This is an optimization exercise on Yosys and OpenROAD, whose aim is small area and a short achievable clock period, not a production implementation. In this exercise RTL edits were held to simulation tests only and were not proved equivalent to the original. Some runs may be left out. An edit can pass the tests and still lose a function that they never use.

Fig. 1: run 1, power grid
Pins as bars on the die edge.
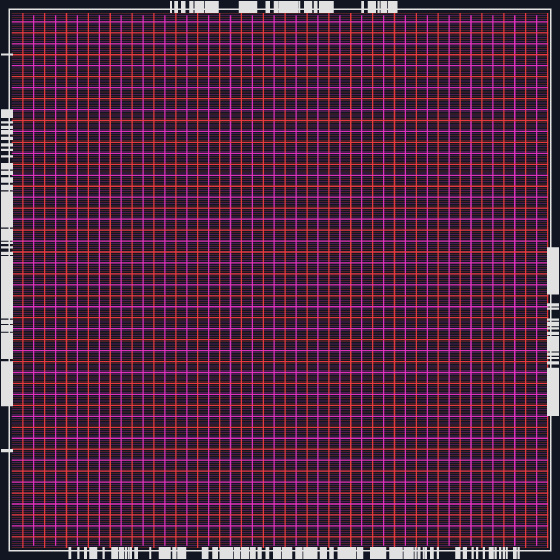
Fig. 2: run 1, placed cells, one colour a class
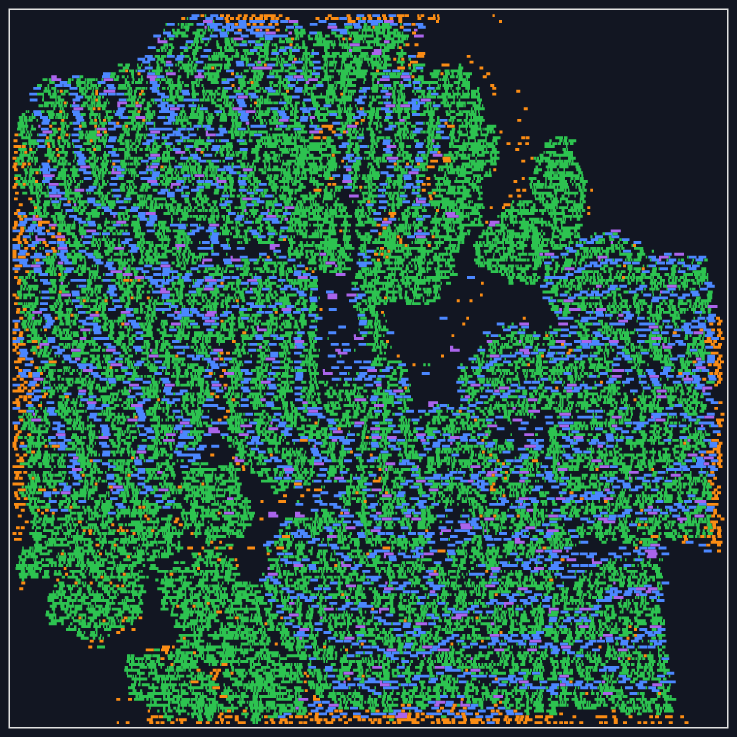
Fig. 3: run 1, routed clock nets over the placement
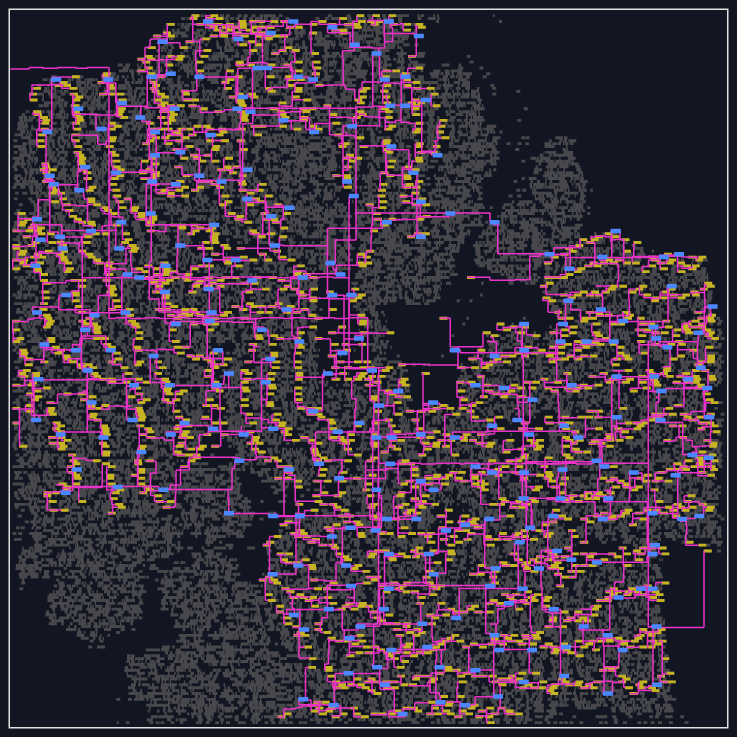
Fig. 4: run 1, signal wires by layer
Two of the layers only.
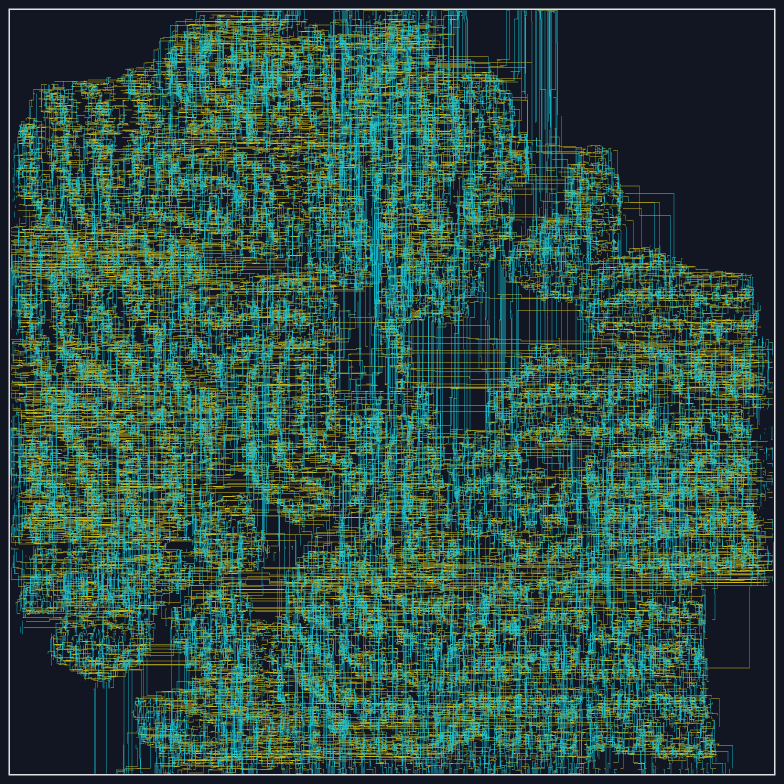
===== design.v =====
module PE (
    input clk,
    input rst,
    input signed [7:0] ifmap,
    input signed [7:0] weight,
    input signed [31:0] bias,
    input en,
    output reg signed [31:0] opsum,
    output reg valid
);
    wire signed [31:0] ifmap_adjusted = {{24{ifmap[7]}},ifmap};  
    wire signed [31:0] weight_adjusted = {{24{weight[7]}},weight};  
    always @(posedge clk) begin
        if(rst) begin
            opsum <= 32'd0;
            valid <= 1'd0;  
        end 
        else begin
            opsum <= (en)? (ifmap_adjusted * weight_adjusted + bias) : 32'd0;
            valid <= en;
        end 
    end
endmodule
module PE_block (
    input clk,
    input rst,
    input i_en,
    input [7:0] ifmap,
    input [8 * 8 - 1 : 0] weight,
    input [8 * 32 - 1 : 0] bias,
    output [8 * 32 - 1 : 0] ofmap,
    output valid
);
    wire [31:0] opsum [0 : 4 - 1][0 : 8 - 1];
    wire [8 - 1 : 0] valid_chain [0 : 4 - 1];
    assign valid = (&valid_chain[4 - 1]);
    genvar gen;
    generate
        for (gen = 0; gen < 8; gen = gen + 1) begin: ofmap_gen
            assign ofmap[gen * 32 +: 32] = opsum[4 - 1][gen];
        end
        for (gen = 0; gen < 8 * 4; gen = gen + 1) begin: PE_block
            if(gen < 8) begin  
                PE pe(
                    .clk(clk),
                    .rst(rst),
                    .ifmap(ifmap),
                    .weight(weight[gen * 8 +: 8]),
                    .bias(bias[gen * 32 +: 32]),
                    .en(i_en),
                    .opsum(opsum[0][gen]),
                    .valid(valid_chain[0][gen])
                );
            end
            else begin  
                PE pe(
                    .clk(clk),
                    .rst(rst),
                    .ifmap(ifmap),
                    .weight(weight[(gen % 8) * 8 +: 8]),
                    .bias(opsum[gen / 8 - 1][gen % 8]),
                    .en(valid_chain[gen / 8 - 1][gen % 8]),
                    .opsum(opsum[gen / 8][gen % 8]),
                    .valid(valid_chain[gen / 8][gen % 8])
                );
            end
        end
    endgenerate
endmodule
module Adder_tree (
    input clk,
    input rst,
    input en,
    input [8 * 2 * 32 - 1 : 0] data_in,
    output logic [8 * 32 - 1 : 0] data_out,
    output logic valid
);
    integer i, j;
    logic [31:0] sum [0 : 8 - 1];
    always @(*) begin
        for (i = 0; i < 8; i = i + 1) begin
            sum[i] = 32'd0;
            for (j = 0; j < 2; j = j + 1)
                sum[i] = sum[i] + data_in[(i + j * 8) * 32 +: 32];
        end
    end
    always @(posedge clk) begin
        if(rst) begin
            data_out <= '0;  
            valid <= 0;  
        end
        else begin
            for (i = 0; i < 8; i = i + 1) begin
                data_out[i * 32 +: 32] <= (en)? sum[i] : 32'd0;
            end
            valid <= en;  
        end
    end
endmodule
module PE_array (
    input clk, 
    input rst,
    input i_en,
    input [8 * 2 - 1 : 0] ifmap,
    input [8 * 8 * 2 - 1 : 0] weight,
    input [8 * 4 * 8 - 1 : 0] bias,
    output [8 * 4 * 8 - 1 : 0] ofmap,
    output valid
);
    wire [8 * 4 * 8 * 2 - 1 : 0] opsum;
    wire [2 - 1 : 0] valid_chain;
    wire valid_pe = (&valid_chain);
    wire [8 * 4 * 8 - 1 : 0] bias_zero = '0;
    genvar gen;
    generate
        for(gen = 0 ; gen < 2; gen = gen + 1) begin: PE_array
            PE_block pe_block(
                .clk(clk),
                .rst(rst),
                .i_en(i_en),
                .ifmap(ifmap[gen * 8 +: 8]),
                .weight(weight[gen * 8 * 8 +: 8 * 8]),
                .bias((gen == 0) ? bias : bias_zero),  
                .ofmap(opsum[gen * 8 * 4 * 8 +: 8 * 4 * 8]),
                .valid(valid_chain[gen])
            );
        end
    endgenerate
    Adder_tree u_Adder_tree(
        .clk(clk),
        .rst(rst),
        .en       	(valid_pe        ),
        .data_in  	(opsum   ),
        .data_out 	(ofmap  ),
        .valid    	(valid     )
    );
endmodule

===== run.sh =====
#!/bin/bash
# synth_recipe.tcl (not shown) runs the flow's synth.tcl, then flattens the netlist and writes it again
# the make line also repeats each setting of config.mk as NAME=value (left out here)
make -C /OpenROAD-flow-scripts/flow DESIGN_CONFIG=/design/flow/config.mk WORK_HOME=/design/flow/orfs CLKGATE_MAP_FILE= SYNTH_SCRIPT=/design/flow/synth_recipe.tcl finish

===== config.mk =====
export PLATFORM = sky130hd
export DESIGN_NAME = PE_array
export DESIGN_NICKNAME = PE_array
export VERILOG_FILES = /design/flow/design.v
export SDC_FILE = /design/flow/constraint.sdc
export NUM_CORES = 4
export LEC_CHECK = 0
export CAP_MARGIN = 20
export CORE_MARGIN = 2
export CORE_UTILIZATION = 40
export SLEW_MARGIN = 20

===== constraint.sdc =====
create_clock -name core_clock -period 10.0 [get_ports {clk}]
set_input_delay 2.0000 -clock core_clock [delete_from_list [all_inputs] [get_ports {clk}]]
set_output_delay 2.0000 -clock core_clock [all_outputs]
set_load 0.01 [all_outputs]

==> impl_metrics.csv, run 1 <==
group,metric,value,unit
run_status,status,"finished clean",
detailed_routing,drc_errors,0,
global_route,grt_pass1_vias,143000,
global_route,overflow,0,
layout,area_delta_synth_final,14.2,%
setup_path,end_kind,"flop",
clocking,cts_root_buf,"clkbuf_16",
clocking,cts_resized,0,
synth,synth_edf_count,0,
placed_design,hpwlAfterDp,408000,um
setup_path,r2r-end,"u_Adder_tree.data_out[30]",
setup_path,cp.depth,32,
setup_path,arrival,9860,ps
global_route,grt_max_degree,158,
clocking,cts_setup_buffers,0,
synth,muxShareOfSynthArea,0.00169,
setup_path,crit_fanout,24,
synth,synth_fa_ha_area_frac,0.278,
sta,relSlewSlack,0.156,
synth,ys_types,99,
setup_path,crit_path_start,"ifmap[5]",
synth,yosys.area.top_type,"dfxtp_1",
global_route,grt_most_used_layer,"met2",
detailed_routing,routed-wl-met3,25400,um
detailed_routing,wl_per_cell,18.4,um
setup_path,crit_top_cell,"a21oi_1",
floorplan,die-area,449000,um2
synth,synth_area_leaders,"dfxtp_1, ha_1, fa_1",
synth,yosysMostFrequentCell,"nor2_1",
setup_path,crit_buf_inv,7,
clocking,tritoncts,"built",
floorplan,io_pins,660,
synth,yosysSeqAreaShare,0.246,
layout,fin_nets,25100,
global_route,grt_usage,0.221,
clocking,cts_buffer_depth,4,
sta,rsz0062_at_grt,"no",
floorplan,die_w,670,um
layout,antennaDiodeCount,37,
synth,synth_compound_area_frac,0.170,
synth,synthArstFlopShare,0,
global_route,antenna_found_initial,97,
layout,top_regs,"PE_array.pe_block.PE_block.genblk1.pe.opsum x1920, u_Adder_tree.data_out x256, PE_array.pe_block.PE_block.genblk1.pe.valid x4",
clocking,numCtsBuffers,276,
clocking,clkSinkCount,2181,
synth,synth_cells,20500,
layout,stdcell_count,27500,
placed_design,dp_slack,62.7,ps
synth,syn_area,178000,um2
sta,post-route-min-period,9090,ps
layout,clock_area_frac,0.0464,
synth,synth_top_area_frac,0.246,
setup_path,reg2reg_slack,5710,ps
sta,final.period_utilization,0.909,
global_route,met3_usage,0.0348,
flow_run,cap_violations,0,
synth,synth_xor_area_frac,0.0878,
clocking,clk_pin_slew_worst_paths,60,ps
global_route,grt_pass1_wl,792000,um
detailed_routing,drt-vias-per-instance,5.21,
About Fig. 1:
Key: red = VSS; magenta = VDD
245 met1 rails follow the rows. 660 signal pins sit on the boundary. 49 straps on met4. The core has 244 rows. 48 straps on met5.

About Fig. 2:
Key: orange = remaining buffers and delay cells [cells 1010]; blue = sequential cells [cells 2181]; purple = clock drivers and dummy loads [cells 487]; green = combinational and other logic [cells 17907]
Core Region: 442000 um2
row cnt: 244
Seq/total area: 0.215
final core occ: 0.459
final instance area: 203000 um2

About Fig. 3:
Key: yellow = flip-flops [count 2181]; magenta = clock wires [length 33.5 mm]; blue = clock drivers [count 276]
There are 277 routed clock nets.
worst-skew pair later-pin latency: 940 ps
Clock Skew: 58.1 ps

About Fig. 4:
Key: cyan = metal 2 [wire length 240 mm]; yellow = metal 1 [wire length 218 mm]

## Run 2: what changed since run 1
==> design.v (replaced) <==
module PE_array (
    input clk,
    input rst,
    input i_en,
    input [15:0] ifmap,
    input [127:0] weight,
    input [255:0] bias,
    output [255:0] ofmap,
    output valid
);
    localparam ROWS = 8;
    reg [15:0]  x_r;
    reg [127:0] w_r;
    reg [4:0]   v;
    reg [31:0] ps0 [0:ROWS-1];    
    reg [31:0] ps1 [0:ROWS-1];    
    reg [31:0] ps2 [0:ROWS-1];    
    reg [31:0] ps3 [0:ROWS-1];    
    reg [31:0] y   [0:ROWS-1];    
    wire signed [16:0] p [0:ROWS-1];
    genvar r;
    generate
        for (r = 0; r < ROWS; r = r + 1) begin : row
            wire signed [7:0] x0 = x_r[7:0];
            wire signed [7:0] x1 = x_r[15:8];
            wire signed [7:0] w0 = w_r[r*8 +: 8];
            wire signed [7:0] w1 = w_r[(8+r)*8 +: 8];
            assign p[r] = x0 * w0 + x1 * w1;
            wire [31:0] pe = {{15{p[r][16]}}, p[r]};
            always @(posedge clk) begin
                ps0[r] <= bias[r*32 +: 32];
                ps1[r] <= ps0[r] + pe;
                ps2[r] <= ps1[r] + pe;
                ps3[r] <= ps2[r] + pe;
                y[r]   <= ps3[r] + pe;
            end
            assign ofmap[r*32 +: 32] = y[r];
        end
    endgenerate
    always @(posedge clk) begin
        x_r <= ifmap;
        w_r <= weight;
    end
    always @(posedge clk) begin
        if (rst) v <= 5'd0;
        else     v <= {v[3:0], i_en};
    end
    assign valid = v[4];
endmodule
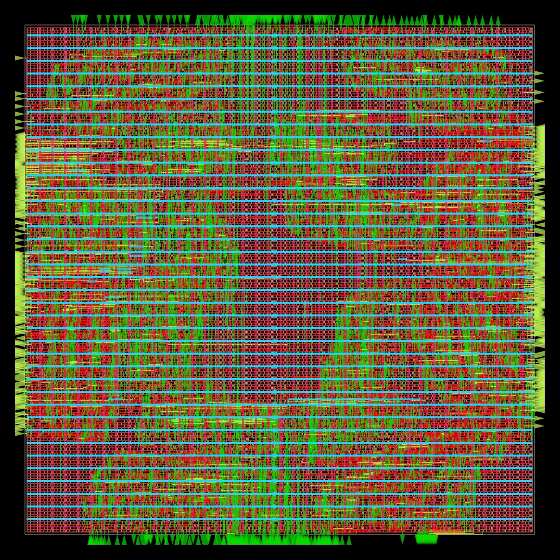
Fig. 5. Top view of the die (run 2).
final instance area: 135000 um2
I/O pins: 660
die extent in y: 544 um
final core occ: 0.464
die footprint: 296000 um2

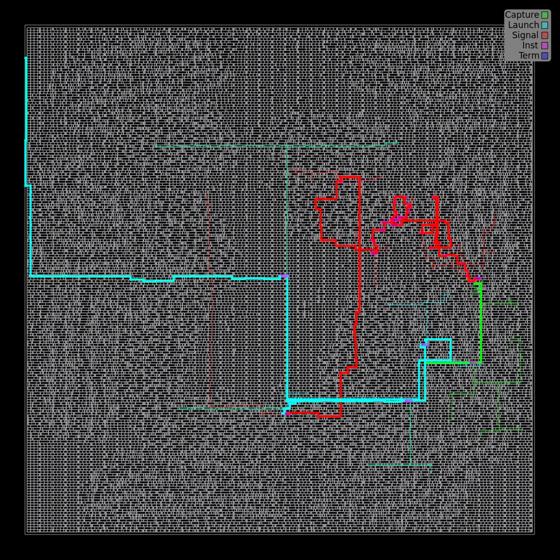
Fig. 6. Path with the least slack (run 2).
Final WS setup: 607 ps
Final min period: 9390 ps
Finished Layout Cells: 17100
setup TNS: 0 ps

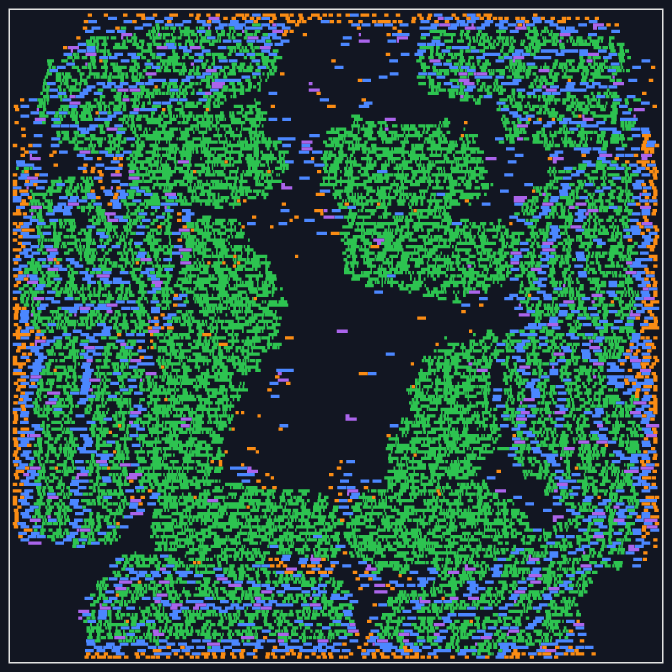
Fig. 7. Placed cells, one colour a class (run 2).
Key: blue = sequential cells [cells 1429]; orange = remaining buffers and delay cells [cells 760]; purple = clock drivers and dummy loads [cells 318]; green = combinational and other logic [cells 10659]

==> run 2 against run 1 <==
Still clean on timing, DRC and antenna; cell count down 38%; register-to-register slack worse by 5100 ps; via count down 41%; die area down 34%.
==> impl_metrics.csv, run 2 <==
group,metric,value,unit
layout,layout-drive-gt1-share,0.0352,
synth,synth_xor_area_frac,0.0806,
synth,synth_area_leaders,"dfxtp_1, fa_1, ha_1",
layout,clock_buffers,236,
synth,synth_top_family_by_area,"adder cells",
detailed_routing,wl_per_cell,17.1,um
global_route,grt_pass1_vias,86300,
synth,synth.net_count,15200,
sta,finalHoldViolCount,0,
synth,yosysWarnings,6,
clocking,insertion_delay,870,ps
setup_path,arrival,10150,ps
floorplan,rows,198,
setup_path,reg2reg_slack,610,ps
flow_run,cap_violations,0,
global_route,use_met2,0.315,
layout,antennaDiodeCount,41,
layout,multiInputGateArea,81800,um2
hold_path,hp-class,"flop to flop",
global_route,grt_most_used_layer,"met2",
detailed_routing,first_pass_iters,5,
synth,syn_area,117000,um2
layout,fillers,27900,
detailed_routing,vias,85200,
sta,finalClockSkew,48.5,ps
global_route,grt_usage,0.198,
setup_path,crit_required,10760,ps
global_route,grt_pass1_wl,469000,um
layout,nFlopsAndLatches,1429,
clocking,cts_setup_buffers,0,
setup_path,critical-path-top-delay-family,"adder cells",
floorplan,die_w,544,um
run_status,status,"finished clean",
setup_path,path_class,"flop to flop",
global_route,antenna_found_initial,63,
layout,area_delta_synth_final,15.5,%
layout,final_common_cell,"inv_1",
clocking,cts_resized,0,
synth,synth_cells,12200,
layout,nNonClkInverters,1567,
synth,ys_types,85,
setup_path,end_kind,"flop",
placed_design,dp_slack,582,ps
placed_design,hpwlAfterDp,235000,um
setup_path,crit_top_cell,"fa_1",
synth,synth_compound_area_frac,0.140,
clocking,clkSinkCount,1429,
setup_path,crit_path_start,"x_r[4]",
synth,yosysSeqAreaShare,0.245,
global_route,met3_usage,0.0357,
setup_path,cp.depth,32,
global_route,grt_max_degree,65,
synth,synthArstFlopShare,0,
sta,worst_slew_pin_slew,1040,ps
synth,yosysMostFrequentCell,"inv_1",
setup_path,cp_slowest_cell,"nor4_1",
placed_design,place.gp.congestion,0.864,
layout,sh_seq_area,0.213,
sta,final.period_utilization,0.939,
clocking,numCtsBuffers,175,
clocking,tritoncts,"built",
floorplan,taps,3900,
clocking,cts_buffer_depth,4,
synth,muxShareOfSynthArea,0.000354,
synth,synth_edf_count,0,
sta,rsz0062_at_grt,"no",
floorplan,coreArea,291000,um2
global_route,use_met1,0.275,
detailed_routing,routed-wl-met3,16300,um
layout,multi_input_area_share,0.607,
detailed_routing,drc_errors,0,
sta,slew_violations,0,
clocking,clk_pin_slew_worst_paths,60,ps
setup_path,r2r-end,"ps2[0][31]",
sta,relSlewSlack,0.304,
layout,clock_area_frac,0.0441,
setup_path,crit_fanout,26,
layout,fin_nets,16100,
clocking,cts-hold-fix-buffers,0,
detailed_routing,drtIter0Drc,4473,
layout,largest_class,"multi-input combinational cells",
synth,ys.flop_type,"dfxtp_1",
global_route,overflow,0,
layout,final_cell_mix,"inv_1, ha_1, dfxtp_1",
synth,yosys.area.top_type,"dfxtp_1",
floorplan,initial_utilization,0.402,
synth,synth_top_area_frac,0.245,
detailed_routing,drt-vias-per-instance,4.98,
clocking,cts_root_buf,"clkbuf_16",
setup_path,crit_buf_inv,5,
layout,seqCellArea,28700,um2
synth,synth_fa_ha_area_frac,0.357,
synth,post_synth.cell_area_avg,9.55,um2
--- run 3 (changed files replaced; the others as in run 2) ---
==> design.v <==
module PE_array (
    input clk,
    input rst,
    input i_en,
    input [15:0] ifmap,
    input [127:0] weight,
    input [255:0] bias,
    output [255:0] ofmap,
    output valid
);
    localparam ROWS = 8;
    reg  [3:0] neg_r [0:1];
    reg  [3:0] one_r [0:1];
    reg  [3:0] two_r [0:1];
    reg  [15:0] k_r;               
    wire [3:0] neg_c [0:1];
    wire [3:0] one_c [0:1];
    wire [3:0] two_c [0:1];
    genvar l, j;
    generate
        for (l = 0; l < 2; l = l + 1) begin : enc
            wire [8:0] xe = {ifmap[l*8 +: 8], 1'b0};
            for (j = 0; j < 4; j = j + 1) begin : dig
                wire b2 = xe[2*j+2], b1 = xe[2*j+1], b0 = xe[2*j];
                assign neg_c[l][j] = b2;
                assign one_c[l][j] = b1 ^ b0;
                assign two_c[l][j] = (b2 & ~b1 & ~b0) | (~b2 & b1 & b0);
            end
        end
    endgenerate
    wire [15:0] kc = {8'd0, neg_c[0][3], 1'b0, neg_c[0][2], 1'b0, neg_c[0][1], 1'b0, neg_c[0][0]}
                   + {8'd0, neg_c[1][3], 1'b0, neg_c[1][2], 1'b0, neg_c[1][1], 1'b0, neg_c[1][0]}
                   + 16'd22016;
    reg [127:0] w_r;
    reg [4:0]   v;
    always @(posedge clk) begin
        neg_r[0] <= neg_c[0]; neg_r[1] <= neg_c[1];
        one_r[0] <= one_c[0]; one_r[1] <= one_c[1];
        two_r[0] <= two_c[0]; two_r[1] <= two_c[1];
        k_r <= kc;
        w_r <= weight;
    end
    reg [31:0] ps0 [0:ROWS-1];    
    reg [31:0] ps1 [0:ROWS-1];    
    reg [31:0] ps2 [0:ROWS-1];    
    reg [31:0] ps3 [0:ROWS-1];    
    reg [31:0] y   [0:ROWS-1];    
    genvar r;
    generate
        for (r = 0; r < ROWS; r = r + 1) begin : row
            wire [8:0] u00;
            booth_pp pp00 (.w(w_r[(0*8 + r)*8 +: 8]), .neg(neg_r[0][0]), .one(one_r[0][0]), .two(two_r[0][0]), .u(u00));
            wire [8:0] u01;
            booth_pp pp01 (.w(w_r[(0*8 + r)*8 +: 8]), .neg(neg_r[0][1]), .one(one_r[0][1]), .two(two_r[0][1]), .u(u01));
            wire [8:0] u02;
            booth_pp pp02 (.w(w_r[(0*8 + r)*8 +: 8]), .neg(neg_r[0][2]), .one(one_r[0][2]), .two(two_r[0][2]), .u(u02));
            wire [8:0] u03;
            booth_pp pp03 (.w(w_r[(0*8 + r)*8 +: 8]), .neg(neg_r[0][3]), .one(one_r[0][3]), .two(two_r[0][3]), .u(u03));
            wire [8:0] u10;
            booth_pp pp10 (.w(w_r[(1*8 + r)*8 +: 8]), .neg(neg_r[1][0]), .one(one_r[1][0]), .two(two_r[1][0]), .u(u10));
            wire [8:0] u11;
            booth_pp pp11 (.w(w_r[(1*8 + r)*8 +: 8]), .neg(neg_r[1][1]), .one(one_r[1][1]), .two(two_r[1][1]), .u(u11));
            wire [8:0] u12;
            booth_pp pp12 (.w(w_r[(1*8 + r)*8 +: 8]), .neg(neg_r[1][2]), .one(one_r[1][2]), .two(two_r[1][2]), .u(u12));
            wire [8:0] u13;
            booth_pp pp13 (.w(w_r[(1*8 + r)*8 +: 8]), .neg(neg_r[1][3]), .one(one_r[1][3]), .two(two_r[1][3]), .u(u13));
            wire t_s1 = u00[4] ^ u01[2];
            wire t_c2 = u00[4] & u01[2];
            wire t_s3 = u00[5] ^ u01[3] ^ u02[1];
            wire t_c4 = (u00[5] & u01[3]) | (u00[5] & u02[1]) | (u01[3] & u02[1]);
            wire t_s5 = u00[6] ^ u01[4] ^ u02[2];
            wire t_c6 = (u00[6] & u01[4]) | (u00[6] & u02[2]) | (u01[4] & u02[2]);
            wire t_s7 = u03[0] ^ u10[6] ^ u11[4];
            wire t_c8 = (u03[0] & u10[6]) | (u03[0] & u11[4]) | (u10[6] & u11[4]);
            wire t_s9 = u00[7] ^ u01[5] ^ u02[3];
            wire t_c10 = (u00[7] & u01[5]) | (u00[7] & u02[3]) | (u01[5] & u02[3]);
            wire t_s11 = u03[1] ^ u10[7] ^ u11[5];
            wire t_c12 = (u03[1] & u10[7]) | (u03[1] & u11[5]) | (u10[7] & u11[5]);
            wire t_s13 = u12[3] ^ u13[1];
            wire t_c14 = u12[3] & u13[1];
            wire t_s15 = u00[8] ^ u01[6] ^ u02[4];
            wire t_c16 = (u00[8] & u01[6]) | (u00[8] & u02[4]) | (u01[6] & u02[4]);
            wire t_s17 = u03[2] ^ u10[8] ^ u11[6];
            wire t_c18 = (u03[2] & u10[8]) | (u03[2] & u11[6]) | (u10[8] & u11[6]);
            wire t_s19 = u12[4] ^ u13[2] ^ k_r[8];
            wire t_c20 = (u12[4] & u13[2]) | (u12[4] & k_r[8]) | (u13[2] & k_r[8]);
            wire t_s21 = u01[7] ^ u02[5] ^ u03[3];
            wire t_c22 = (u01[7] & u02[5]) | (u01[7] & u03[3]) | (u02[5] & u03[3]);
            wire t_s23 = u11[7] ^ u12[5] ^ u13[3];
            wire t_c24 = (u11[7] & u12[5]) | (u11[7] & u13[3]) | (u12[5] & u13[3]);
            wire t_s25 = u01[8] ^ u02[6] ^ u03[4];
            wire t_c26 = (u01[8] & u02[6]) | (u01[8] & u03[4]) | (u02[6] & u03[4]);
            wire t_s27 = u11[8] ^ u12[6];
            wire t_c28 = u11[8] & u12[6];
            wire t_s29 = u02[7] ^ u03[5];
            wire t_c30 = u02[7] & u03[5];
            wire t_s31 = u00[2] ^ u01[0];
            wire t_c32 = u00[2] & u01[0];
            wire t_s33 = u00[3] ^ u01[1] ^ u10[3];
            wire t_c34 = (u00[3] & u01[1]) | (u00[3] & u10[3]) | (u01[1] & u10[3]);
            wire t_s35 = u02[0] ^ u10[4] ^ u11[2];
            wire t_c36 = (u02[0] & u10[4]) | (u02[0] & u11[2]) | (u10[4] & u11[2]);
            wire t_s37 = u12[0] ^ k_r[4];
            wire t_c38 = u12[0] & k_r[4];
            wire t_s39 = u10[5] ^ u11[3] ^ u12[1];
            wire t_c40 = (u10[5] & u11[3]) | (u10[5] & u12[1]) | (u11[3] & u12[1]);
            wire t_s41 = k_r[5] ^ t_s3 ^ t_c2;
            wire t_c42 = (k_r[5] & t_s3) | (k_r[5] & t_c2) | (t_s3 & t_c2);
            wire t_s43 = u12[2] ^ u13[0] ^ k_r[6];
            wire t_c44 = (u12[2] & u13[0]) | (u12[2] & k_r[6]) | (u13[0] & k_r[6]);
            wire t_s45 = t_s5 ^ t_s7 ^ t_c4;
            wire t_c46 = (t_s5 & t_s7) | (t_s5 & t_c4) | (t_s7 & t_c4);
            wire t_s47 = k_r[7] ^ t_s9 ^ t_s11;
            wire t_c48 = (k_r[7] & t_s9) | (k_r[7] & t_s11) | (t_s9 & t_s11);
            wire t_s49 = t_s13 ^ t_c6 ^ t_c8;
            wire t_c50 = (t_s13 & t_c6) | (t_s13 & t_c8) | (t_c6 & t_c8);
            wire t_s51 = t_s15 ^ t_s17 ^ t_s19;
            wire t_c52 = (t_s15 & t_s17) | (t_s15 & t_s19) | (t_s17 & t_s19);
            wire t_s53 = t_c10 ^ t_c12 ^ t_c14;
            wire t_c54 = (t_c10 & t_c12) | (t_c10 & t_c14) | (t_c12 & t_c14);
            wire t_s55 = k_r[9] ^ t_s21 ^ t_s23;
            wire t_c56 = (k_r[9] & t_s21) | (k_r[9] & t_s23) | (t_s21 & t_s23);
            wire t_s57 = t_c16 ^ t_c18 ^ t_c20;
            wire t_c58 = (t_c16 & t_c18) | (t_c16 & t_c20) | (t_c18 & t_c20);
            wire t_s59 = u13[4] ^ k_r[10] ^ t_s25;
            wire t_c60 = (u13[4] & k_r[10]) | (u13[4] & t_s25) | (k_r[10] & t_s25);
            wire t_s61 = t_s27 ^ t_c22 ^ t_c24;
            wire t_c62 = (t_s27 & t_c22) | (t_s27 & t_c24) | (t_c22 & t_c24);
            wire t_s63 = u12[7] ^ u13[5] ^ k_r[11];
            wire t_c64 = (u12[7] & u13[5]) | (u12[7] & k_r[11]) | (u13[5] & k_r[11]);
            wire t_s65 = t_s29 ^ t_c26 ^ t_c28;
            wire t_c66 = (t_s29 & t_c26) | (t_s29 & t_c28) | (t_c26 & t_c28);
            wire t_s67 = u02[8] ^ u03[6] ^ u12[8];
            wire t_c68 = (u02[8] & u03[6]) | (u02[8] & u12[8]) | (u03[6] & u12[8]);
            wire t_s69 = u13[6] ^ k_r[12] ^ t_c30;
            wire t_c70 = (u13[6] & k_r[12]) | (u13[6] & t_c30) | (k_r[12] & t_c30);
            wire t_s71 = u03[7] ^ u13[7];
            wire t_c72 = u03[7] & u13[7];
            wire t_s73 = u10[2] ^ u11[0];
            wire t_c74 = u10[2] & u11[0];
            wire t_s75 = u11[1] ^ k_r[3] ^ t_s33;
            wire t_c76 = (u11[1] & k_r[3]) | (u11[1] & t_s33) | (k_r[3] & t_s33);
            wire t_s77 = t_s1 ^ t_s35 ^ t_s37;
            wire t_c78 = (t_s1 & t_s35) | (t_s1 & t_s37) | (t_s35 & t_s37);
            wire t_s79 = t_s39 ^ t_s41 ^ t_c36;
            wire t_c80 = (t_s39 & t_s41) | (t_s39 & t_c36) | (t_s41 & t_c36);
            wire t_s81 = t_s43 ^ t_s45 ^ t_c40;
            wire t_c82 = (t_s43 & t_s45) | (t_s43 & t_c40) | (t_s45 & t_c40);
            wire t_s83 = t_s47 ^ t_s49 ^ t_c44;
            wire t_c84 = (t_s47 & t_s49) | (t_s47 & t_c44) | (t_s49 & t_c44);
            wire t_s85 = t_s51 ^ t_s53 ^ t_c48;
            wire t_c86 = (t_s51 & t_s53) | (t_s51 & t_c48) | (t_s53 & t_c48);
            wire t_s87 = t_s55 ^ t_s57 ^ t_c52;
            wire t_c88 = (t_s55 & t_s57) | (t_s55 & t_c52) | (t_s57 & t_c52);
            wire t_s89 = t_s59 ^ t_s61 ^ t_c56;
            wire t_c90 = (t_s59 & t_s61) | (t_s59 & t_c56) | (t_s61 & t_c56);
            wire t_s91 = t_s63 ^ t_s65 ^ t_c60;
            wire t_c92 = (t_s63 & t_s65) | (t_s63 & t_c60) | (t_s65 & t_c60);
            wire t_s93 = t_s67 ^ t_s69 ^ t_c64;
            wire t_c94 = (t_s67 & t_s69) | (t_s67 & t_c64) | (t_s69 & t_c64);
            wire t_s95 = k_r[13] ^ t_s71 ^ t_c68;
            wire t_c96 = (k_r[13] & t_s71) | (k_r[13] & t_c68) | (t_s71 & t_c68);
            wire t_s97 = u03[8] ^ u13[8] ^ k_r[14];
            wire t_c98 = (u03[8] & u13[8]) | (u03[8] & k_r[14]) | (u13[8] & k_r[14]);
            wire t_s99 = u00[0] ^ u10[0];
            wire t_c100 = u00[0] & u10[0];
            wire t_s101 = u00[1] ^ u10[1] ^ k_r[1];
            wire t_c102 = (u00[1] & u10[1]) | (u00[1] & k_r[1]) | (u10[1] & k_r[1]);
            wire t_s103 = k_r[2] ^ t_s31 ^ t_s73;
            wire t_c104 = (k_r[2] & t_s31) | (k_r[2] & t_s73) | (t_s31 & t_s73);
            wire t_s105 = t_c32 ^ t_s75 ^ t_c74;
            wire t_c106 = (t_c32 & t_s75) | (t_c32 & t_c74) | (t_s75 & t_c74);
            wire t_s107 = t_c34 ^ t_s77 ^ t_c76;
            wire t_c108 = (t_c34 & t_s77) | (t_c34 & t_c76) | (t_s77 & t_c76);
            wire t_s109 = t_c38 ^ t_s79 ^ t_c78;
            wire t_c110 = (t_c38 & t_s79) | (t_c38 & t_c78) | (t_s79 & t_c78);
            wire t_s111 = t_c42 ^ t_s81 ^ t_c80;
            wire t_c112 = (t_c42 & t_s81) | (t_c42 & t_c80) | (t_s81 & t_c80);
            wire t_s113 = t_c46 ^ t_s83 ^ t_c82;
            wire t_c114 = (t_c46 & t_s83) | (t_c46 & t_c82) | (t_s83 & t_c82);
            wire t_s115 = t_c50 ^ t_s85 ^ t_c84;
            wire t_c116 = (t_c50 & t_s85) | (t_c50 & t_c84) | (t_s85 & t_c84);
            wire t_s117 = t_c54 ^ t_s87 ^ t_c86;
            wire t_c118 = (t_c54 & t_s87) | (t_c54 & t_c86) | (t_s87 & t_c86);
            wire t_s119 = t_c58 ^ t_s89 ^ t_c88;
            wire t_c120 = (t_c58 & t_s89) | (t_c58 & t_c88) | (t_s89 & t_c88);
            wire t_s121 = t_c62 ^ t_s91 ^ t_c90;
            wire t_c122 = (t_c62 & t_s91) | (t_c62 & t_c90) | (t_s91 & t_c90);
            wire t_s123 = t_c66 ^ t_s93 ^ t_c92;
            wire t_c124 = (t_c66 & t_s93) | (t_c66 & t_c92) | (t_s93 & t_c92);
            wire t_s125 = t_c70 ^ t_s95 ^ t_c94;
            wire t_c126 = (t_c70 & t_s95) | (t_c70 & t_c94) | (t_s95 & t_c94);
            wire t_s127 = t_c72 ^ t_s97 ^ t_c96;
            wire t_c128 = (t_c72 & t_s97) | (t_c72 & t_c96) | (t_s97 & t_c96);
            wire t_s129 = k_r[15] ^ t_c98;
            wire t_c130 = k_r[15] & t_c98;
            wire [16:0] ts = {t_c130, t_s129, t_s127, t_s125, t_s123, t_s121, t_s119, t_s117, t_s115, t_s113, t_s111, t_s109, t_s107, t_s105, t_s103, t_s101, k_r[0]};
            wire [16:0] tc = {1'b0, t_c128, t_c126, t_c124, t_c122, t_c120, t_c118, t_c116, t_c114, t_c112, t_c110, t_c108, t_c106, t_c104, t_c102, t_c100, t_s99};
            wire [31:0] s1, c1, s2, c2, s3, c3, s4, c4;
            csa32 a1 (.a(ps0[r]), .b(ts), .c(tc), .s(s1), .co(c1));
            csa32 a2 (.a(ps1[r]), .b(ts), .c(tc), .s(s2), .co(c2));
            csa32 a3 (.a(ps2[r]), .b(ts), .c(tc), .s(s3), .co(c3));
            csa32 a4 (.a(ps3[r]), .b(ts), .c(tc), .s(s4), .co(c4));
            always @(posedge clk) begin
                ps0[r] <= bias[r*32 +: 32] - 32'h0004_0000;
                ps1[r] <= s1 + c1;
                ps2[r] <= s2 + c2;
                ps3[r] <= s3 + c3;
                y[r]   <= s4 + c4;
            end
            assign ofmap[r*32 +: 32] = y[r];
        end
    endgenerate
    always @(posedge clk) begin
        if (rst) v <= 5'd0;
        else     v <= {v[3:0], i_en};
    end
    assign valid = v[4];
endmodule
module booth_pp (
    input [7:0] w,
    input neg,
    input one,
    input two,
    output [8:0] u
);
    wire [8:0] we = {w[7], w};
    wire [8:0] w2 = {w, 1'b0};
    wire [8:0] m = ({9{one}} & we) | ({9{two}} & w2);
    wire [8:0] e = m ^ {9{neg}};
    assign u = {~e[8], e[7:0]};
endmodule
module csa32 (
    input [31:0] a,
    input [17-1:0] b,
    input [17-1:0] c,
    output [31:0] s,
    output [31:0] co
);
    wire [31:0] be = {{(32-17){1'b0}}, b};
    wire [31:0] ce = {{(32-17){1'b0}}, c};
    wire [31:0] mj = (a & be) | (a & ce) | (be & ce);
    assign s = a ^ be ^ ce;
    assign co = {mj[30:0], 1'b0};
endmodule
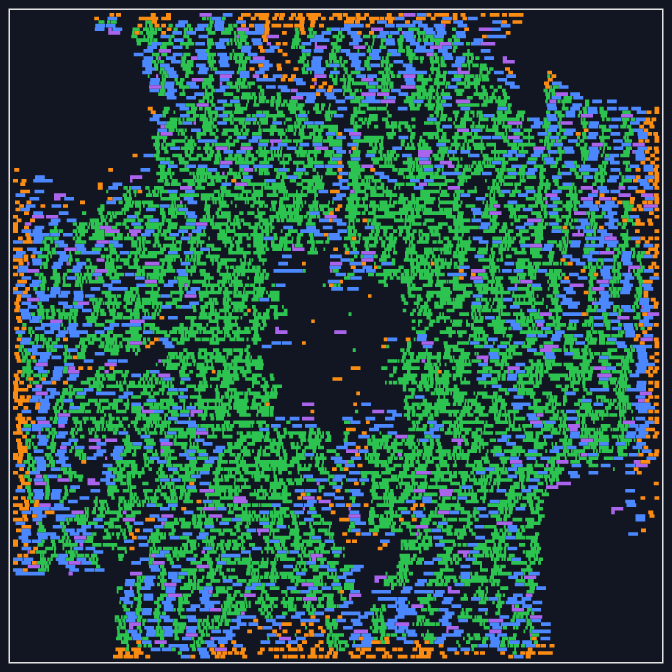
Fig. 8. Placed cells, one colour a class (run 3).
Key: orange = remaining buffers and delay cells [cells 680]; purple = clock drivers and dummy loads [cells 310]; green = combinational and other logic [cells 7730]; blue = sequential cells [cells 1445]

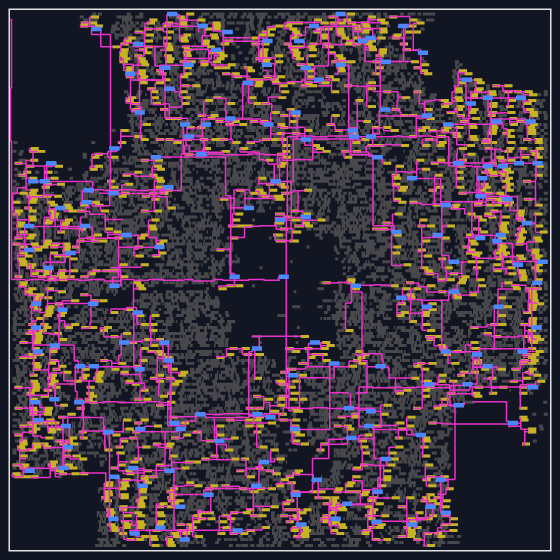
Fig. 9. Routed clock nets over the placement (run 3).
Key: blue = clock drivers [count 170]; yellow = flip-flops [count 1445]; magenta = clock wires [length 21.2 mm]
Position of the flops: all over the die.

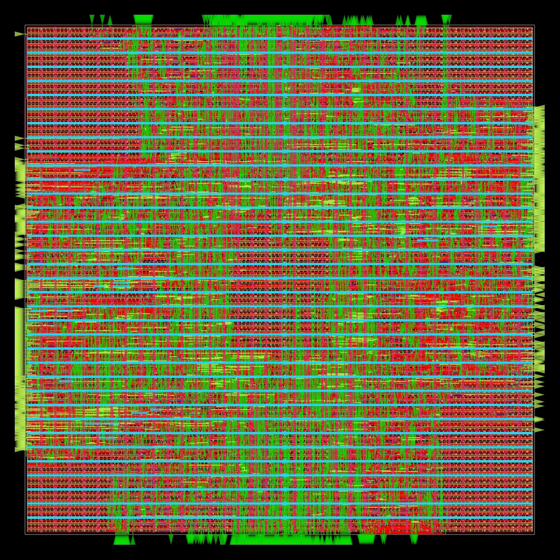
Fig. 10. Top view of the die (run 3).
die footprint: 242000 um2
Finished Layout Cells: 13400
DRT Wirelength: 271000 um
final core occ: 0.466
final instance area: 111000 um2

==> run 3 against run 2 <==
Synthesized area down 18%; critical path depth down 15; register-to-register slack better by 2400 ps; count of clock-buffer cells in the layout down 10; die area down 18%; non-clock buffer count down 80; global-route usage up 2.5 points; critical path type unchanged; critical endpoint is now ps2[2][26]; largest cell class unchanged.
==> impl_metrics.csv, run 3 <==
group,metric,value,unit
layout,nFlopsAndLatches,1445,
synth,synth_xor_area_frac,0.145,
synth,synth_top_area_frac,0.304,
setup_path,crit_path_start,"neg_r[0][1]",
layout,layout-drive-gt1-share,0.0378,
layout,fillers,22200,
layout,sh_seq_area,0.262,
detailed_routing,drt-vias-per-instance,5.14,
synth,synth_area_leaders,"dfxtp_1, fa_1, xnor2_1",
synth,muxShareOfSynthArea,0.000210,
floorplan,fp.dieH,492,um
synth,synth_edf_count,0,
synth,synth_compound_area_frac,0.126,
placed_design,place.gp.congestion,0.910,
synth,yosys.area.top_type,"dfxtp_1",
sta,post-route-min-period,6980,ps
global_route,use_met2,0.360,
global_route,overflow,0,
floorplan,rows,179,
sta,slew_violations,0,
sta,relSlewSlack,0.287,
setup_path,critical-path-top-delay-family,"adder cells",
detailed_routing,wl_per_cell,20.3,um
floorplan,coreArea,237000,um2
placed_design,dp_slack,3080,ps
layout,final_common_cell,"dfxtp_1",
run_status,status,"finished clean",
detailed_routing,routed-wl-met3,15300,um
setup_path,arrival,7700,ps
setup_path,crit_buf_inv,4,
sta,finalHoldViolCount,0,
layout,largest_class,"multi-input combinational cells",
global_route,grt_pass1_vias,70400,
clocking,cts_root_buf,"clkbuf_16",
synth,post_synth.cell_area_avg,10.0,um2
global_route,grt_pass1_wl,418000,um
global_route,grt_most_used_layer,"met2",
detailed_routing,vias,68700,
sta,finalClockSkew,45.4,ps
sta,finalSetupTns,0,ps
synth,synth_cells,9521,
detailed_routing,drtIter0Drc,4418,
global_route,grt_usage,0.223,
sta,rsz0062_at_grt,"no",
synth,synthArstFlopShare,0,
synth,yosysMostFrequentCell,"dfxtp_1",
synth,syn_area,95200,um2
layout,final_cell_mix,"dfxtp_1, xnor2_1, inv_1",
global_route,grt_max_degree,66,
clocking,clkSinkCount,1445,
setup_path,cp_slowest_cell,"dfxtp_4",
layout,area_delta_synth_final,16.2,%
setup_path,reg2reg_slack,3020,ps
clocking,clk_pin_slew_worst_paths,60,ps
clocking,cts_resized,0,
global_route,use_met1,0.295,
layout,antennaDiodeCount,35,
setup_path,r2r-end,"ps2[2][26]",
layout,seqCellArea,29000,um2
setup_path,cp.depth,17,
synth,synth_fa_ha_area_frac,0.278,
detailed_routing,drc_errors,0,
sta,setup_ws,3020,ps
floorplan,initial_utilization,0.401,
layout,multiInputGateArea,61100,um2
placed_design,hpwlAfterDp,215000,um
## Run 4: what changed since run 3
--- a/config.mk
+++ b/config.mk
@@ -9,3 +9,4 @@
 export CORE_MARGIN = 2
 export CORE_UTILIZATION = 40
+export SETUP_SLACK_MARGIN = 5
 export SLEW_MARGIN = 20
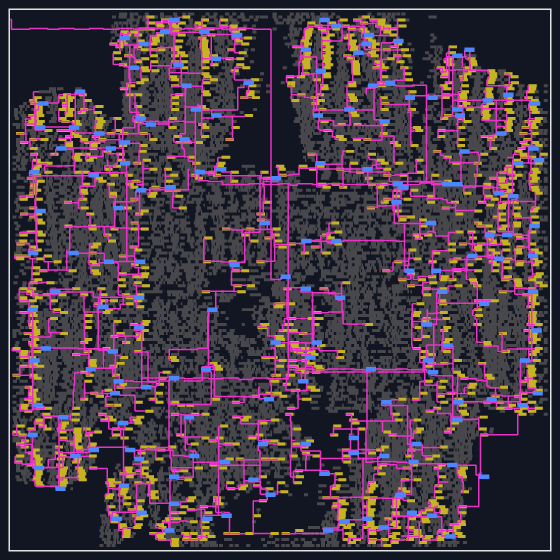
Fig. 11. Routed clock nets over the placement (run 4).
Key: magenta = clock wires [length 21.0 mm]; blue = clock drivers [count 167]; yellow = flip-flops [count 1445]
There are 168 routed clock nets. Position of the flops: all over the die.

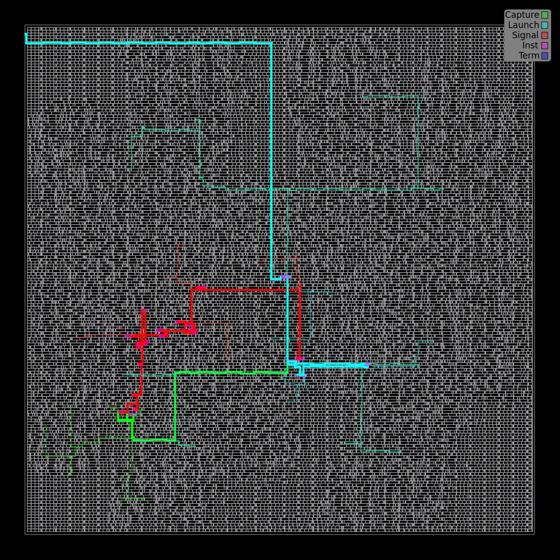
Fig. 12. Path with the least slack (run 4).
Final min period: 5870 ps
final core occ: 0.565
Finished Layout Cells: 14400
Final WS setup: 4130 ps

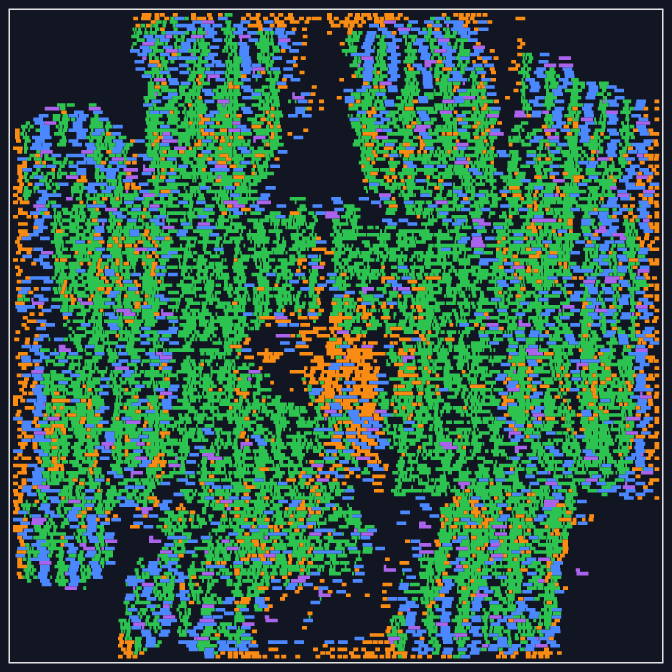
Fig. 13. Placed cells, one colour a class (run 4).
Key: blue = sequential cells [cells 1445]; purple = clock drivers and dummy loads [cells 305]; orange = remaining buffers and delay cells [cells 1713]; green = combinational and other logic [cells 7730]

==> run 4 against run 3 <==
Non-clock buffer count increased by 1033; synthesized area is the same; worst setup slack better by 1100 ps; global-route usage rose by 3.4 points; critical path type unchanged; largest cell class unchanged.
==> impl_metrics.csv, run 4 <==
group,metric,value,unit
run_status,status,"finished clean",
synth,synth_xor_area_frac,0.145,
clocking,clkSinkCount,1445,
floorplan,rows,179,
synth,synth_compound_area_frac,0.126,
layout,final_cell_mix,"dfxtp_1, xnor2_1, inv_1",
setup_path,r2r-end,"ps2[1][16]",
floorplan,taps,3167,
setup_path,arrival,6600,ps
placed_design,dp_slack,3210,ps
detailed_routing,drt_wl_total,324000,um
placed_design,hpwlAfterDp,215000,um
detailed_routing,drc_errors,0,
synth,synthArstFlopShare,0,
global_route,use_met1,0.331,
synth,post_synth.cell_area_avg,10.0,um2
floorplan,fp.dieH,492,um
global_route,grt_most_used_layer,"met2",
hold_path,min_to,"ps1[0][31]",
setup_path,cp_slowest_cell,"fa_2",
layout,area_delta_synth_final,40.9,%
detailed_routing,final_antenna_net_count,0,
sta,relSlewSlack,0.443,
sta,finalSetupTns,0,ps
layout,postLayoutCellArea,134000,um2
floorplan,initial_utilization,0.401,
sta,slew_violations,0,
layout,largest_class,"multi-input combinational cells",
synth,yosys.area.top_type,"dfxtp_1",
detailed_routing,vias,76000,
setup_path,crit_buf_inv,3,
placed_design,numPlacedInstances,13000,
synth,syn_area,95200,um2
setup_path,reg2reg_slack,4130,ps
detailed_routing,drtIter0Drc,5131,
floorplan,die-area,242000,um2
clocking,clk_pin_slew_worst_paths,60,ps
layout,final_common_cell,"dfxtp_1",
setup_path,cp-start-kind,"flop",
sta,finalHoldViolCount,0,
global_route,grt_usage,0.257,
global_route,use_met2,0.416,
layout,antennaDiodeCount,28,
synth,synth_top_family_by_area,"adder cells",
synth,yosysMostFrequentCell,"dfxtp_1",
synth,synth_edf_count,0,
layout,fillers,19600,
clocking,cts_root_buf,"clkbuf_16",
floorplan,coreArea,237000,um2
detailed_routing,drt-vias-per-instance,5.28,
synth,synth_cells,9521,
placed_design,place.gp.congestion,0.888,
layout,multi_input_cells,6727,
global_route,grt_pass1_wl,476000,um
clocking,cts_setup_buffers,649,
hold_path,min_path_cells,1,
layout,layout-drive-gt1-share,0.299,
clocking,cts_resized,1568,
setup_path,cp.depth,18,
global_route,grt_max_degree,38,
setup_path,r2r-start,"one_r[1][1]",
sta,finalClockSkew,54.0,ps
layout,sh_seq_area,0.216,
global_route,grt_pass1_vias,78200,
detailed_routing,drt-met1-wl,134000,um
setup_path,crit_path_start,"one_r[1][1]",
layout,n_all_buffers,1713,
detailed_routing,routed-wl-met3,21600,um
synth,synth_fa_ha_area_frac,0.278,
sta,rsz0062_at_grt,"yes",
setup_path,crit_top_cell,"fa_1",
synth,synth_top_area_frac,0.304,
synth,muxShareOfSynthArea,0.000210,
layout,nFlopsAndLatches,1445,
layout,multiInputGateArea,73400,um2
detailed_routing,wl_per_cell,22.5,um
synth,synth_area_leaders,"dfxtp_1, fa_1, xnor2_1",
setup_path,critical-path-top-delay-family,"adder cells",
global_route,overflow,0,
layout,seqCellArea,29100,um2
--- run 5 (changed files replaced; the others as in run 4) ---
==> design.v <==
module PE_array (
    input clk,
    input rst,
    input i_en,
    input [15:0] ifmap,
    input [127:0] weight,
    input [255:0] bias,
    output [255:0] ofmap,
    output valid
);
    localparam ROWS = 8;
    wire [3:0] neg_c [0:1];
    wire [3:0] one_c [0:1];
    wire [3:0] two_c [0:1];
    reg  [3:0] neg_r [0:1];
    reg  [3:0] one_r [0:1];
    reg  [3:0] two_r [0:1];
    reg  [7:0] n_r;
    genvar l, j;
    generate
        for (l = 0; l < 2; l = l + 1) begin : enc
            wire [8:0] xe = {ifmap[l*8 +: 8], 1'b0};
            for (j = 0; j < 4; j = j + 1) begin : dig
                wire b2 = xe[2*j+2], b1 = xe[2*j+1], b0 = xe[2*j];
                assign neg_c[l][j] = b2;
                assign one_c[l][j] = b1 ^ b0;
                assign two_c[l][j] = (b2 & ~b1 & ~b0) | (~b2 & b1 & b0);
            end
        end
    endgenerate
    wire [7:0] n_c = {1'b0, neg_c[0][3], 1'b0, neg_c[0][2], 1'b0, neg_c[0][1], 1'b0, neg_c[0][0]}
                   + {1'b0, neg_c[1][3], 1'b0, neg_c[1][2], 1'b0, neg_c[1][1], 1'b0, neg_c[1][0]};
    always @(posedge clk) begin
        neg_r[0] <= neg_c[0]; neg_r[1] <= neg_c[1];
        one_r[0] <= one_c[0]; one_r[1] <= one_c[1];
        two_r[0] <= two_c[0]; two_r[1] <= two_c[1];
        n_r <= n_c;
    end
    reg [4:0] v;
    reg [31:0] ps0 [0:ROWS-1];    
    reg [31:0] ps1 [0:ROWS-1];    
    reg [31:0] ps2 [0:ROWS-1];    
    reg [31:0] ps3 [0:ROWS-1];    
    reg [31:0] y   [0:ROWS-1];    
    reg [54:0] cut_r [0:ROWS-1];
    genvar r;
    generate
        for (r = 0; r < ROWS; r = r + 1) begin : row
            wire [8:0] u00;
            booth_pp pp00 (.w(weight[(0*8 + r)*8 +: 8]), .neg(neg_c[0][0]), .one(one_c[0][0]), .two(two_c[0][0]), .u(u00));
            wire [8:0] u01;
            booth_pp pp01 (.w(weight[(0*8 + r)*8 +: 8]), .neg(neg_c[0][1]), .one(one_c[0][1]), .two(two_c[0][1]), .u(u01));
            wire [8:0] u02;
            booth_pp pp02 (.w(weight[(0*8 + r)*8 +: 8]), .neg(neg_c[0][2]), .one(one_c[0][2]), .two(two_c[0][2]), .u(u02));
            wire [8:0] u03;
            booth_pp pp03 (.w(weight[(0*8 + r)*8 +: 8]), .neg(neg_c[0][3]), .one(one_c[0][3]), .two(two_c[0][3]), .u(u03));
            wire [8:0] u10;
            booth_pp pp10 (.w(weight[(1*8 + r)*8 +: 8]), .neg(neg_c[1][0]), .one(one_c[1][0]), .two(two_c[1][0]), .u(u10));
            wire [8:0] u11;
            booth_pp pp11 (.w(weight[(1*8 + r)*8 +: 8]), .neg(neg_c[1][1]), .one(one_c[1][1]), .two(two_c[1][1]), .u(u11));
            wire [8:0] u12;
            booth_pp pp12 (.w(weight[(1*8 + r)*8 +: 8]), .neg(neg_c[1][2]), .one(one_c[1][2]), .two(two_c[1][2]), .u(u12));
            wire [8:0] u13;
            booth_pp pp13 (.w(weight[(1*8 + r)*8 +: 8]), .neg(neg_c[1][3]), .one(one_c[1][3]), .two(two_c[1][3]), .u(u13));
            wire ta_s1 = u00[4] ^ u01[2];
            wire ta_c2 = u00[4] & u01[2];
            wire ta_s3 = u00[5] ^ u01[3] ^ u02[1];
            wire ta_c4 = (u00[5] & u01[3]) | (u00[5] & u02[1]) | (u01[3] & u02[1]);
            wire ta_s5 = u00[6] ^ u01[4] ^ u02[2];
            wire ta_c6 = (u00[6] & u01[4]) | (u00[6] & u02[2]) | (u01[4] & u02[2]);
            wire ta_s7 = u03[0] ^ u10[6] ^ u11[4];
            wire ta_c8 = (u03[0] & u10[6]) | (u03[0] & u11[4]) | (u10[6] & u11[4]);
            wire ta_s9 = u00[7] ^ u01[5] ^ u02[3];
            wire ta_c10 = (u00[7] & u01[5]) | (u00[7] & u02[3]) | (u01[5] & u02[3]);
            wire ta_s11 = u03[1] ^ u10[7] ^ u11[5];
            wire ta_c12 = (u03[1] & u10[7]) | (u03[1] & u11[5]) | (u10[7] & u11[5]);
            wire ta_s13 = u12[3] ^ u13[1];
            wire ta_c14 = u12[3] & u13[1];
            wire ta_s15 = u00[8] ^ u01[6] ^ u02[4];
            wire ta_c16 = (u00[8] & u01[6]) | (u00[8] & u02[4]) | (u01[6] & u02[4]);
            wire ta_s17 = u03[2] ^ u10[8] ^ u11[6];
            wire ta_c18 = (u03[2] & u10[8]) | (u03[2] & u11[6]) | (u10[8] & u11[6]);
            wire ta_s19 = u12[4] ^ u13[2];
            wire ta_c20 = u12[4] & u13[2];
            wire ta_s21 = u01[7] ^ u02[5] ^ u03[3];
            wire ta_c22 = (u01[7] & u02[5]) | (u01[7] & u03[3]) | (u02[5] & u03[3]);
            wire ta_s23 = u11[7] ^ u12[5];
            wire ta_c24 = u11[7] & u12[5];
            wire ta_s25 = u01[8] ^ u02[6] ^ u03[4];
            wire ta_c26 = (u01[8] & u02[6]) | (u01[8] & u03[4]) | (u02[6] & u03[4]);
            wire ta_s27 = u00[2] ^ u01[0];
            wire ta_c28 = u00[2] & u01[0];
            wire ta_s29 = u00[3] ^ u01[1] ^ u10[3];
            wire ta_c30 = (u00[3] & u01[1]) | (u00[3] & u10[3]) | (u01[1] & u10[3]);
            wire ta_s31 = u02[0] ^ u10[4] ^ u11[2];
            wire ta_c32 = (u02[0] & u10[4]) | (u02[0] & u11[2]) | (u10[4] & u11[2]);
            wire ta_s33 = u12[0] ^ n_c[4];
            wire ta_c34 = u12[0] & n_c[4];
            wire ta_s35 = u10[5] ^ u11[3] ^ u12[1];
            wire ta_c36 = (u10[5] & u11[3]) | (u10[5] & u12[1]) | (u11[3] & u12[1]);
            wire ta_s37 = n_c[5] ^ ta_s3 ^ ta_c2;
            wire ta_c38 = (n_c[5] & ta_s3) | (n_c[5] & ta_c2) | (ta_s3 & ta_c2);
            wire ta_s39 = u12[2] ^ u13[0] ^ n_c[6];
            wire ta_c40 = (u12[2] & u13[0]) | (u12[2] & n_c[6]) | (u13[0] & n_c[6]);
            wire ta_s41 = ta_s5 ^ ta_s7 ^ ta_c4;
            wire ta_c42 = (ta_s5 & ta_s7) | (ta_s5 & ta_c4) | (ta_s7 & ta_c4);
            wire ta_s43 = n_c[7] ^ ta_s9 ^ ta_s11;
            wire ta_c44 = (n_c[7] & ta_s9) | (n_c[7] & ta_s11) | (ta_s9 & ta_s11);
            wire ta_s45 = ta_s13 ^ ta_c6 ^ ta_c8;
            wire ta_c46 = (ta_s13 & ta_c6) | (ta_s13 & ta_c8) | (ta_c6 & ta_c8);
            wire ta_s47 = ta_s15 ^ ta_s17 ^ ta_s19;
            wire ta_c48 = (ta_s15 & ta_s17) | (ta_s15 & ta_s19) | (ta_s17 & ta_s19);
            wire ta_s49 = ta_c10 ^ ta_c12 ^ ta_c14;
            wire ta_c50 = (ta_c10 & ta_c12) | (ta_c10 & ta_c14) | (ta_c12 & ta_c14);
            wire ta_s51 = u13[3] ^ ta_s21 ^ ta_s23;
            wire ta_c52 = (u13[3] & ta_s21) | (u13[3] & ta_s23) | (ta_s21 & ta_s23);
            wire ta_s53 = ta_c16 ^ ta_c18 ^ ta_c20;
            wire ta_c54 = (ta_c16 & ta_c18) | (ta_c16 & ta_c20) | (ta_c18 & ta_c20);
            wire ta_s55 = u11[8] ^ u12[6] ^ u13[4];
            wire ta_c56 = (u11[8] & u12[6]) | (u11[8] & u13[4]) | (u12[6] & u13[4]);
            wire ta_s57 = ta_s25 ^ ta_c22 ^ ta_c24;
            wire ta_c58 = (ta_s25 & ta_c22) | (ta_s25 & ta_c24) | (ta_c22 & ta_c24);
            wire ta_s59 = u02[7] ^ u03[5] ^ u12[7];
            wire ta_c60 = (u02[7] & u03[5]) | (u02[7] & u12[7]) | (u03[5] & u12[7]);
            wire ta_s61 = u13[5] ^ ta_c26;
            wire ta_c62 = u13[5] & ta_c26;
            wire ta_s63 = u02[8] ^ u03[6] ^ u12[8];
            wire ta_c64 = (u02[8] & u03[6]) | (u02[8] & u12[8]) | (u03[6] & u12[8]);
            always @(posedge clk) cut_r[r] <= {u13[8], u03[8], ta_c64, u13[7], u03[7], ta_c62, ta_c60, ta_s63, u13[6], ta_c58, ta_c56, ta_s61, ta_s59, ta_c54, ta_c52, ta_s57, ta_s55, ta_c50, ta_c48, ta_s53, ta_s51, ta_c46, ta_c44, ta_s49, ta_s47, ta_c42, ta_c40, ta_s45, ta_s43, ta_c38, ta_c36, ta_s41, ta_s39, ta_c34, ta_c32, ta_s37, ta_s35, ta_c30, ta_s33, ta_s31, ta_s1, ta_c28, ta_s29, n_c[3], u11[1], ta_s27, n_c[2], u11[0], u10[2], n_c[1], u10[1], u00[1], n_c[0], u10[0], u00[0]};
            wire tb_s1 = cut_r[r][6] ^ cut_r[r][7];
            wire tb_c2 = cut_r[r][6] & cut_r[r][7];
            wire tb_s3 = cut_r[r][10] ^ cut_r[r][11] ^ cut_r[r][12];
            wire tb_c4 = (cut_r[r][10] & cut_r[r][11]) | (cut_r[r][10] & cut_r[r][12]) | (cut_r[r][11] & cut_r[r][12]);
            wire tb_s5 = cut_r[r][14] ^ cut_r[r][15] ^ cut_r[r][16];
            wire tb_c6 = (cut_r[r][14] & cut_r[r][15]) | (cut_r[r][14] & cut_r[r][16]) | (cut_r[r][15] & cut_r[r][16]);
            wire tb_s7 = cut_r[r][18] ^ cut_r[r][19] ^ cut_r[r][20];
            wire tb_c8 = (cut_r[r][18] & cut_r[r][19]) | (cut_r[r][18] & cut_r[r][20]) | (cut_r[r][19] & cut_r[r][20]);
            wire tb_s9 = cut_r[r][22] ^ cut_r[r][23] ^ cut_r[r][24];
            wire tb_c10 = (cut_r[r][22] & cut_r[r][23]) | (cut_r[r][22] & cut_r[r][24]) | (cut_r[r][23] & cut_r[r][24]);
            wire tb_s11 = cut_r[r][26] ^ cut_r[r][27] ^ cut_r[r][28];
            wire tb_c12 = (cut_r[r][26] & cut_r[r][27]) | (cut_r[r][26] & cut_r[r][28]) | (cut_r[r][27] & cut_r[r][28]);
            wire tb_s13 = cut_r[r][30] ^ cut_r[r][31] ^ cut_r[r][32];
            wire tb_c14 = (cut_r[r][30] & cut_r[r][31]) | (cut_r[r][30] & cut_r[r][32]) | (cut_r[r][31] & cut_r[r][32]);
            wire tb_s15 = cut_r[r][34] ^ cut_r[r][35] ^ cut_r[r][36];
            wire tb_c16 = (cut_r[r][34] & cut_r[r][35]) | (cut_r[r][34] & cut_r[r][36]) | (cut_r[r][35] & cut_r[r][36]);
            wire tb_s17 = cut_r[r][38] ^ cut_r[r][39] ^ cut_r[r][40];
            wire tb_c18 = (cut_r[r][38] & cut_r[r][39]) | (cut_r[r][38] & cut_r[r][40]) | (cut_r[r][39] & cut_r[r][40]);
            wire tb_s19 = cut_r[r][42] ^ cut_r[r][43] ^ cut_r[r][44];
            wire tb_c20 = (cut_r[r][42] & cut_r[r][43]) | (cut_r[r][42] & cut_r[r][44]) | (cut_r[r][43] & cut_r[r][44]);
            wire tb_s21 = cut_r[r][46] ^ cut_r[r][47] ^ cut_r[r][48];
            wire tb_c22 = (cut_r[r][46] & cut_r[r][47]) | (cut_r[r][46] & cut_r[r][48]) | (cut_r[r][47] & cut_r[r][48]);
            wire tb_s23 = cut_r[r][50] ^ cut_r[r][51];
            wire tb_c24 = cut_r[r][50] & cut_r[r][51];
            wire tb_s25 = cut_r[r][0] ^ cut_r[r][1];
            wire tb_c26 = cut_r[r][0] & cut_r[r][1];
            wire tb_s27 = cut_r[r][3] ^ cut_r[r][4] ^ cut_r[r][5];
            wire tb_c28 = (cut_r[r][3] & cut_r[r][4]) | (cut_r[r][3] & cut_r[r][5]) | (cut_r[r][4] & cut_r[r][5]);
            wire tb_s29 = cut_r[r][8] ^ cut_r[r][9] ^ tb_s1;
            wire tb_c30 = (cut_r[r][8] & cut_r[r][9]) | (cut_r[r][8] & tb_s1) | (cut_r[r][9] & tb_s1);
            wire tb_s31 = cut_r[r][13] ^ tb_s3 ^ tb_c2;
            wire tb_c32 = (cut_r[r][13] & tb_s3) | (cut_r[r][13] & tb_c2) | (tb_s3 & tb_c2);
            wire tb_s33 = cut_r[r][17] ^ tb_s5 ^ tb_c4;
            wire tb_c34 = (cut_r[r][17] & tb_s5) | (cut_r[r][17] & tb_c4) | (tb_s5 & tb_c4);
            wire tb_s35 = cut_r[r][21] ^ tb_s7 ^ tb_c6;
            wire tb_c36 = (cut_r[r][21] & tb_s7) | (cut_r[r][21] & tb_c6) | (tb_s7 & tb_c6);
            wire tb_s37 = cut_r[r][25] ^ tb_s9 ^ tb_c8;
            wire tb_c38 = (cut_r[r][25] & tb_s9) | (cut_r[r][25] & tb_c8) | (tb_s9 & tb_c8);
            wire tb_s39 = cut_r[r][29] ^ tb_s11 ^ tb_c10;
            wire tb_c40 = (cut_r[r][29] & tb_s11) | (cut_r[r][29] & tb_c10) | (tb_s11 & tb_c10);
            wire tb_s41 = cut_r[r][33] ^ tb_s13 ^ tb_c12;
            wire tb_c42 = (cut_r[r][33] & tb_s13) | (cut_r[r][33] & tb_c12) | (tb_s13 & tb_c12);
            wire tb_s43 = cut_r[r][37] ^ tb_s15 ^ tb_c14;
            wire tb_c44 = (cut_r[r][37] & tb_s15) | (cut_r[r][37] & tb_c14) | (tb_s15 & tb_c14);
            wire tb_s45 = cut_r[r][41] ^ tb_s17 ^ tb_c16;
            wire tb_c46 = (cut_r[r][41] & tb_s17) | (cut_r[r][41] & tb_c16) | (tb_s17 & tb_c16);
            wire tb_s47 = cut_r[r][45] ^ tb_s19 ^ tb_c18;
            wire tb_c48 = (cut_r[r][45] & tb_s19) | (cut_r[r][45] & tb_c18) | (tb_s19 & tb_c18);
            wire tb_s49 = cut_r[r][49] ^ tb_s21 ^ tb_c20;
            wire tb_c50 = (cut_r[r][49] & tb_s21) | (cut_r[r][49] & tb_c20) | (tb_s21 & tb_c20);
            wire tb_s51 = cut_r[r][52] ^ tb_s23 ^ tb_c22;
            wire tb_c52 = (cut_r[r][52] & tb_s23) | (cut_r[r][52] & tb_c22) | (tb_s23 & tb_c22);
            wire tb_s53 = cut_r[r][53] ^ cut_r[r][54] ^ tb_c24;
            wire tb_c54 = (cut_r[r][53] & cut_r[r][54]) | (cut_r[r][53] & tb_c24) | (cut_r[r][54] & tb_c24);
            wire [15:0] ts = {tb_c54, tb_s53, tb_s51, tb_s49, tb_s47, tb_s45, tb_s43, tb_s41, tb_s39, tb_s37, tb_s35, tb_s33, tb_s31, tb_s29, tb_s27, cut_r[r][2]};
            wire [15:0] tc = {1'b0, tb_c52, tb_c50, tb_c48, tb_c46, tb_c44, tb_c42, tb_c40, tb_c38, tb_c36, tb_c34, tb_c32, tb_c30, tb_c28, tb_c26, tb_s25};
            wire [31:0] s1, c1, s2, c2, s3, c3, s4, c4;
            csa32 #(.W(16)) a1 (.a(ps0[r]), .b(ts), .c(tc), .s(s1), .co(c1));
            csa32 #(.W(16)) a2 (.a(ps1[r]), .b(ts), .c(tc), .s(s2), .co(c2));
            csa32 #(.W(16)) a3 (.a(ps2[r]), .b(ts), .c(tc), .s(s3), .co(c3));
            csa32 #(.W(16)) a4 (.a(ps3[r]), .b(ts), .c(tc), .s(s4), .co(c4));
            always @(posedge clk) begin
                ps0[r] <= bias[r*32 +: 32] - 32'd174080;
                ps1[r] <= s1 + c1;
                ps2[r] <= s2 + c2;
                ps3[r] <= s3 + c3;
                y[r]   <= s4 + c4;
            end
            assign ofmap[r*32 +: 32] = y[r];
        end
    endgenerate
    always @(posedge clk) begin
        if (rst) v <= 5'd0;
        else     v <= {v[3:0], i_en};
    end
    assign valid = v[4];
endmodule
module booth_pp (
    input [7:0] w,
    input neg,
    input one,
    input two,
    output [8:0] u
);
    wire [8:0] we = {w[7], w};
    wire [8:0] w2 = {w, 1'b0};
    wire [8:0] m = ({9{one}} & we) | ({9{two}} & w2);
    wire [8:0] e = m ^ {9{neg}};
    assign u = {~e[8], e[7:0]};
endmodule
module csa32 #(parameter W = 17) (
    input [31:0] a,
    input [W-1:0] b,
    input [W-1:0] c,
    output [31:0] s,
    output [31:0] co
);
    wire [31:0] be = {{(32-W){1'b0}}, b};
    wire [31:0] ce = {{(32-W){1'b0}}, c};
    wire [31:0] mj = (a & be) | (a & ce) | (be & ce);
    assign s = a ^ be ^ ce;
    assign co = {mj[30:0], 1'b0};
endmodule
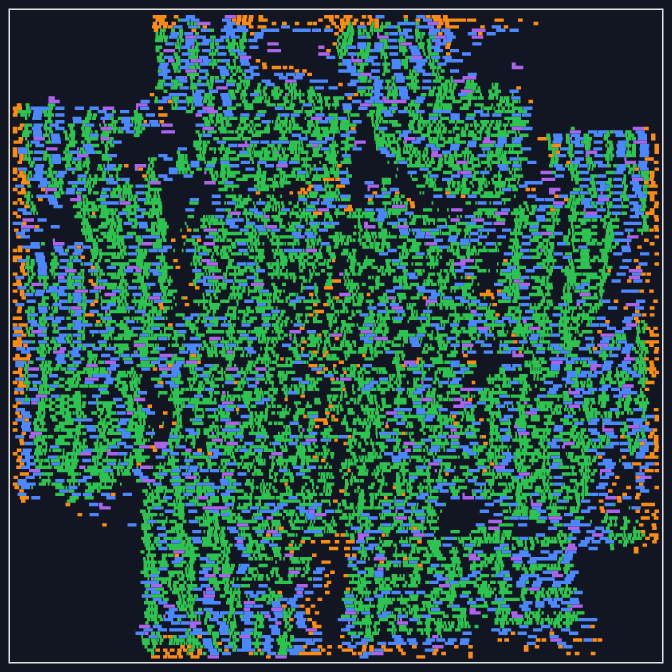
Fig. 14. Placed cells, one colour a class (run 5).
Key: orange = remaining buffers and delay cells [cells 694]; blue = sequential cells [cells 1697]; purple = clock drivers and dummy loads [cells 365]; green = combinational and other logic [cells 9418]

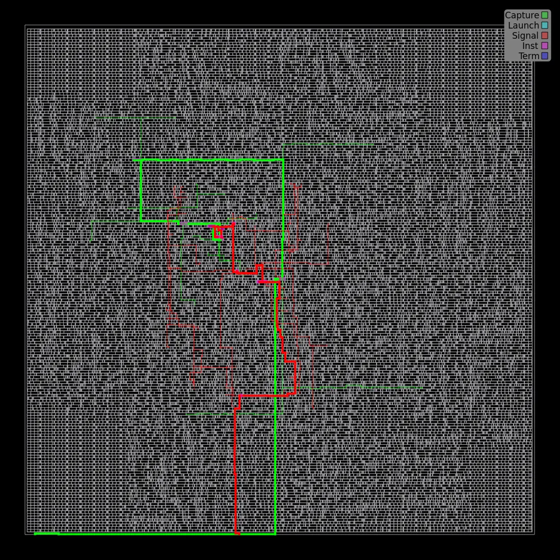
Fig. 15. Path with the least slack (run 5).
Final WS setup: 4970 ps
Final min period: 5030 ps

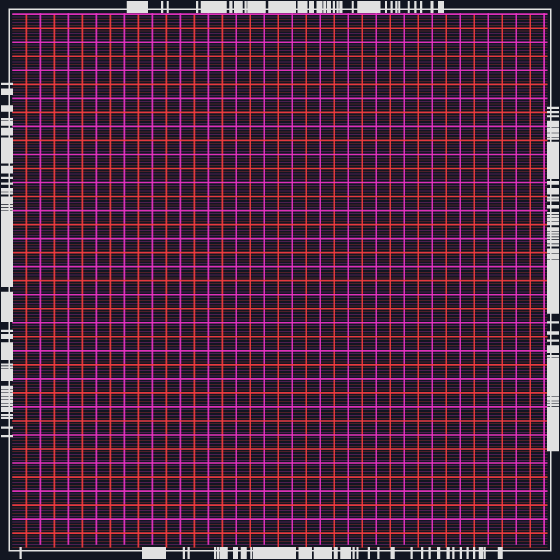
Fig. 16. Power grid (run 5).
Pins as bars on the die edge.
Key: magenta = VDD; red = VSS
The core has 190 rows. 38 straps on met4.
die extent in y: 524 um
width of the chip: 524 um
Core Region: 268000 um2

==> run 5 against run 4 <==
Maximum frequency grew 17%; synthesized area grew 13%; critical path type is now input pin to flop; largest cell class unchanged; highest routed layer unchanged.
==> impl_metrics.csv, run 5 <==
group,metric,value,unit
run_status,status,"finished clean",
global_route,grt_usage,0.236,
floorplan,initial_utilization,0.403,
global_route,use_met2,0.368,
detailed_routing,drt-vias-per-instance,5.42,
setup_path,r2r-start,"cut_r[0][11]",
synth,synth_compound_area_frac,0.159,
detailed_routing,final_antenna_net_count,0,
detailed_routing,drc_errors,0,
synth,yosysMostFrequentCell,"dfxtp_1",
layout,clock_area_frac,0.0561,
layout,multiInputGateArea,67500,um2
synth,synth_xor_area_frac,0.0851,
global_route,use_met1,0.309,
layout,final_common_cell,"dfxtp_1",
global_route,grt_pass1_wl,503000,um
layout,layout-drive-gt1-share,0.0465,
detailed_routing,routed-wl-met3,29100,um
synth,synthArstFlopShare,0,
sta,final.period_utilization,0.503,
global_route,grt_most_used_layer,"met2",
synth,synth_cells,11700,
sta,finalHoldViolCount,0,
clocking,clk_pin_slew_worst_paths,60,ps
detailed_routing,drt-met1-wl,140000,um
layout,multi_input_cells,8191,
sta,relSlewSlack,0.228,
layout,sh_seq_area,0.273,
global_route,grt_max_degree,100,
clocking,cts_resized,14,
layout,postLayoutCellArea,125000,um2
floorplan,taps,3552,
global_route,grt_pass1_vias,84700,
synth,syn_area,108000,um2
synth,synth_fa_ha_area_frac,0.246,
setup_path,cp-start-kind,"input pin",
synth,yosysWarnings,19,
clocking,clkSinkCount,1697,
detailed_routing,vias,85400,
synth,synth_edf_count,0,
detailed_routing,wl_per_cell,20.9,um
layout,clock_buffers,268,
sta,finalClockSkew,70.0,ps
placed_design,numPlacedInstances,15400,
layout,top_register,"cut_r",
synth,yosys.area.top_type,"dfxtp_1",
setup_path,r2r-end,"ps1[2][12]",
layout,fillers,25300,
layout,n_all_buffers,694,
floorplan,rows,190,
placed_design,dp_slack,3860,ps
clocking,cts_setup_buffers,0,
floorplan,die-area,274000,um2
synth,synth_top_area_frac,0.315,
synth,synth_area_leaders,"dfxtp_1, fa_1, ha_1",
setup_path,critical-path-top-delay-family,"adder cells",
setup_path,crit_path_start,"ifmap[6]",
setup_path,cp_slowest_cell,"and2_2",
detailed_routing,drtIter0Drc,7061,
setup_path,cp.depth,6,
sta,rsz0062_at_grt,"no",
layout,stdcell_count,15800,
hold_path,min_to,"ps3[1][31]",
synth,synth_top_family_by_area,"adder cells",
synth,synth_seq_cells,1697,
setup_path,reg2reg_slack,5160,ps
layout,nFlopsAndLatches,1697,
sta,finalSetupTns,0,ps
placed_design,hpwlAfterDp,242000,um
setup_path,arrival,5810,ps
setup_path,max_stage_delay,980,ps
synth,muxShareOfSynthArea,0.00618,
layout,final_cell_mix,"dfxtp_1, inv_1, fa_1",
layout,seqCellArea,34000,um2
sta,slew_violations,0,
layout,largest_class,"multi-input combinational cells",
hold_path,min_path_cells,1,
setup_path,crit_buf_inv,1,
## Run 6: what changed since run 5
--- a/design.v
+++ b/design.v
@@ -38,9 +38,10 @@
     end
     reg [4:0] v;
-    reg [31:0] ps0 [0:ROWS-1];    
-    reg [31:0] ps1 [0:ROWS-1];    
-    reg [31:0] ps2 [0:ROWS-1];    
-    reg [31:0] ps3 [0:ROWS-1];    
-    reg [31:0] y   [0:ROWS-1];    
+    reg [16:0] q_r  [0:ROWS-1];   
+    reg [31:0] ps0  [0:ROWS-1];   
+    reg [31:0] bd   [0:ROWS-1];   
+    reg [31:0] ps2  [0:ROWS-1];   
+    reg [31:0] ps2d [0:ROWS-1];   
+    reg [31:0] y    [0:ROWS-1];   
     reg [54:0] cut_r [0:ROWS-1];
     genvar r;
@@ -184,15 +185,19 @@
             wire [15:0] ts = {tb_c54, tb_s53, tb_s51, tb_s49, tb_s47, tb_s45, tb_s43, tb_s41, tb_s39, tb_s37, tb_s35, tb_s33, tb_s31, tb_s29, tb_s27, cut_r[r][2]};
             wire [15:0] tc = {1'b0, tb_c52, tb_c50, tb_c48, tb_c46, tb_c44, tb_c42, tb_c40, tb_c38, tb_c36, tb_c34, tb_c32, tb_c30, tb_c28, tb_c26, tb_s25};
-            wire [31:0] s1, c1, s2, c2, s3, c3, s4, c4;
-            csa32 #(.W(16)) a1 (.a(ps0[r]), .b(ts), .c(tc), .s(s1), .co(c1));
-            csa32 #(.W(16)) a2 (.a(ps1[r]), .b(ts), .c(tc), .s(s2), .co(c2));
-            csa32 #(.W(16)) a3 (.a(ps2[r]), .b(ts), .c(tc), .s(s3), .co(c3));
-            csa32 #(.W(16)) a4 (.a(ps3[r]), .b(ts), .c(tc), .s(s4), .co(c4));
+            wire [16:0] q = ts + tc;
+            wire [17:0] tq = {1'b0, q_r[r]};
+            wire [17:0] t_s = tq ^ ts ^ tc;
+            wire [17:0] t_m = (tq & ts) | (tq & tc) | (ts & tc);
+            wire [17:0] t_c = {t_m[16:0], 1'b0};
+            wire [31:0] s1, c1, s2, c2;
+            csa32 #(.W(18)) a1 (.a(bd[r]),  .b(t_s), .c(t_c), .s(s1), .co(c1));
+            csa32 #(.W(18)) a2 (.a(ps2d[r]), .b(t_s), .c(t_c), .s(s2), .co(c2));
             always @(posedge clk) begin
-                ps0[r] <= bias[r*32 +: 32] - 32'd174080;
-                ps1[r] <= s1 + c1;
-                ps2[r] <= s2 + c2;
-                ps3[r] <= s3 + c3;
-                y[r]   <= s4 + c4;
+                q_r[r]  <= q;
+                ps0[r]  <= bias[r*32 +: 32] - 32'd174080;
+                bd[r]   <= ps0[r];
+                ps2[r]  <= s1 + c1;
+                ps2d[r] <= ps2[r];
+                y[r]    <= s2 + c2;
             end
             assign ofmap[r*32 +: 32] = y[r];
--- a/config.mk
+++ b/config.mk
@@ -9,4 +9,3 @@
 export CORE_MARGIN = 2
 export CORE_UTILIZATION = 40
-export SETUP_SLACK_MARGIN = 5
 export SLEW_MARGIN = 20
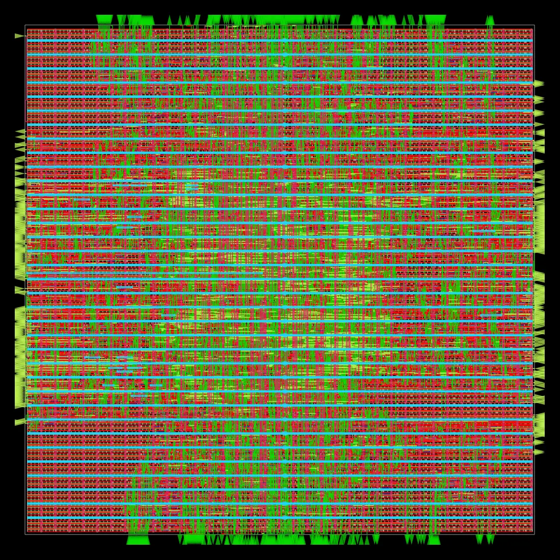
Fig. 17. Top view of the die (run 6).
row cnt: 179
final instance area: 112000 um2
Finished Layout Cells: 13600
die extent in y: 494 um
DRT Wirelength: 276000 um

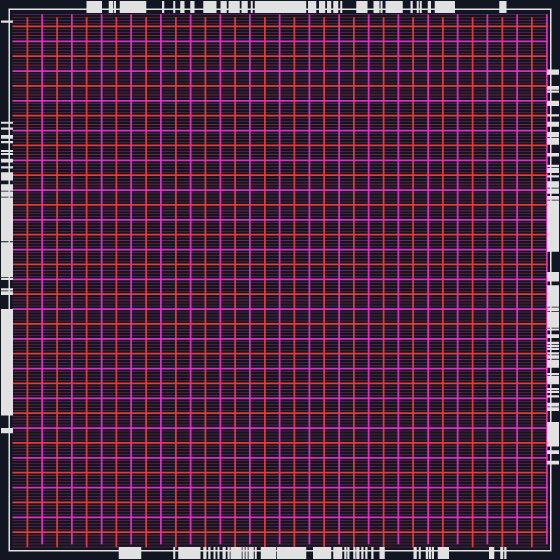
Fig. 18. Power grid (run 6).
Pins as bars on the die edge.
Key: magenta = VDD; red = VSS
36 straps on met4. 35 straps on met5. The core has 179 rows. 660 signal pins sit on the boundary. 180 met1 rails follow the rows.

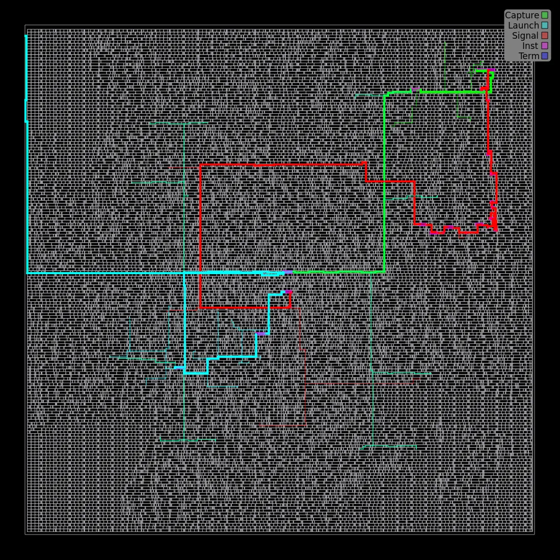
Fig. 19. Path with the least slack (run 6).
Final WS setup: 3840 ps
final core occ: 0.471
Final min period: 6160 ps

==> run 6 against run 5 <==
Via count decreased by 17%; worst setup slack got worse by 1100 ps; synthesized area decreased by 11%; first-iteration DRC count decreased by 19%; critical path type is now flop to flop; cell count decreased by 14%; maximum frequency decreased by 18%; cell area decreased by 9.8%.
==> impl_metrics.csv, run 6 <==
group,metric,value,unit
layout,sh_seq_area,0.327,
synth,synth_top_area_frac,0.382,
setup_path,path_class,"flop to flop",
placed_design,numPlacedInstances,13200,
layout,seqCellArea,36700,um2
hold_path,min_to,"ps2d[5][15]",
layout,largest_class,"multi-input combinational cells",
setup_path,r2r-end,"y[5][25]",
clocking,cts_setup_buffers,0,
placed_design,hpwlAfterDp,199000,um
setup_path,cp-start-kind,"flop",
layout,fillers,22100,
setup_path,max_stage_delay,640,ps
floorplan,initial_utilization,0.403,
sta,finalHoldViolCount,0,
clocking,clkSinkCount,1833,
detailed_routing,drc_errors,0,
sta,finalClockSkew,70.6,ps
setup_path,cp_slowest_cell,"inv_2",
global_route,grt_usage,0.224,
clocking,cts-hold-fix-buffers,0,
setup_path,cp.depth,18,
synth,yosysSeqAreaShare,0.382,
layout,final_cell_mix,"dfxtp_1, inv_1, nor2_1",
sta,relSlewSlack,0.221,
detailed_routing,drt-met1-wl,111000,um
detailed_routing,drtIter0Drc,5736,
detailed_routing,wl_per_cell,20.3,um
floorplan,coreArea,238000,um2
global_route,grt_max_degree,172,
synth,synth_compound_area_frac,0.142,
global_route,use_met1,0.279,
global_route,grt_most_used_layer,"met2",
layout,top_register,"cut_r",
floorplan,die-area,244000,um2
detailed_routing,routed-wl-met3,20200,um
global_route,grt_pass1_wl,422000,um
global_route,grt_pass1_vias,71400,
synth,yosysWarnings,21,
synth,synth_area_leaders,"dfxtp_1, fa_1, ha_1",
synth,synth_seq_cells,1833,
synth,muxShareOfSynthArea,0.00653,
run_status,status,"finished clean",
detailed_routing,met2_length,128000,um
clocking,clk_pin_slew_worst_paths,70,ps
sta,rsz0062_at_grt,"no",
synth,synth_fa_ha_area_frac,0.236,
setup_path,reg2reg_slack,3840,ps
synth,synthArstFlopShare,0,
layout,final_common_cell,"dfxtp_1",
placed_design,placed_area,105000,um2
clocking,cts_buffer_depth,3,
layout,clock_buffers,269,
synth,synth_edf_count,0,
synth,synth_xor_area_frac,0.0674,
detailed_routing,drt-vias-per-instance,5.24,
sta,final.period_utilization,0.616,
synth,synth_cells,9883,
global_route,use_met2,0.355,
detailed_routing,vias,71300,
layout,layout-drive-gt1-share,0.0487,
layout,multiInputGateArea,53600,um2
floorplan,die_w,494,um
sta,finalSetupTns,0,ps
sta,slew_violations,0,
sta,worst_slew_pin_slew,1170,ps
global_route,overflow,0,
placed_design,dp_slack,3900,ps
layout,clock_area_frac,0.0652,
layout,nFlopsAndLatches,1833,
synth,ys_top_cells_by_count,"dfxtp_1, inv_1, nor2_1",
setup_path,crit_path_start,"cut_r[0][11]",
clocking,htreeDepth,4,
synth,synth_top_family_by_area,"adder cells",
synth,yosysMostFrequentCell,"dfxtp_1",
synth,yosys.area.top_type,"dfxtp_1",
layout,n_all_buffers,686,
floorplan,taps,3167,
hold_path,min_path_cells,0,
setup_path,crit_buf_inv,4,
detailed_routing,final_antenna_net_count,0,
setup_path,r2r-start,"cut_r[0][11]",
synth,syn_area,95900,um2
clocking,cts_resized,0,
layout,multi_input_cells,6468,
setup_path,arrival,6920,ps
layout,fin_nets,11900,
setup_path,critical-path-top-delay-family,"adder cells",
==> run 7: too many edits to list; what changed since run 6 <==
design.v: 237 -> 374 lines; modules unchanged: 1
  PE_array: edited, 211 -> 198 lines
  booth_enc: new, 17 lines
  booth_pp: edited, 13 -> 13 lines
  add17: new, 44 lines
  add32: new, 89 lines
==> module booth_pp as of run 7 <==
module booth_pp (
    input [7:0] x,
    input neg,
    input one,
    input two,
    output [8:0] u
);
    wire [8:0] xe = {x[7], x};
    wire [8:0] x2 = {x, 1'b0};
    wire [8:0] m = ({9{one}} & xe) | ({9{two}} & x2);
    wire [8:0] e = m ^ {9{neg}};
    assign u = {~e[8], e[7:0]};
endmodule
==> module add32 as of run 7 <==
module add32 (input [31:0] a, input [31:0] b, output [31:0] s);
    wire [31:0] g0 = a & b;
    wire [31:0] p0 = a ^ b;
    wire G1 = g0[1] | (p0[1] & g0[0]);
    wire G2 = g0[3] | (p0[3] & g0[2]);
    wire P2 = p0[3] & p0[2];
    wire G3 = g0[5] | (p0[5] & g0[4]);
    wire P3 = p0[5] & p0[4];
    wire G4 = g0[7] | (p0[7] & g0[6]);
    wire P4 = p0[7] & p0[6];
    wire G5 = g0[9] | (p0[9] & g0[8]);
    wire P5 = p0[9] & p0[8];
    wire G6 = g0[11] | (p0[11] & g0[10]);
    wire P6 = p0[11] & p0[10];
    wire G7 = g0[13] | (p0[13] & g0[12]);
    wire P7 = p0[13] & p0[12];
    wire G8 = g0[15] | (p0[15] & g0[14]);
    wire P8 = p0[15] & p0[14];
    wire G9 = g0[17] | (p0[17] & g0[16]);
    wire P9 = p0[17] & p0[16];
    wire G10 = g0[19] | (p0[19] & g0[18]);
    wire P10 = p0[19] & p0[18];
    wire G11 = g0[21] | (p0[21] & g0[20]);
    wire P11 = p0[21] & p0[20];
    wire G12 = g0[23] | (p0[23] & g0[22]);
    wire P12 = p0[23] & p0[22];
    wire G13 = g0[25] | (p0[25] & g0[24]);
    wire P13 = p0[25] & p0[24];
    wire G14 = g0[27] | (p0[27] & g0[26]);
    wire P14 = p0[27] & p0[26];
    wire G15 = g0[29] | (p0[29] & g0[28]);
    wire P15 = p0[29] & p0[28];
    wire G16 = g0[31] | (p0[31] & g0[30]);
    wire P16 = p0[31] & p0[30];
    wire G17 = G2 | (P2 & G1);
    wire G18 = G4 | (P4 & G3);
    wire P18 = P4 & P3;
    wire G19 = G6 | (P6 & G5);
    wire P19 = P6 & P5;
    wire G20 = G8 | (P8 & G7);
    wire P20 = P8 & P7;
    wire G21 = G10 | (P10 & G9);
    wire P21 = P10 & P9;
    wire G22 = G12 | (P12 & G11);
    wire P22 = P12 & P11;
    wire G23 = G14 | (P14 & G13);
    wire P23 = P14 & P13;
    wire G24 = G16 | (P16 & G15);
    wire P24 = P16 & P15;
    wire G25 = G18 | (P18 & G17);
    wire G26 = G20 | (P20 & G19);
    wire P26 = P20 & P19;
    wire G27 = G22 | (P22 & G21);
    wire P27 = P22 & P21;
    wire G28 = G24 | (P24 & G23);
    wire P28 = P24 & P23;
    wire G29 = G26 | (P26 & G25);
    wire G30 = G28 | (P28 & G27);
    wire P30 = P28 & P27;
    wire G31 = G30 | (P30 & G29);
    wire G32 = G27 | (P27 & G29);
    wire G33 = G19 | (P19 & G25);
    wire G34 = G21 | (P21 & G29);
    wire G35 = G23 | (P23 & G32);
    wire G36 = G3 | (P3 & G17);
    wire G37 = G5 | (P5 & G25);
    wire G38 = G7 | (P7 & G33);
    wire G39 = G9 | (P9 & G29);
    wire G40 = G11 | (P11 & G34);
    wire G41 = G13 | (P13 & G32);
    wire G42 = G15 | (P15 & G35);
    wire G43 = g0[2] | (p0[2] & G1);
    wire G44 = g0[4] | (p0[4] & G17);
    wire G45 = g0[6] | (p0[6] & G36);
    wire G46 = g0[8] | (p0[8] & G25);
    wire G47 = g0[10] | (p0[10] & G37);
    wire G48 = g0[12] | (p0[12] & G33);
    wire G49 = g0[14] | (p0[14] & G38);
    wire G50 = g0[16] | (p0[16] & G29);
    wire G51 = g0[18] | (p0[18] & G39);
    wire G52 = g0[20] | (p0[20] & G34);
    wire G53 = g0[22] | (p0[22] & G40);
    wire G54 = g0[24] | (p0[24] & G32);
    wire G55 = g0[26] | (p0[26] & G41);
    wire G56 = g0[28] | (p0[28] & G35);
    wire G57 = g0[30] | (p0[30] & G42);
    wire [31:0] cy = {G57, G42, G56, G35, G55, G41, G54, G32, G53, G40, G52, G34, G51, G39, G50, G29, G49, G38, G48, G33, G47, G37, G46, G25, G45, G36, G44, G17, G43, G1, g0[0], 1'b0};
    assign s = p0 ^ cy;
endmodule
==> module add17 as of run 7 <==
module add17 (input [16:0] a, input [16:0] b, output [16:0] s);
    wire [16:0] g0 = a & b;
    wire [16:0] p0 = a ^ b;
    wire G1 = g0[1] | (p0[1] & g0[0]);
    wire G2 = g0[3] | (p0[3] & g0[2]);
    wire P2 = p0[3] & p0[2];
    wire G3 = g0[5] | (p0[5] & g0[4]);
    wire P3 = p0[5] & p0[4];
    wire G4 = g0[7] | (p0[7] & g0[6]);
    wire P4 = p0[7] & p0[6];
    wire G5 = g0[9] | (p0[9] & g0[8]);
    wire P5 = p0[9] & p0[8];
    wire G6 = g0[11] | (p0[11] & g0[10]);
    wire P6 = p0[11] & p0[10];
    wire G7 = g0[13] | (p0[13] & g0[12]);
    wire P7 = p0[13] & p0[12];
    wire G8 = g0[15] | (p0[15] & g0[14]);
    wire P8 = p0[15] & p0[14];
    wire G9 = G2 | (P2 & G1);
    wire G10 = G4 | (P4 & G3);
    wire P10 = P4 & P3;
    wire G11 = G6 | (P6 & G5);
    wire P11 = P6 & P5;
    wire G12 = G8 | (P8 & G7);
    wire P12 = P8 & P7;
    wire G13 = G10 | (P10 & G9);
    wire G14 = G12 | (P12 & G11);
    wire P14 = P12 & P11;
    wire G15 = G14 | (P14 & G13);
    wire G16 = G11 | (P11 & G13);
    wire G17 = G3 | (P3 & G9);
    wire G18 = G5 | (P5 & G13);
    wire G19 = G7 | (P7 & G16);
    wire G20 = g0[2] | (p0[2] & G1);
    wire G21 = g0[4] | (p0[4] & G9);
    wire G22 = g0[6] | (p0[6] & G17);
    wire G23 = g0[8] | (p0[8] & G13);
    wire G24 = g0[10] | (p0[10] & G18);
    wire G25 = g0[12] | (p0[12] & G16);
    wire G26 = g0[14] | (p0[14] & G19);
    wire G27 = g0[16] | (p0[16] & G15);
    wire [16:0] cy = {G15, G26, G19, G25, G16, G24, G18, G23, G13, G22, G17, G21, G9, G20, G1, g0[0], 1'b0};
    assign s = p0 ^ cy;
endmodule
==> module booth_enc as of run 7 <==
module booth_enc (
    input [7:0] w,
    output [3:0] neg,
    output [3:0] one,
    output [3:0] two
);
    wire [8:0] we = {w, 1'b0};
    genvar j;
    generate
        for (j = 0; j < 4; j = j + 1) begin : dig
            wire b2 = we[2*j+2], b1 = we[2*j+1], b0 = we[2*j];
            assign neg[j] = b2;
            assign one[j] = b1 ^ b0;
            assign two[j] = (b2 & ~b1 & ~b0) | (~b2 & b1 & b0);
        end
    endgenerate
endmodule
--- a/config.mk
+++ b/config.mk
@@ -9,3 +9,4 @@
 export CORE_MARGIN = 2
 export CORE_UTILIZATION = 40
+export SETUP_SLACK_MARGIN = 5
 export SLEW_MARGIN = 20
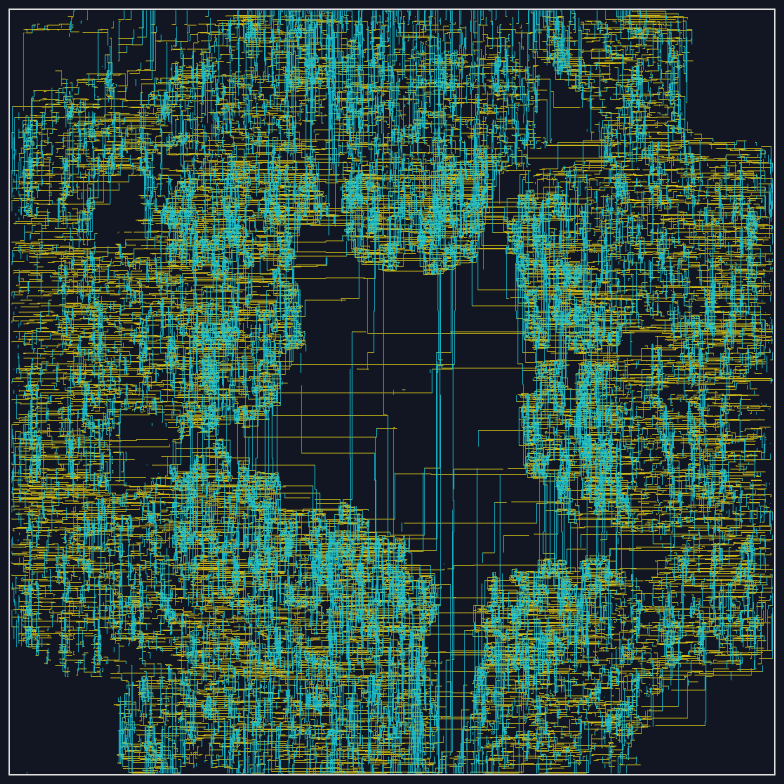
Fig. 20. Signal wires by layer (run 7).
Two of the layers only.
Key: yellow = metal 1 [wire length 109 mm]; cyan = metal 2 [wire length 116 mm]
DRT Wirelength: 245000 um
Total Routing Usage GR: 0.194

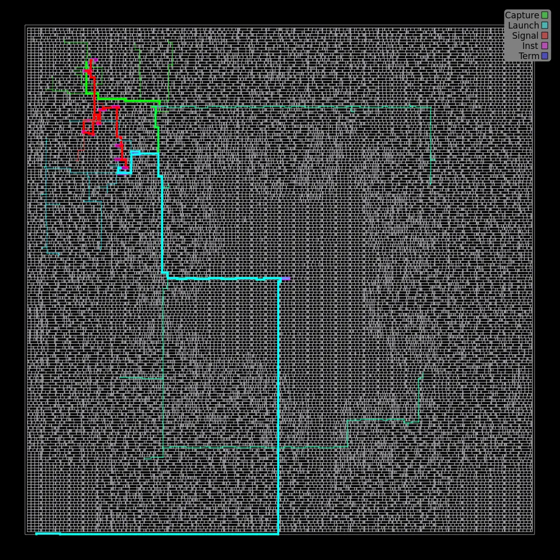
Fig. 21. Path with the least slack (run 7).
final core occ: 0.469
Final WS setup: 5230 ps

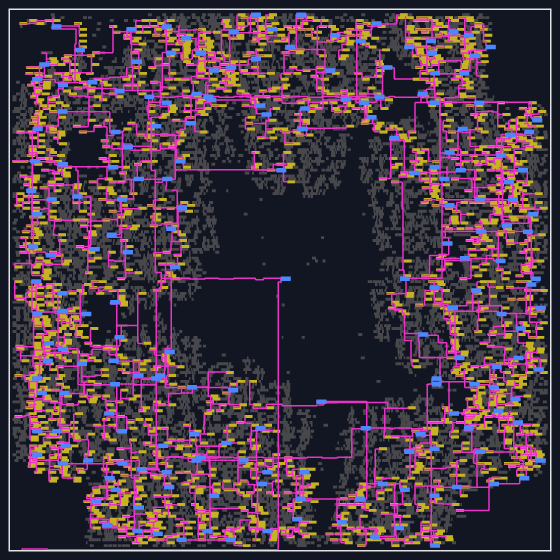
Fig. 22. Routed clock nets over the placement (run 7).
Key: yellow = flip-flops [count 1861]; magenta = clock wires [length 24.2 mm]; blue = clock drivers [count 200]
Position of the flops: all over the die.
worst-skew pair later-pin latency: 880 ps
Clock Skew: 80.1 ps

==> run 7 against run 6 <==
Count of clock-buffer cells in the layout is the same; cell count shrank 1.3%; global-route usage shrank 3.0 points; cell area grew 2.6%; first-iteration DRC count shrank 25%; still clean; die area grew 2.9%.
==> impl_metrics.csv, run 7 <==
group,metric,value,unit
global_route,grt_pass1_vias,70000,
setup_path,cp_slowest_cell,"a2111oi_1",
clocking,cts_setup_buffers,0,
detailed_routing,drc_errors,0,
layout,fillers,22500,
synth,yosys.area.top_type,"dfxtp_1",
detailed_routing,routed-wl-met3,13800,um
run_status,status,"finished clean",
clocking,cts-hold-fix-buffers,0,
global_route,grt_max_degree,121,
synth,synth_top_area_frac,0.377,
detailed_routing,met2_length,116000,um
setup_path,cp.depth,14,
layout,sh_seq_area,0.323,
setup_path,cp-start-kind,"flop",
detailed_routing,final_antenna_net_count,0,
layout,buffer_area_frac,0.0617,
synth,synth_fa_ha_area_frac,0.288,
layout,multiInputGateArea,55700,um2
layout,top_register,"cut_r",
detailed_routing,drt-vias-per-instance,5.07,
global_route,grt_pass1_wl,388000,um
synth,synthArstFlopShare,0,
setup_path,path_class,"flop to flop",
layout,nFlopsAndLatches,1861,
layout,largest_class,"multi-input combinational cells",
synth,yosysMostFrequentCell,"dfxtp_1",
synth,yosysWarnings,15,
floorplan,die_w,501,um
detailed_routing,wl_per_cell,18.2,um
sta,post-route-min-period,4770,ps
clocking,clkSinkCount,1861,
setup_path,crit_top_cell,"fa_1",
setup_path,reg2reg_slack,5230,ps
global_route,use_met1,0.257,
layout,final_common_cell,"dfxtp_1",
layout,final_cell_mix,"dfxtp_1, inv_1, fa_1",
layout,layout-drive-gt1-share,0.0487,
floorplan,die-area,251000,um2
setup_path,crit_path_start,"cut_r[5][46]",
synth,synth_compound_area_frac,0.129,
layout,postLayoutCellArea,115000,um2
sta,finalSetupTns,0,ps
clocking,cts_buffer_depth,3,
synth,synth_edf_count,0,
synth,yosysSeqAreaShare,0.377,
layout,clock_area_frac,0.0620,
sta,rsz0062_at_grt,"no",
detailed_routing,vias,68200,
setup_path,crit_buf_inv,2,
clocking,clk_pin_slew_worst_paths,60,ps
sta,slew_violations,0,
setup_path,r2r-end,"y[5][31]",
hold_path,min_to,"bd[2][16]",
synth,synth_cells,9632,
synth,synth_area_leaders,"dfxtp_1, fa_1, ha_1",
floorplan,rows,182,
global_route,use_met2,0.323,
placed_design,hpwlAfterDp,183000,um
synth,ys_top_cells_by_count,"dfxtp_1, inv_1, fa_1",
clocking,htreeDepth,4,
synth,muxShareOfSynthArea,0.00558,
layout,clock_buffers,269,
clocking,cts_resized,13,
layout,seqCellArea,37300,um2
floorplan,fp.dieH,501,um
synth,synth_top_family_by_area,"adder cells",
setup_path,critical-path-top-delay-family,"adder cells",
sta,relSlewSlack,0.264,
placed_design,dp_slack,4390,ps
layout,n_all_buffers,732,
floorplan,coreArea,246000,um2
layout,fin_nets,12000,
synth,synth_xor_area_frac,0.0486,
layout,stdcell_count,13400,
layout,multi_input_cells,6190,
detailed_routing,drt-met1-wl,109000,um
hold_path,min_path_cells,0,
placed_design,numPlacedInstances,13000,
## Run 8: what changed since run 7
==> flow/run.sh (new file) <==
#!/bin/bash
# Standard ORFS layout (standard.sh, unchanged synthesis), with two changes:
# - the port buffers that placement inserts on every input and output are the
#   platform's smallest buffer instead of the one the resizer picks by default (the
#   resizer still resizes them where timing or slew needs it);
# - clock tree synthesis adds no dummy load cells for balancing.
set -euo pipefail
export BUFFER_PORTS_ARGS="-buffer_cell sky130_fd_sc_hd__buf_1"
export CTS_ARGS="-sink_clustering_enable -repair_clock_nets -sink_clustering_size 24 -sink_clustering_max_diameter 90 -dont_use_dummy_load"
bash standard.sh > standard.log 2>&1
==> standard.sh (new file) <==
#!/bin/bash
# synth_recipe.tcl (not shown) runs the flow's synth.tcl, then flattens the netlist and writes it again
# the make line also repeats each setting of config.mk as NAME=value (left out here)
make -C /OpenROAD-flow-scripts/flow DESIGN_CONFIG=/design/flow/config.mk WORK_HOME=/design/flow/orfs CLKGATE_MAP_FILE= SYNTH_SCRIPT=/design/flow/synth_recipe.tcl "${@:-finish}"
--- a/config.mk
+++ b/config.mk
@@ -8,5 +8,5 @@
 export CAP_MARGIN = 20
 export CORE_MARGIN = 2
-export CORE_UTILIZATION = 40
+export CORE_UTILIZATION = 50
 export SETUP_SLACK_MARGIN = 5
 export SLEW_MARGIN = 20
removed: run.sh
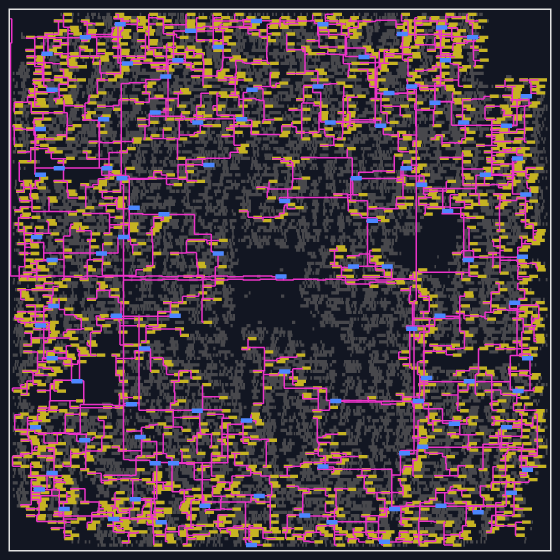
Fig. 23. Routed clock nets over the placement (run 8).
Key: magenta = clock wires [length 21.0 mm]; yellow = flip-flops [count 1861]; blue = clock drivers [count 104]
Position of the flops: all over the die. There are 105 routed clock nets.
Clock Skew: 70.9 ps

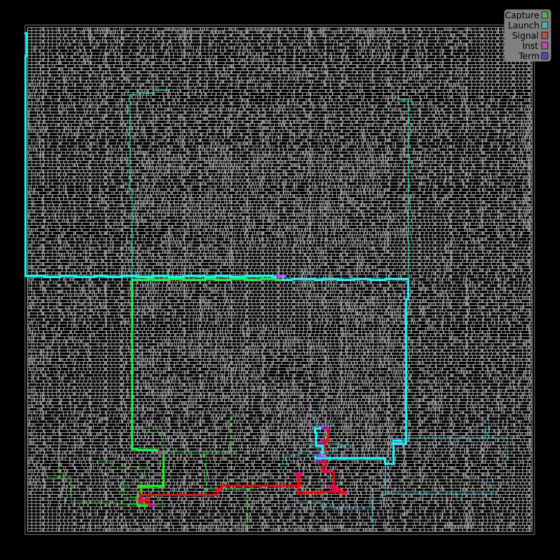
Fig. 24. Path with the least slack (run 8).
Final WS setup: 5210 ps
Final min period: 4790 ps
Finished Layout Cells: 12600
final core occ: 0.539

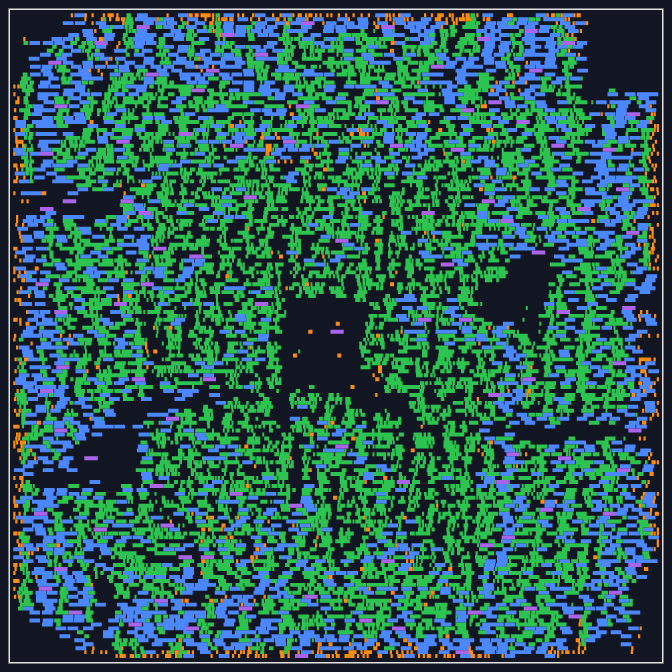
Fig. 25. Placed cells, one colour a class (run 8).
Key: purple = clock drivers [cells 104]; blue = sequential cells [cells 1861]; green = combinational and other logic [cells 7233]; orange = remaining buffers and delay cells [cells 749]

==> run 8 against run 7 <==
Still clean; non-clock buffer count rose by 17; sequential share of layout area is 2.8 points higher; via count down 1.2%; global-route usage grew 3.4 points.
==> impl_metrics.csv, run 8 <==
group,metric,value,unit
run_status,status,"finished clean",
synth,ys_top_cells_by_count,"dfxtp_1, inv_1, fa_1",
layout,largest_class,"multi-input combinational cells",
global_route,grt_pass1_wl,365000,um
floorplan,rows,163,
clocking,cts-hold-fix-buffers,0,
placed_design,hpwlAfterDp,175000,um
floorplan,fp.dieH,448,um
layout,final_cell_mix,"dfxtp_1, inv_1, fa_1",
global_route,grt_most_used_layer,"met2",
synth,synth_area_leaders,"dfxtp_1, fa_1, ha_1",
setup_path,path_class,"flop to flop",
layout,multi_input_cells,6190,
sta,relSlewSlack,0.337,
layout,seqCellArea,37300,um2
global_route,use_met2,0.389,
floorplan,die-area,201000,um2
synth,yosysSeqAreaShare,0.377,
detailed_routing,met2_length,112000,um
clocking,insertion_delay,770,ps
layout,area_delta_synth_final,7.45,%
setup_path,cp-start-kind,"flop",
layout,clock_area_frac,0.0245,
sta,finalSetupTns,0,ps
synth,synth_cells,9632,
setup_path,critPathCapture,"ps2[4][31]",
global_route,grt_max_degree,86,
clocking,cts_setup_buffers,0,
setup_path,crit_required,10690,ps
synth,synth_xor_area_frac,0.0486,
layout,layout-drive-gt1-share,0.0266,
global_route,use_met1,0.300,
synth,yosysWarnings,15,
synth,ys_types,72,
synth,synth.net_count,11600,
clocking,clk_pin_slew_worst_paths,100,ps
detailed_routing,wl_per_cell,18.2,um
synth,synth_edf_count,0,
layout,fin_nets,12000,
layout,postLayoutCellArea,106000,um2
layout,buffer_area_frac,0.0303,
synth,yosys.area.top_type,"dfxtp_1",
detailed_routing,routed-wl-met3,11400,um
synth,muxShareOfSynthArea,0.00558,
setup_path,r2r-end,"ps2[4][31]",
synth,yosysMostFrequentCell,"dfxtp_1",
setup_path,max_stage_delay,540,ps
setup_path,end_kind,"flop",
layout,largest_reg_flops,440,
layout,top_register,"cut_r",
layout,multiInputGateArea,55700,um2
setup_path,reg2reg_slack,5210,ps
synth,synthArstFlopShare,0,
setup_path,cp_slowest_cell,"fa_1",
synth,synth_compound_area_frac,0.129,
layout,fillers,17600,
detailed_routing,final_antenna_net_count,0,
synth,synth_top_family_by_area,"adder cells",
hold_path,min_to,"bd[1][29]",
placed_design,dp_slack,4730,ps
global_route,grt_usage,0.229,
sta,slew_violations,0,
detailed_routing,drt-vias-per-instance,5.34,
clocking,htreeDepth,3,
detailed_routing,drt_wl_total,230000,um
layout,n_all_buffers,749,
layout,final_common_cell,"dfxtp_1",
clocking,cts_resized,9,
detailed_routing,drt-met1-wl,99300,um
floorplan,coreArea,197000,um2
layout,nFlopsAndLatches,1861,
sta,rsz0062_at_grt,"yes",
setup_path,crit_path_start,"cut_r[4][18]",
layout,sh_seq_area,0.351,
layout,clock_buffers,104,
setup_path,crit_buf_inv,2,
hold_path,min_path_cells,0,
detailed_routing,drc_errors,0,
sta,setup_viol,0,
setup_path,crit_top_cell,"fa_1",
synth,synth_top_area_frac,0.377,
clocking,cts_buffer_depth,3,
clocking,cts_root_buf,"clkbuf_16",
clocking,clkSinkCount,1861,
synth,synth_fa_ha_area_frac,0.288,
floorplan,die_w,448,um
sta,whs,291,ps
setup_path,cp.depth,14,
setup_path,critical-path-top-delay-family,"adder cells",
placed_design,placed_area,103000,um2
global_route,grt_pass1_vias,67700,
synth,post_synth.cell_area_avg,10.2,um2
detailed_routing,vias,67300,
placed_design,numPlacedInstances,12500,
==> run 9: too many edits to list; what changed since run 8 <==
design.v: 374 -> 374 lines; modules unchanged: 5
  PE_array: edited, 198 -> 198 lines
==> run.sh (new file) <==
#!/bin/bash
# synth_recipe.tcl (not shown) runs the flow's synth.tcl, then flattens the netlist and writes it again
# the make line also repeats each setting of config.mk as NAME=value (left out here)
make -C /OpenROAD-flow-scripts/flow DESIGN_CONFIG=/design/flow/config.mk WORK_HOME=/design/flow/orfs CLKGATE_MAP_FILE= SYNTH_SCRIPT=/design/flow/synth_recipe.tcl finish
--- a/config.mk
+++ b/config.mk
@@ -8,5 +8,7 @@
 export CAP_MARGIN = 20
 export CORE_MARGIN = 2
-export CORE_UTILIZATION = 50
+export CORE_UTILIZATION = 40
+export CTS_CLUSTER_DIAMETER = 100
+export CTS_CLUSTER_SIZE = 30
 export SETUP_SLACK_MARGIN = 5
 export SLEW_MARGIN = 20
removed: flow/run.sh
removed: standard.sh
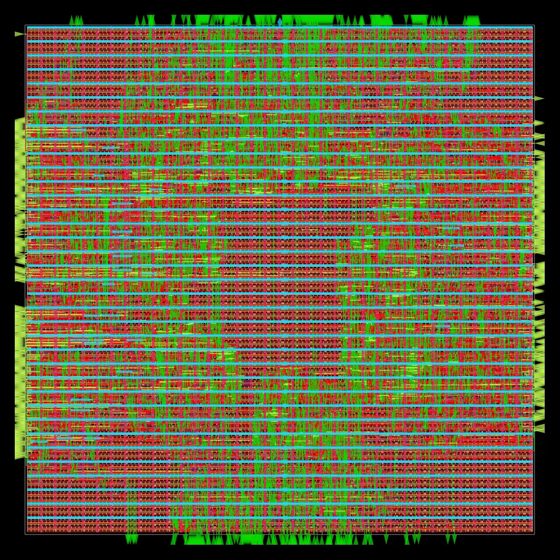
Fig. 26. Top view of the die (run 9).
width of the chip: 495 um
die extent in y: 495 um
row cnt: 180
die footprint: 245000 um2
Finished Layout Cells: 12900

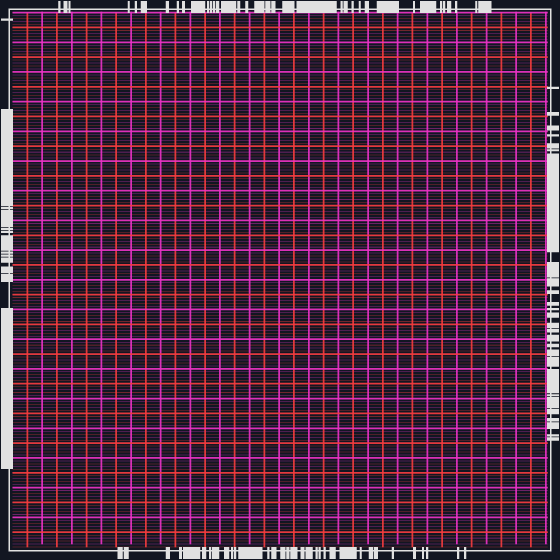
Fig. 27. Power grid (run 9).
Pins as bars on the die edge.
Key: red = VSS; magenta = VDD
36 straps on met5. The core has 180 rows. 660 signal pins sit on the boundary.

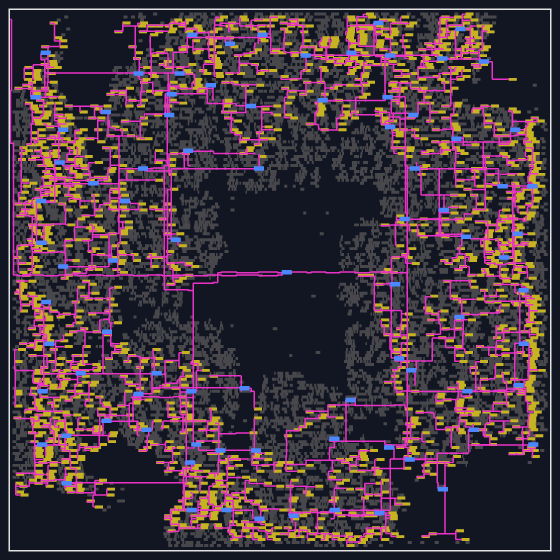
Fig. 28. Routed clock nets over the placement (run 9).
Key: magenta = clock wires [length 20.3 mm]; yellow = flip-flops [count 1781]; blue = clock drivers [count 85]
Position of the flops: all over the die. There are 86 routed clock nets.

==> run 9 against run 8 <==
Clock skew is 5.7 ps higher; cell count rose by 2.0%; flip-flop and latch count fell by 80; worst setup slack got worse by 61 ps; critical path type is now input pin to flop.
==> impl_metrics.csv, run 9 <==
group,metric,value,unit
hold_path,min_to,"bd[7][30]",
layout,antennaDiodeCount,21,
sta,slew_violations,0,
sta,rsz0062_at_grt,"yes",
setup_path,crit_required,10650,ps
detailed_routing,drt-vias-per-instance,5.10,
setup_path,cp-start-kind,"input pin",
detailed_routing,drt_wl_total,232000,um
global_route,grt_max_degree,74,
global_route,grt_pass1_vias,66900,
layout,sh_seq_area,0.329,
synth,synthArstFlopShare,0,
synth,muxShareOfSynthArea,0.00821,
sta,clock.fmax,0.206,GHz
layout,multiInputGateArea,56300,um2
layout,layout-drive-gt1-share,0.0303,
clocking,cts_resized,9,
synth,post_synth.cell_area_avg,10.3,um2
layout,fin_nets,11600,
global_route,grt_usage,0.189,
synth,synth_fa_ha_area_frac,0.307,
sta,post-route-min-period,4850,ps
global_route,use_met1,0.250,
placed_design,numPlacedInstances,12700,
hold_path,min_path_cells,0,
setup_path,crit_buf_inv,4,
detailed_routing,wl_per_cell,18.0,um
clocking,htreeDepth,3,
detailed_routing,drt-met1-wl,103000,um
synth,yosysMostFrequentCell,"dfxtp_1",
synth,synth_xor_area_frac,0.0491,
detailed_routing,routed-wl-met3,13400,um
layout,seqCellArea,35700,um2
clocking,cts_root_buf,"clkbuf_16",
clocking,clk_pin_slew_worst_paths,100,ps
global_route,grt_most_used_layer,"met2",
clocking,cts-hold-fix-buffers,0,
synth,synth_top_area_frac,0.370,
synth,synth_cells,9366,
sta,setup_ws,5150,ps
layout,clock_buffers,89,
layout,n_all_buffers,729,
setup_path,crit_top_cell,"fa_1",
detailed_routing,drc_errors,0,
detailed_routing,met2_length,109000,um
sta,relSlewSlack,0.284,
layout,fillers,22500,
global_route,grt_pass1_wl,366000,um
setup_path,cp_slowest_cell,"buf_4",
layout,nFlopsAndLatches,1781,
setup_path,r2r-end,"y[5][31]",
clocking,clkSinkCount,1781,
synth,synth_top_family_by_area,"adder cells",
layout,postLayoutCellArea,108000,um2
setup_path,path_class,"input pin to flop",
floorplan,coreArea,240000,um2
synth,yosys.area.top_type,"dfxtp_1",
layout,clock_area_frac,0.0268,
synth,synth_edf_count,0,
synth,ys_types,65,
synth,ys_top_cells_by_count,"dfxtp_1, fa_1, nand2_1",
sta,finalSetupTns,0,ps
placed_design,hpwlAfterDp,178000,um
clocking,cts_setup_buffers,2,
sta,worst_slew_pin_slew,1070,ps
setup_path,critical-path-top-delay-family,"adder cells",
layout,area_delta_synth_final,12.5,%
layout,buffer_area_frac,0.0655,
placed_design,dp_slack,4220,ps
detailed_routing,vias,65600,
setup_path,end_kind,"flop",
synth,synth_area_leaders,"dfxtp_1, fa_1, ha_1",
layout,final_core_util,0.451,
layout,largest_reg_flops,360,
clocking,insertion_delay,810,ps
synth,synth.net_count,11400,
layout,final_cell_mix,"dfxtp_1, fa_1, nand2_1",
global_route,use_met2,0.314,
global_route,overflow,0,
layout,final_common_cell,"dfxtp_1",
run_status,status,"finished clean",
layout,multi_input_cells,6372,
clocking,cts_buffer_depth,3,
setup_path,max_stage_delay,790,ps
setup_path,reg2reg_slack,5150,ps
synth,yosysSeqAreaShare,0.370,
synth,yosys.area_share.simple,0.0976,
synth,yosysWarnings,15,
layout,top_register,"cut_r",
placed_design,placed_area,105000,um2
layout,largest_class,"multi-input combinational cells",
setup_path,cp.depth,11,
sta,setup_viol,0,
setup_path,critPathCapture,"cut_r[3][22]",
sta,finalClockSkew,76.6,ps
detailed_routing,final_antenna_net_count,0,
setup_path,crit_path_start,"ifmap[2]",

==> gallery <==
Top view of the die.
picture 1
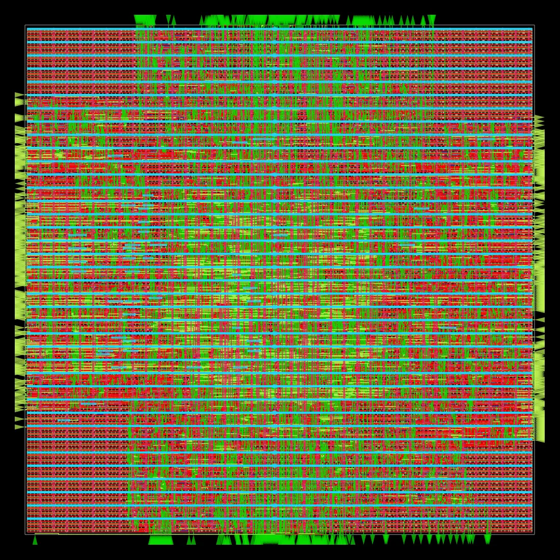
picture 2
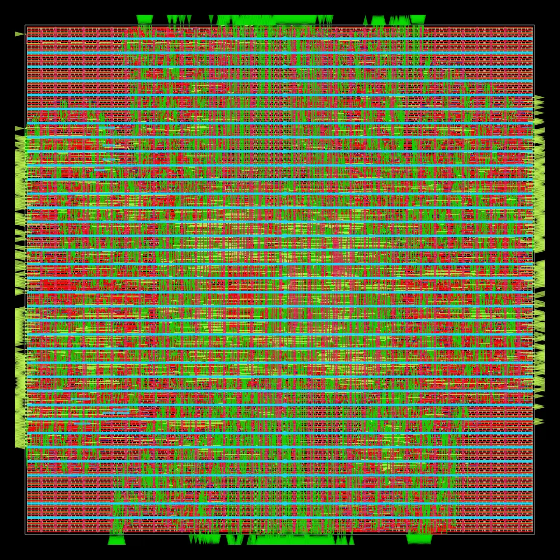
picture 3
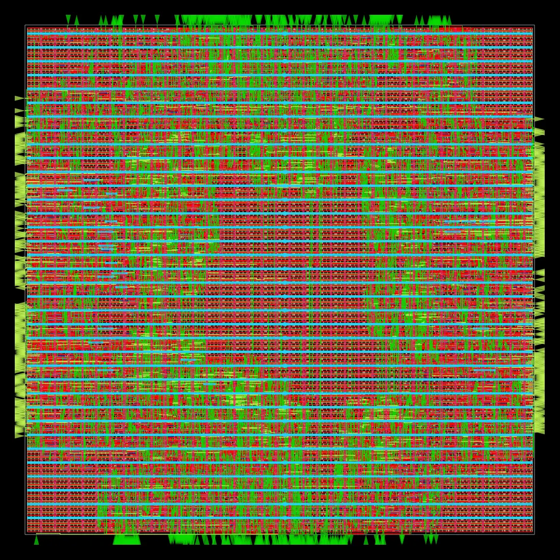
picture 4
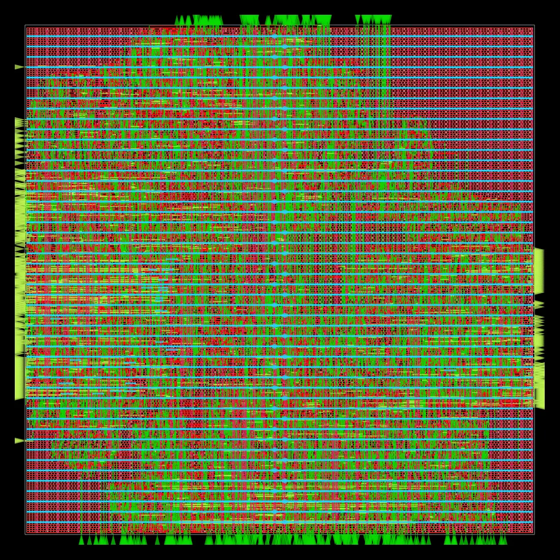
picture 5
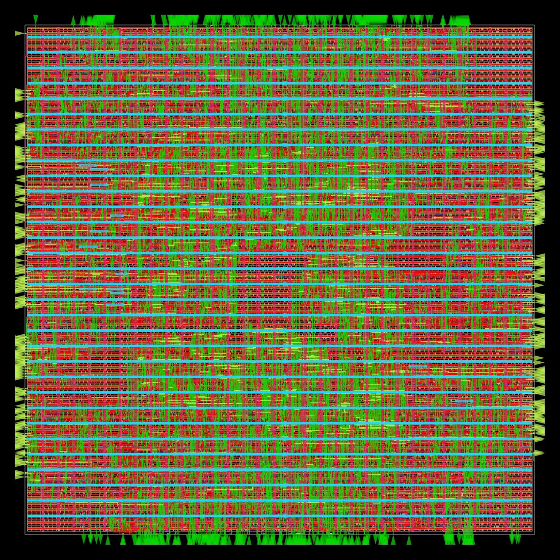
Picture 2 comes from run 4.
Picture 1 comes from run 5.
Picture 3 comes from run 7.
Picture 4 comes from run 1.
Picture 5 comes from run 8.
Of these, most wire: picture 4


==> notes/layouts.md <==
Pictures saved along the way, in no particular order.

Routed clock nets over the placement.
(a)
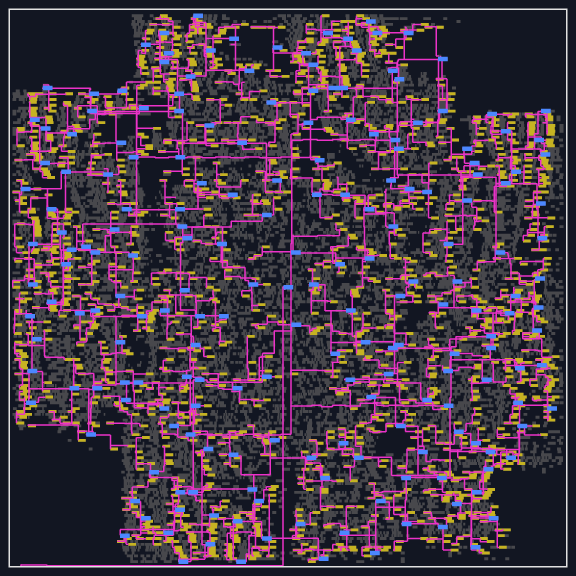
(b)
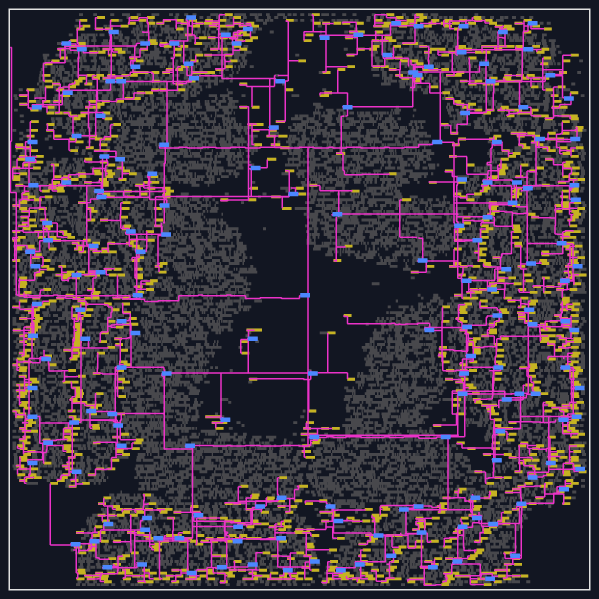
(c)
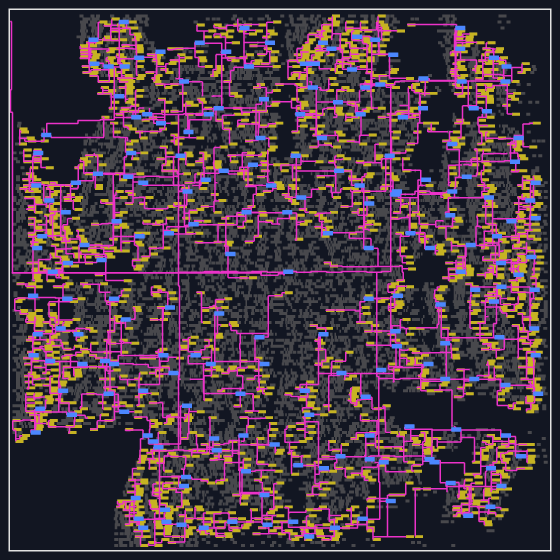
(b) is run 2.
(c) is run 6.
(a) is run 5.
Of these, fewest sequential cells: (b)

Key to (b):
Key: yellow = flip-flops [count 1429]; magenta = clock wires [length 22.8 mm]; blue = clock drivers [count 175]
Position of the flops: all over the die. There are 176 routed clock nets.

[separate check: timing with driven ports]
Ports are ideal in the flow. The routed layouts listed here were re-timed in OpenROAD.
Step 1, drivers: a clkbuf_16 drives clk and a buf_2 each remaining input, both assumed.
Step 2 times the ports against the registers' clock, not the clock port: input delays grow and output delays shrink by t, the midpoint of the rising clock arrivals with the driver on.
a / b / c = ideal / step 1 / step 2; a / b = the first two.
| run | t, ns | setup WS [ns] | worst setup path after step 2 | worst slew at a driven data input, ns |
|---|---|---|---|---|
| run 1 | 1.026 | 0.909 / 0.986 / -0.041 | input to register | 0.24 |
| run 2 | 0.954 | 0.607 / 0.607 / 0.607 | register to register | 0.19 |
| run 3 | 0.915 | 3.020 / 3.020 / 3.020 | register to register | 0.21 |
| run 4 | 0.930 | 4.131 / 4.131 / 4.131 | register to register | 0.21 |
| run 5 | 0.959 | 4.972 / 4.929 / 3.970 | input to register | 0.30 |
| run 6 | 0.958 | 3.844 / 3.844 / 3.844 | register to register | 0.29 |
| run 7 | 0.935 | 5.228 / 5.228 / 4.347 | input to register | 0.24 |
| run 8 | 0.826 | 5.206 / 5.206 / 4.660 | input to register | 0.21 |
| run 9 | 0.871 | 5.145 / 5.140 / 4.269 | input to register | 0.19 |
With both steps, setup timing fails in run 1, where it was met with ideal ports. The setup slack of run 5, which loses most, moves by -0.043 ns with the drivers and by -1.002 ns with both steps.
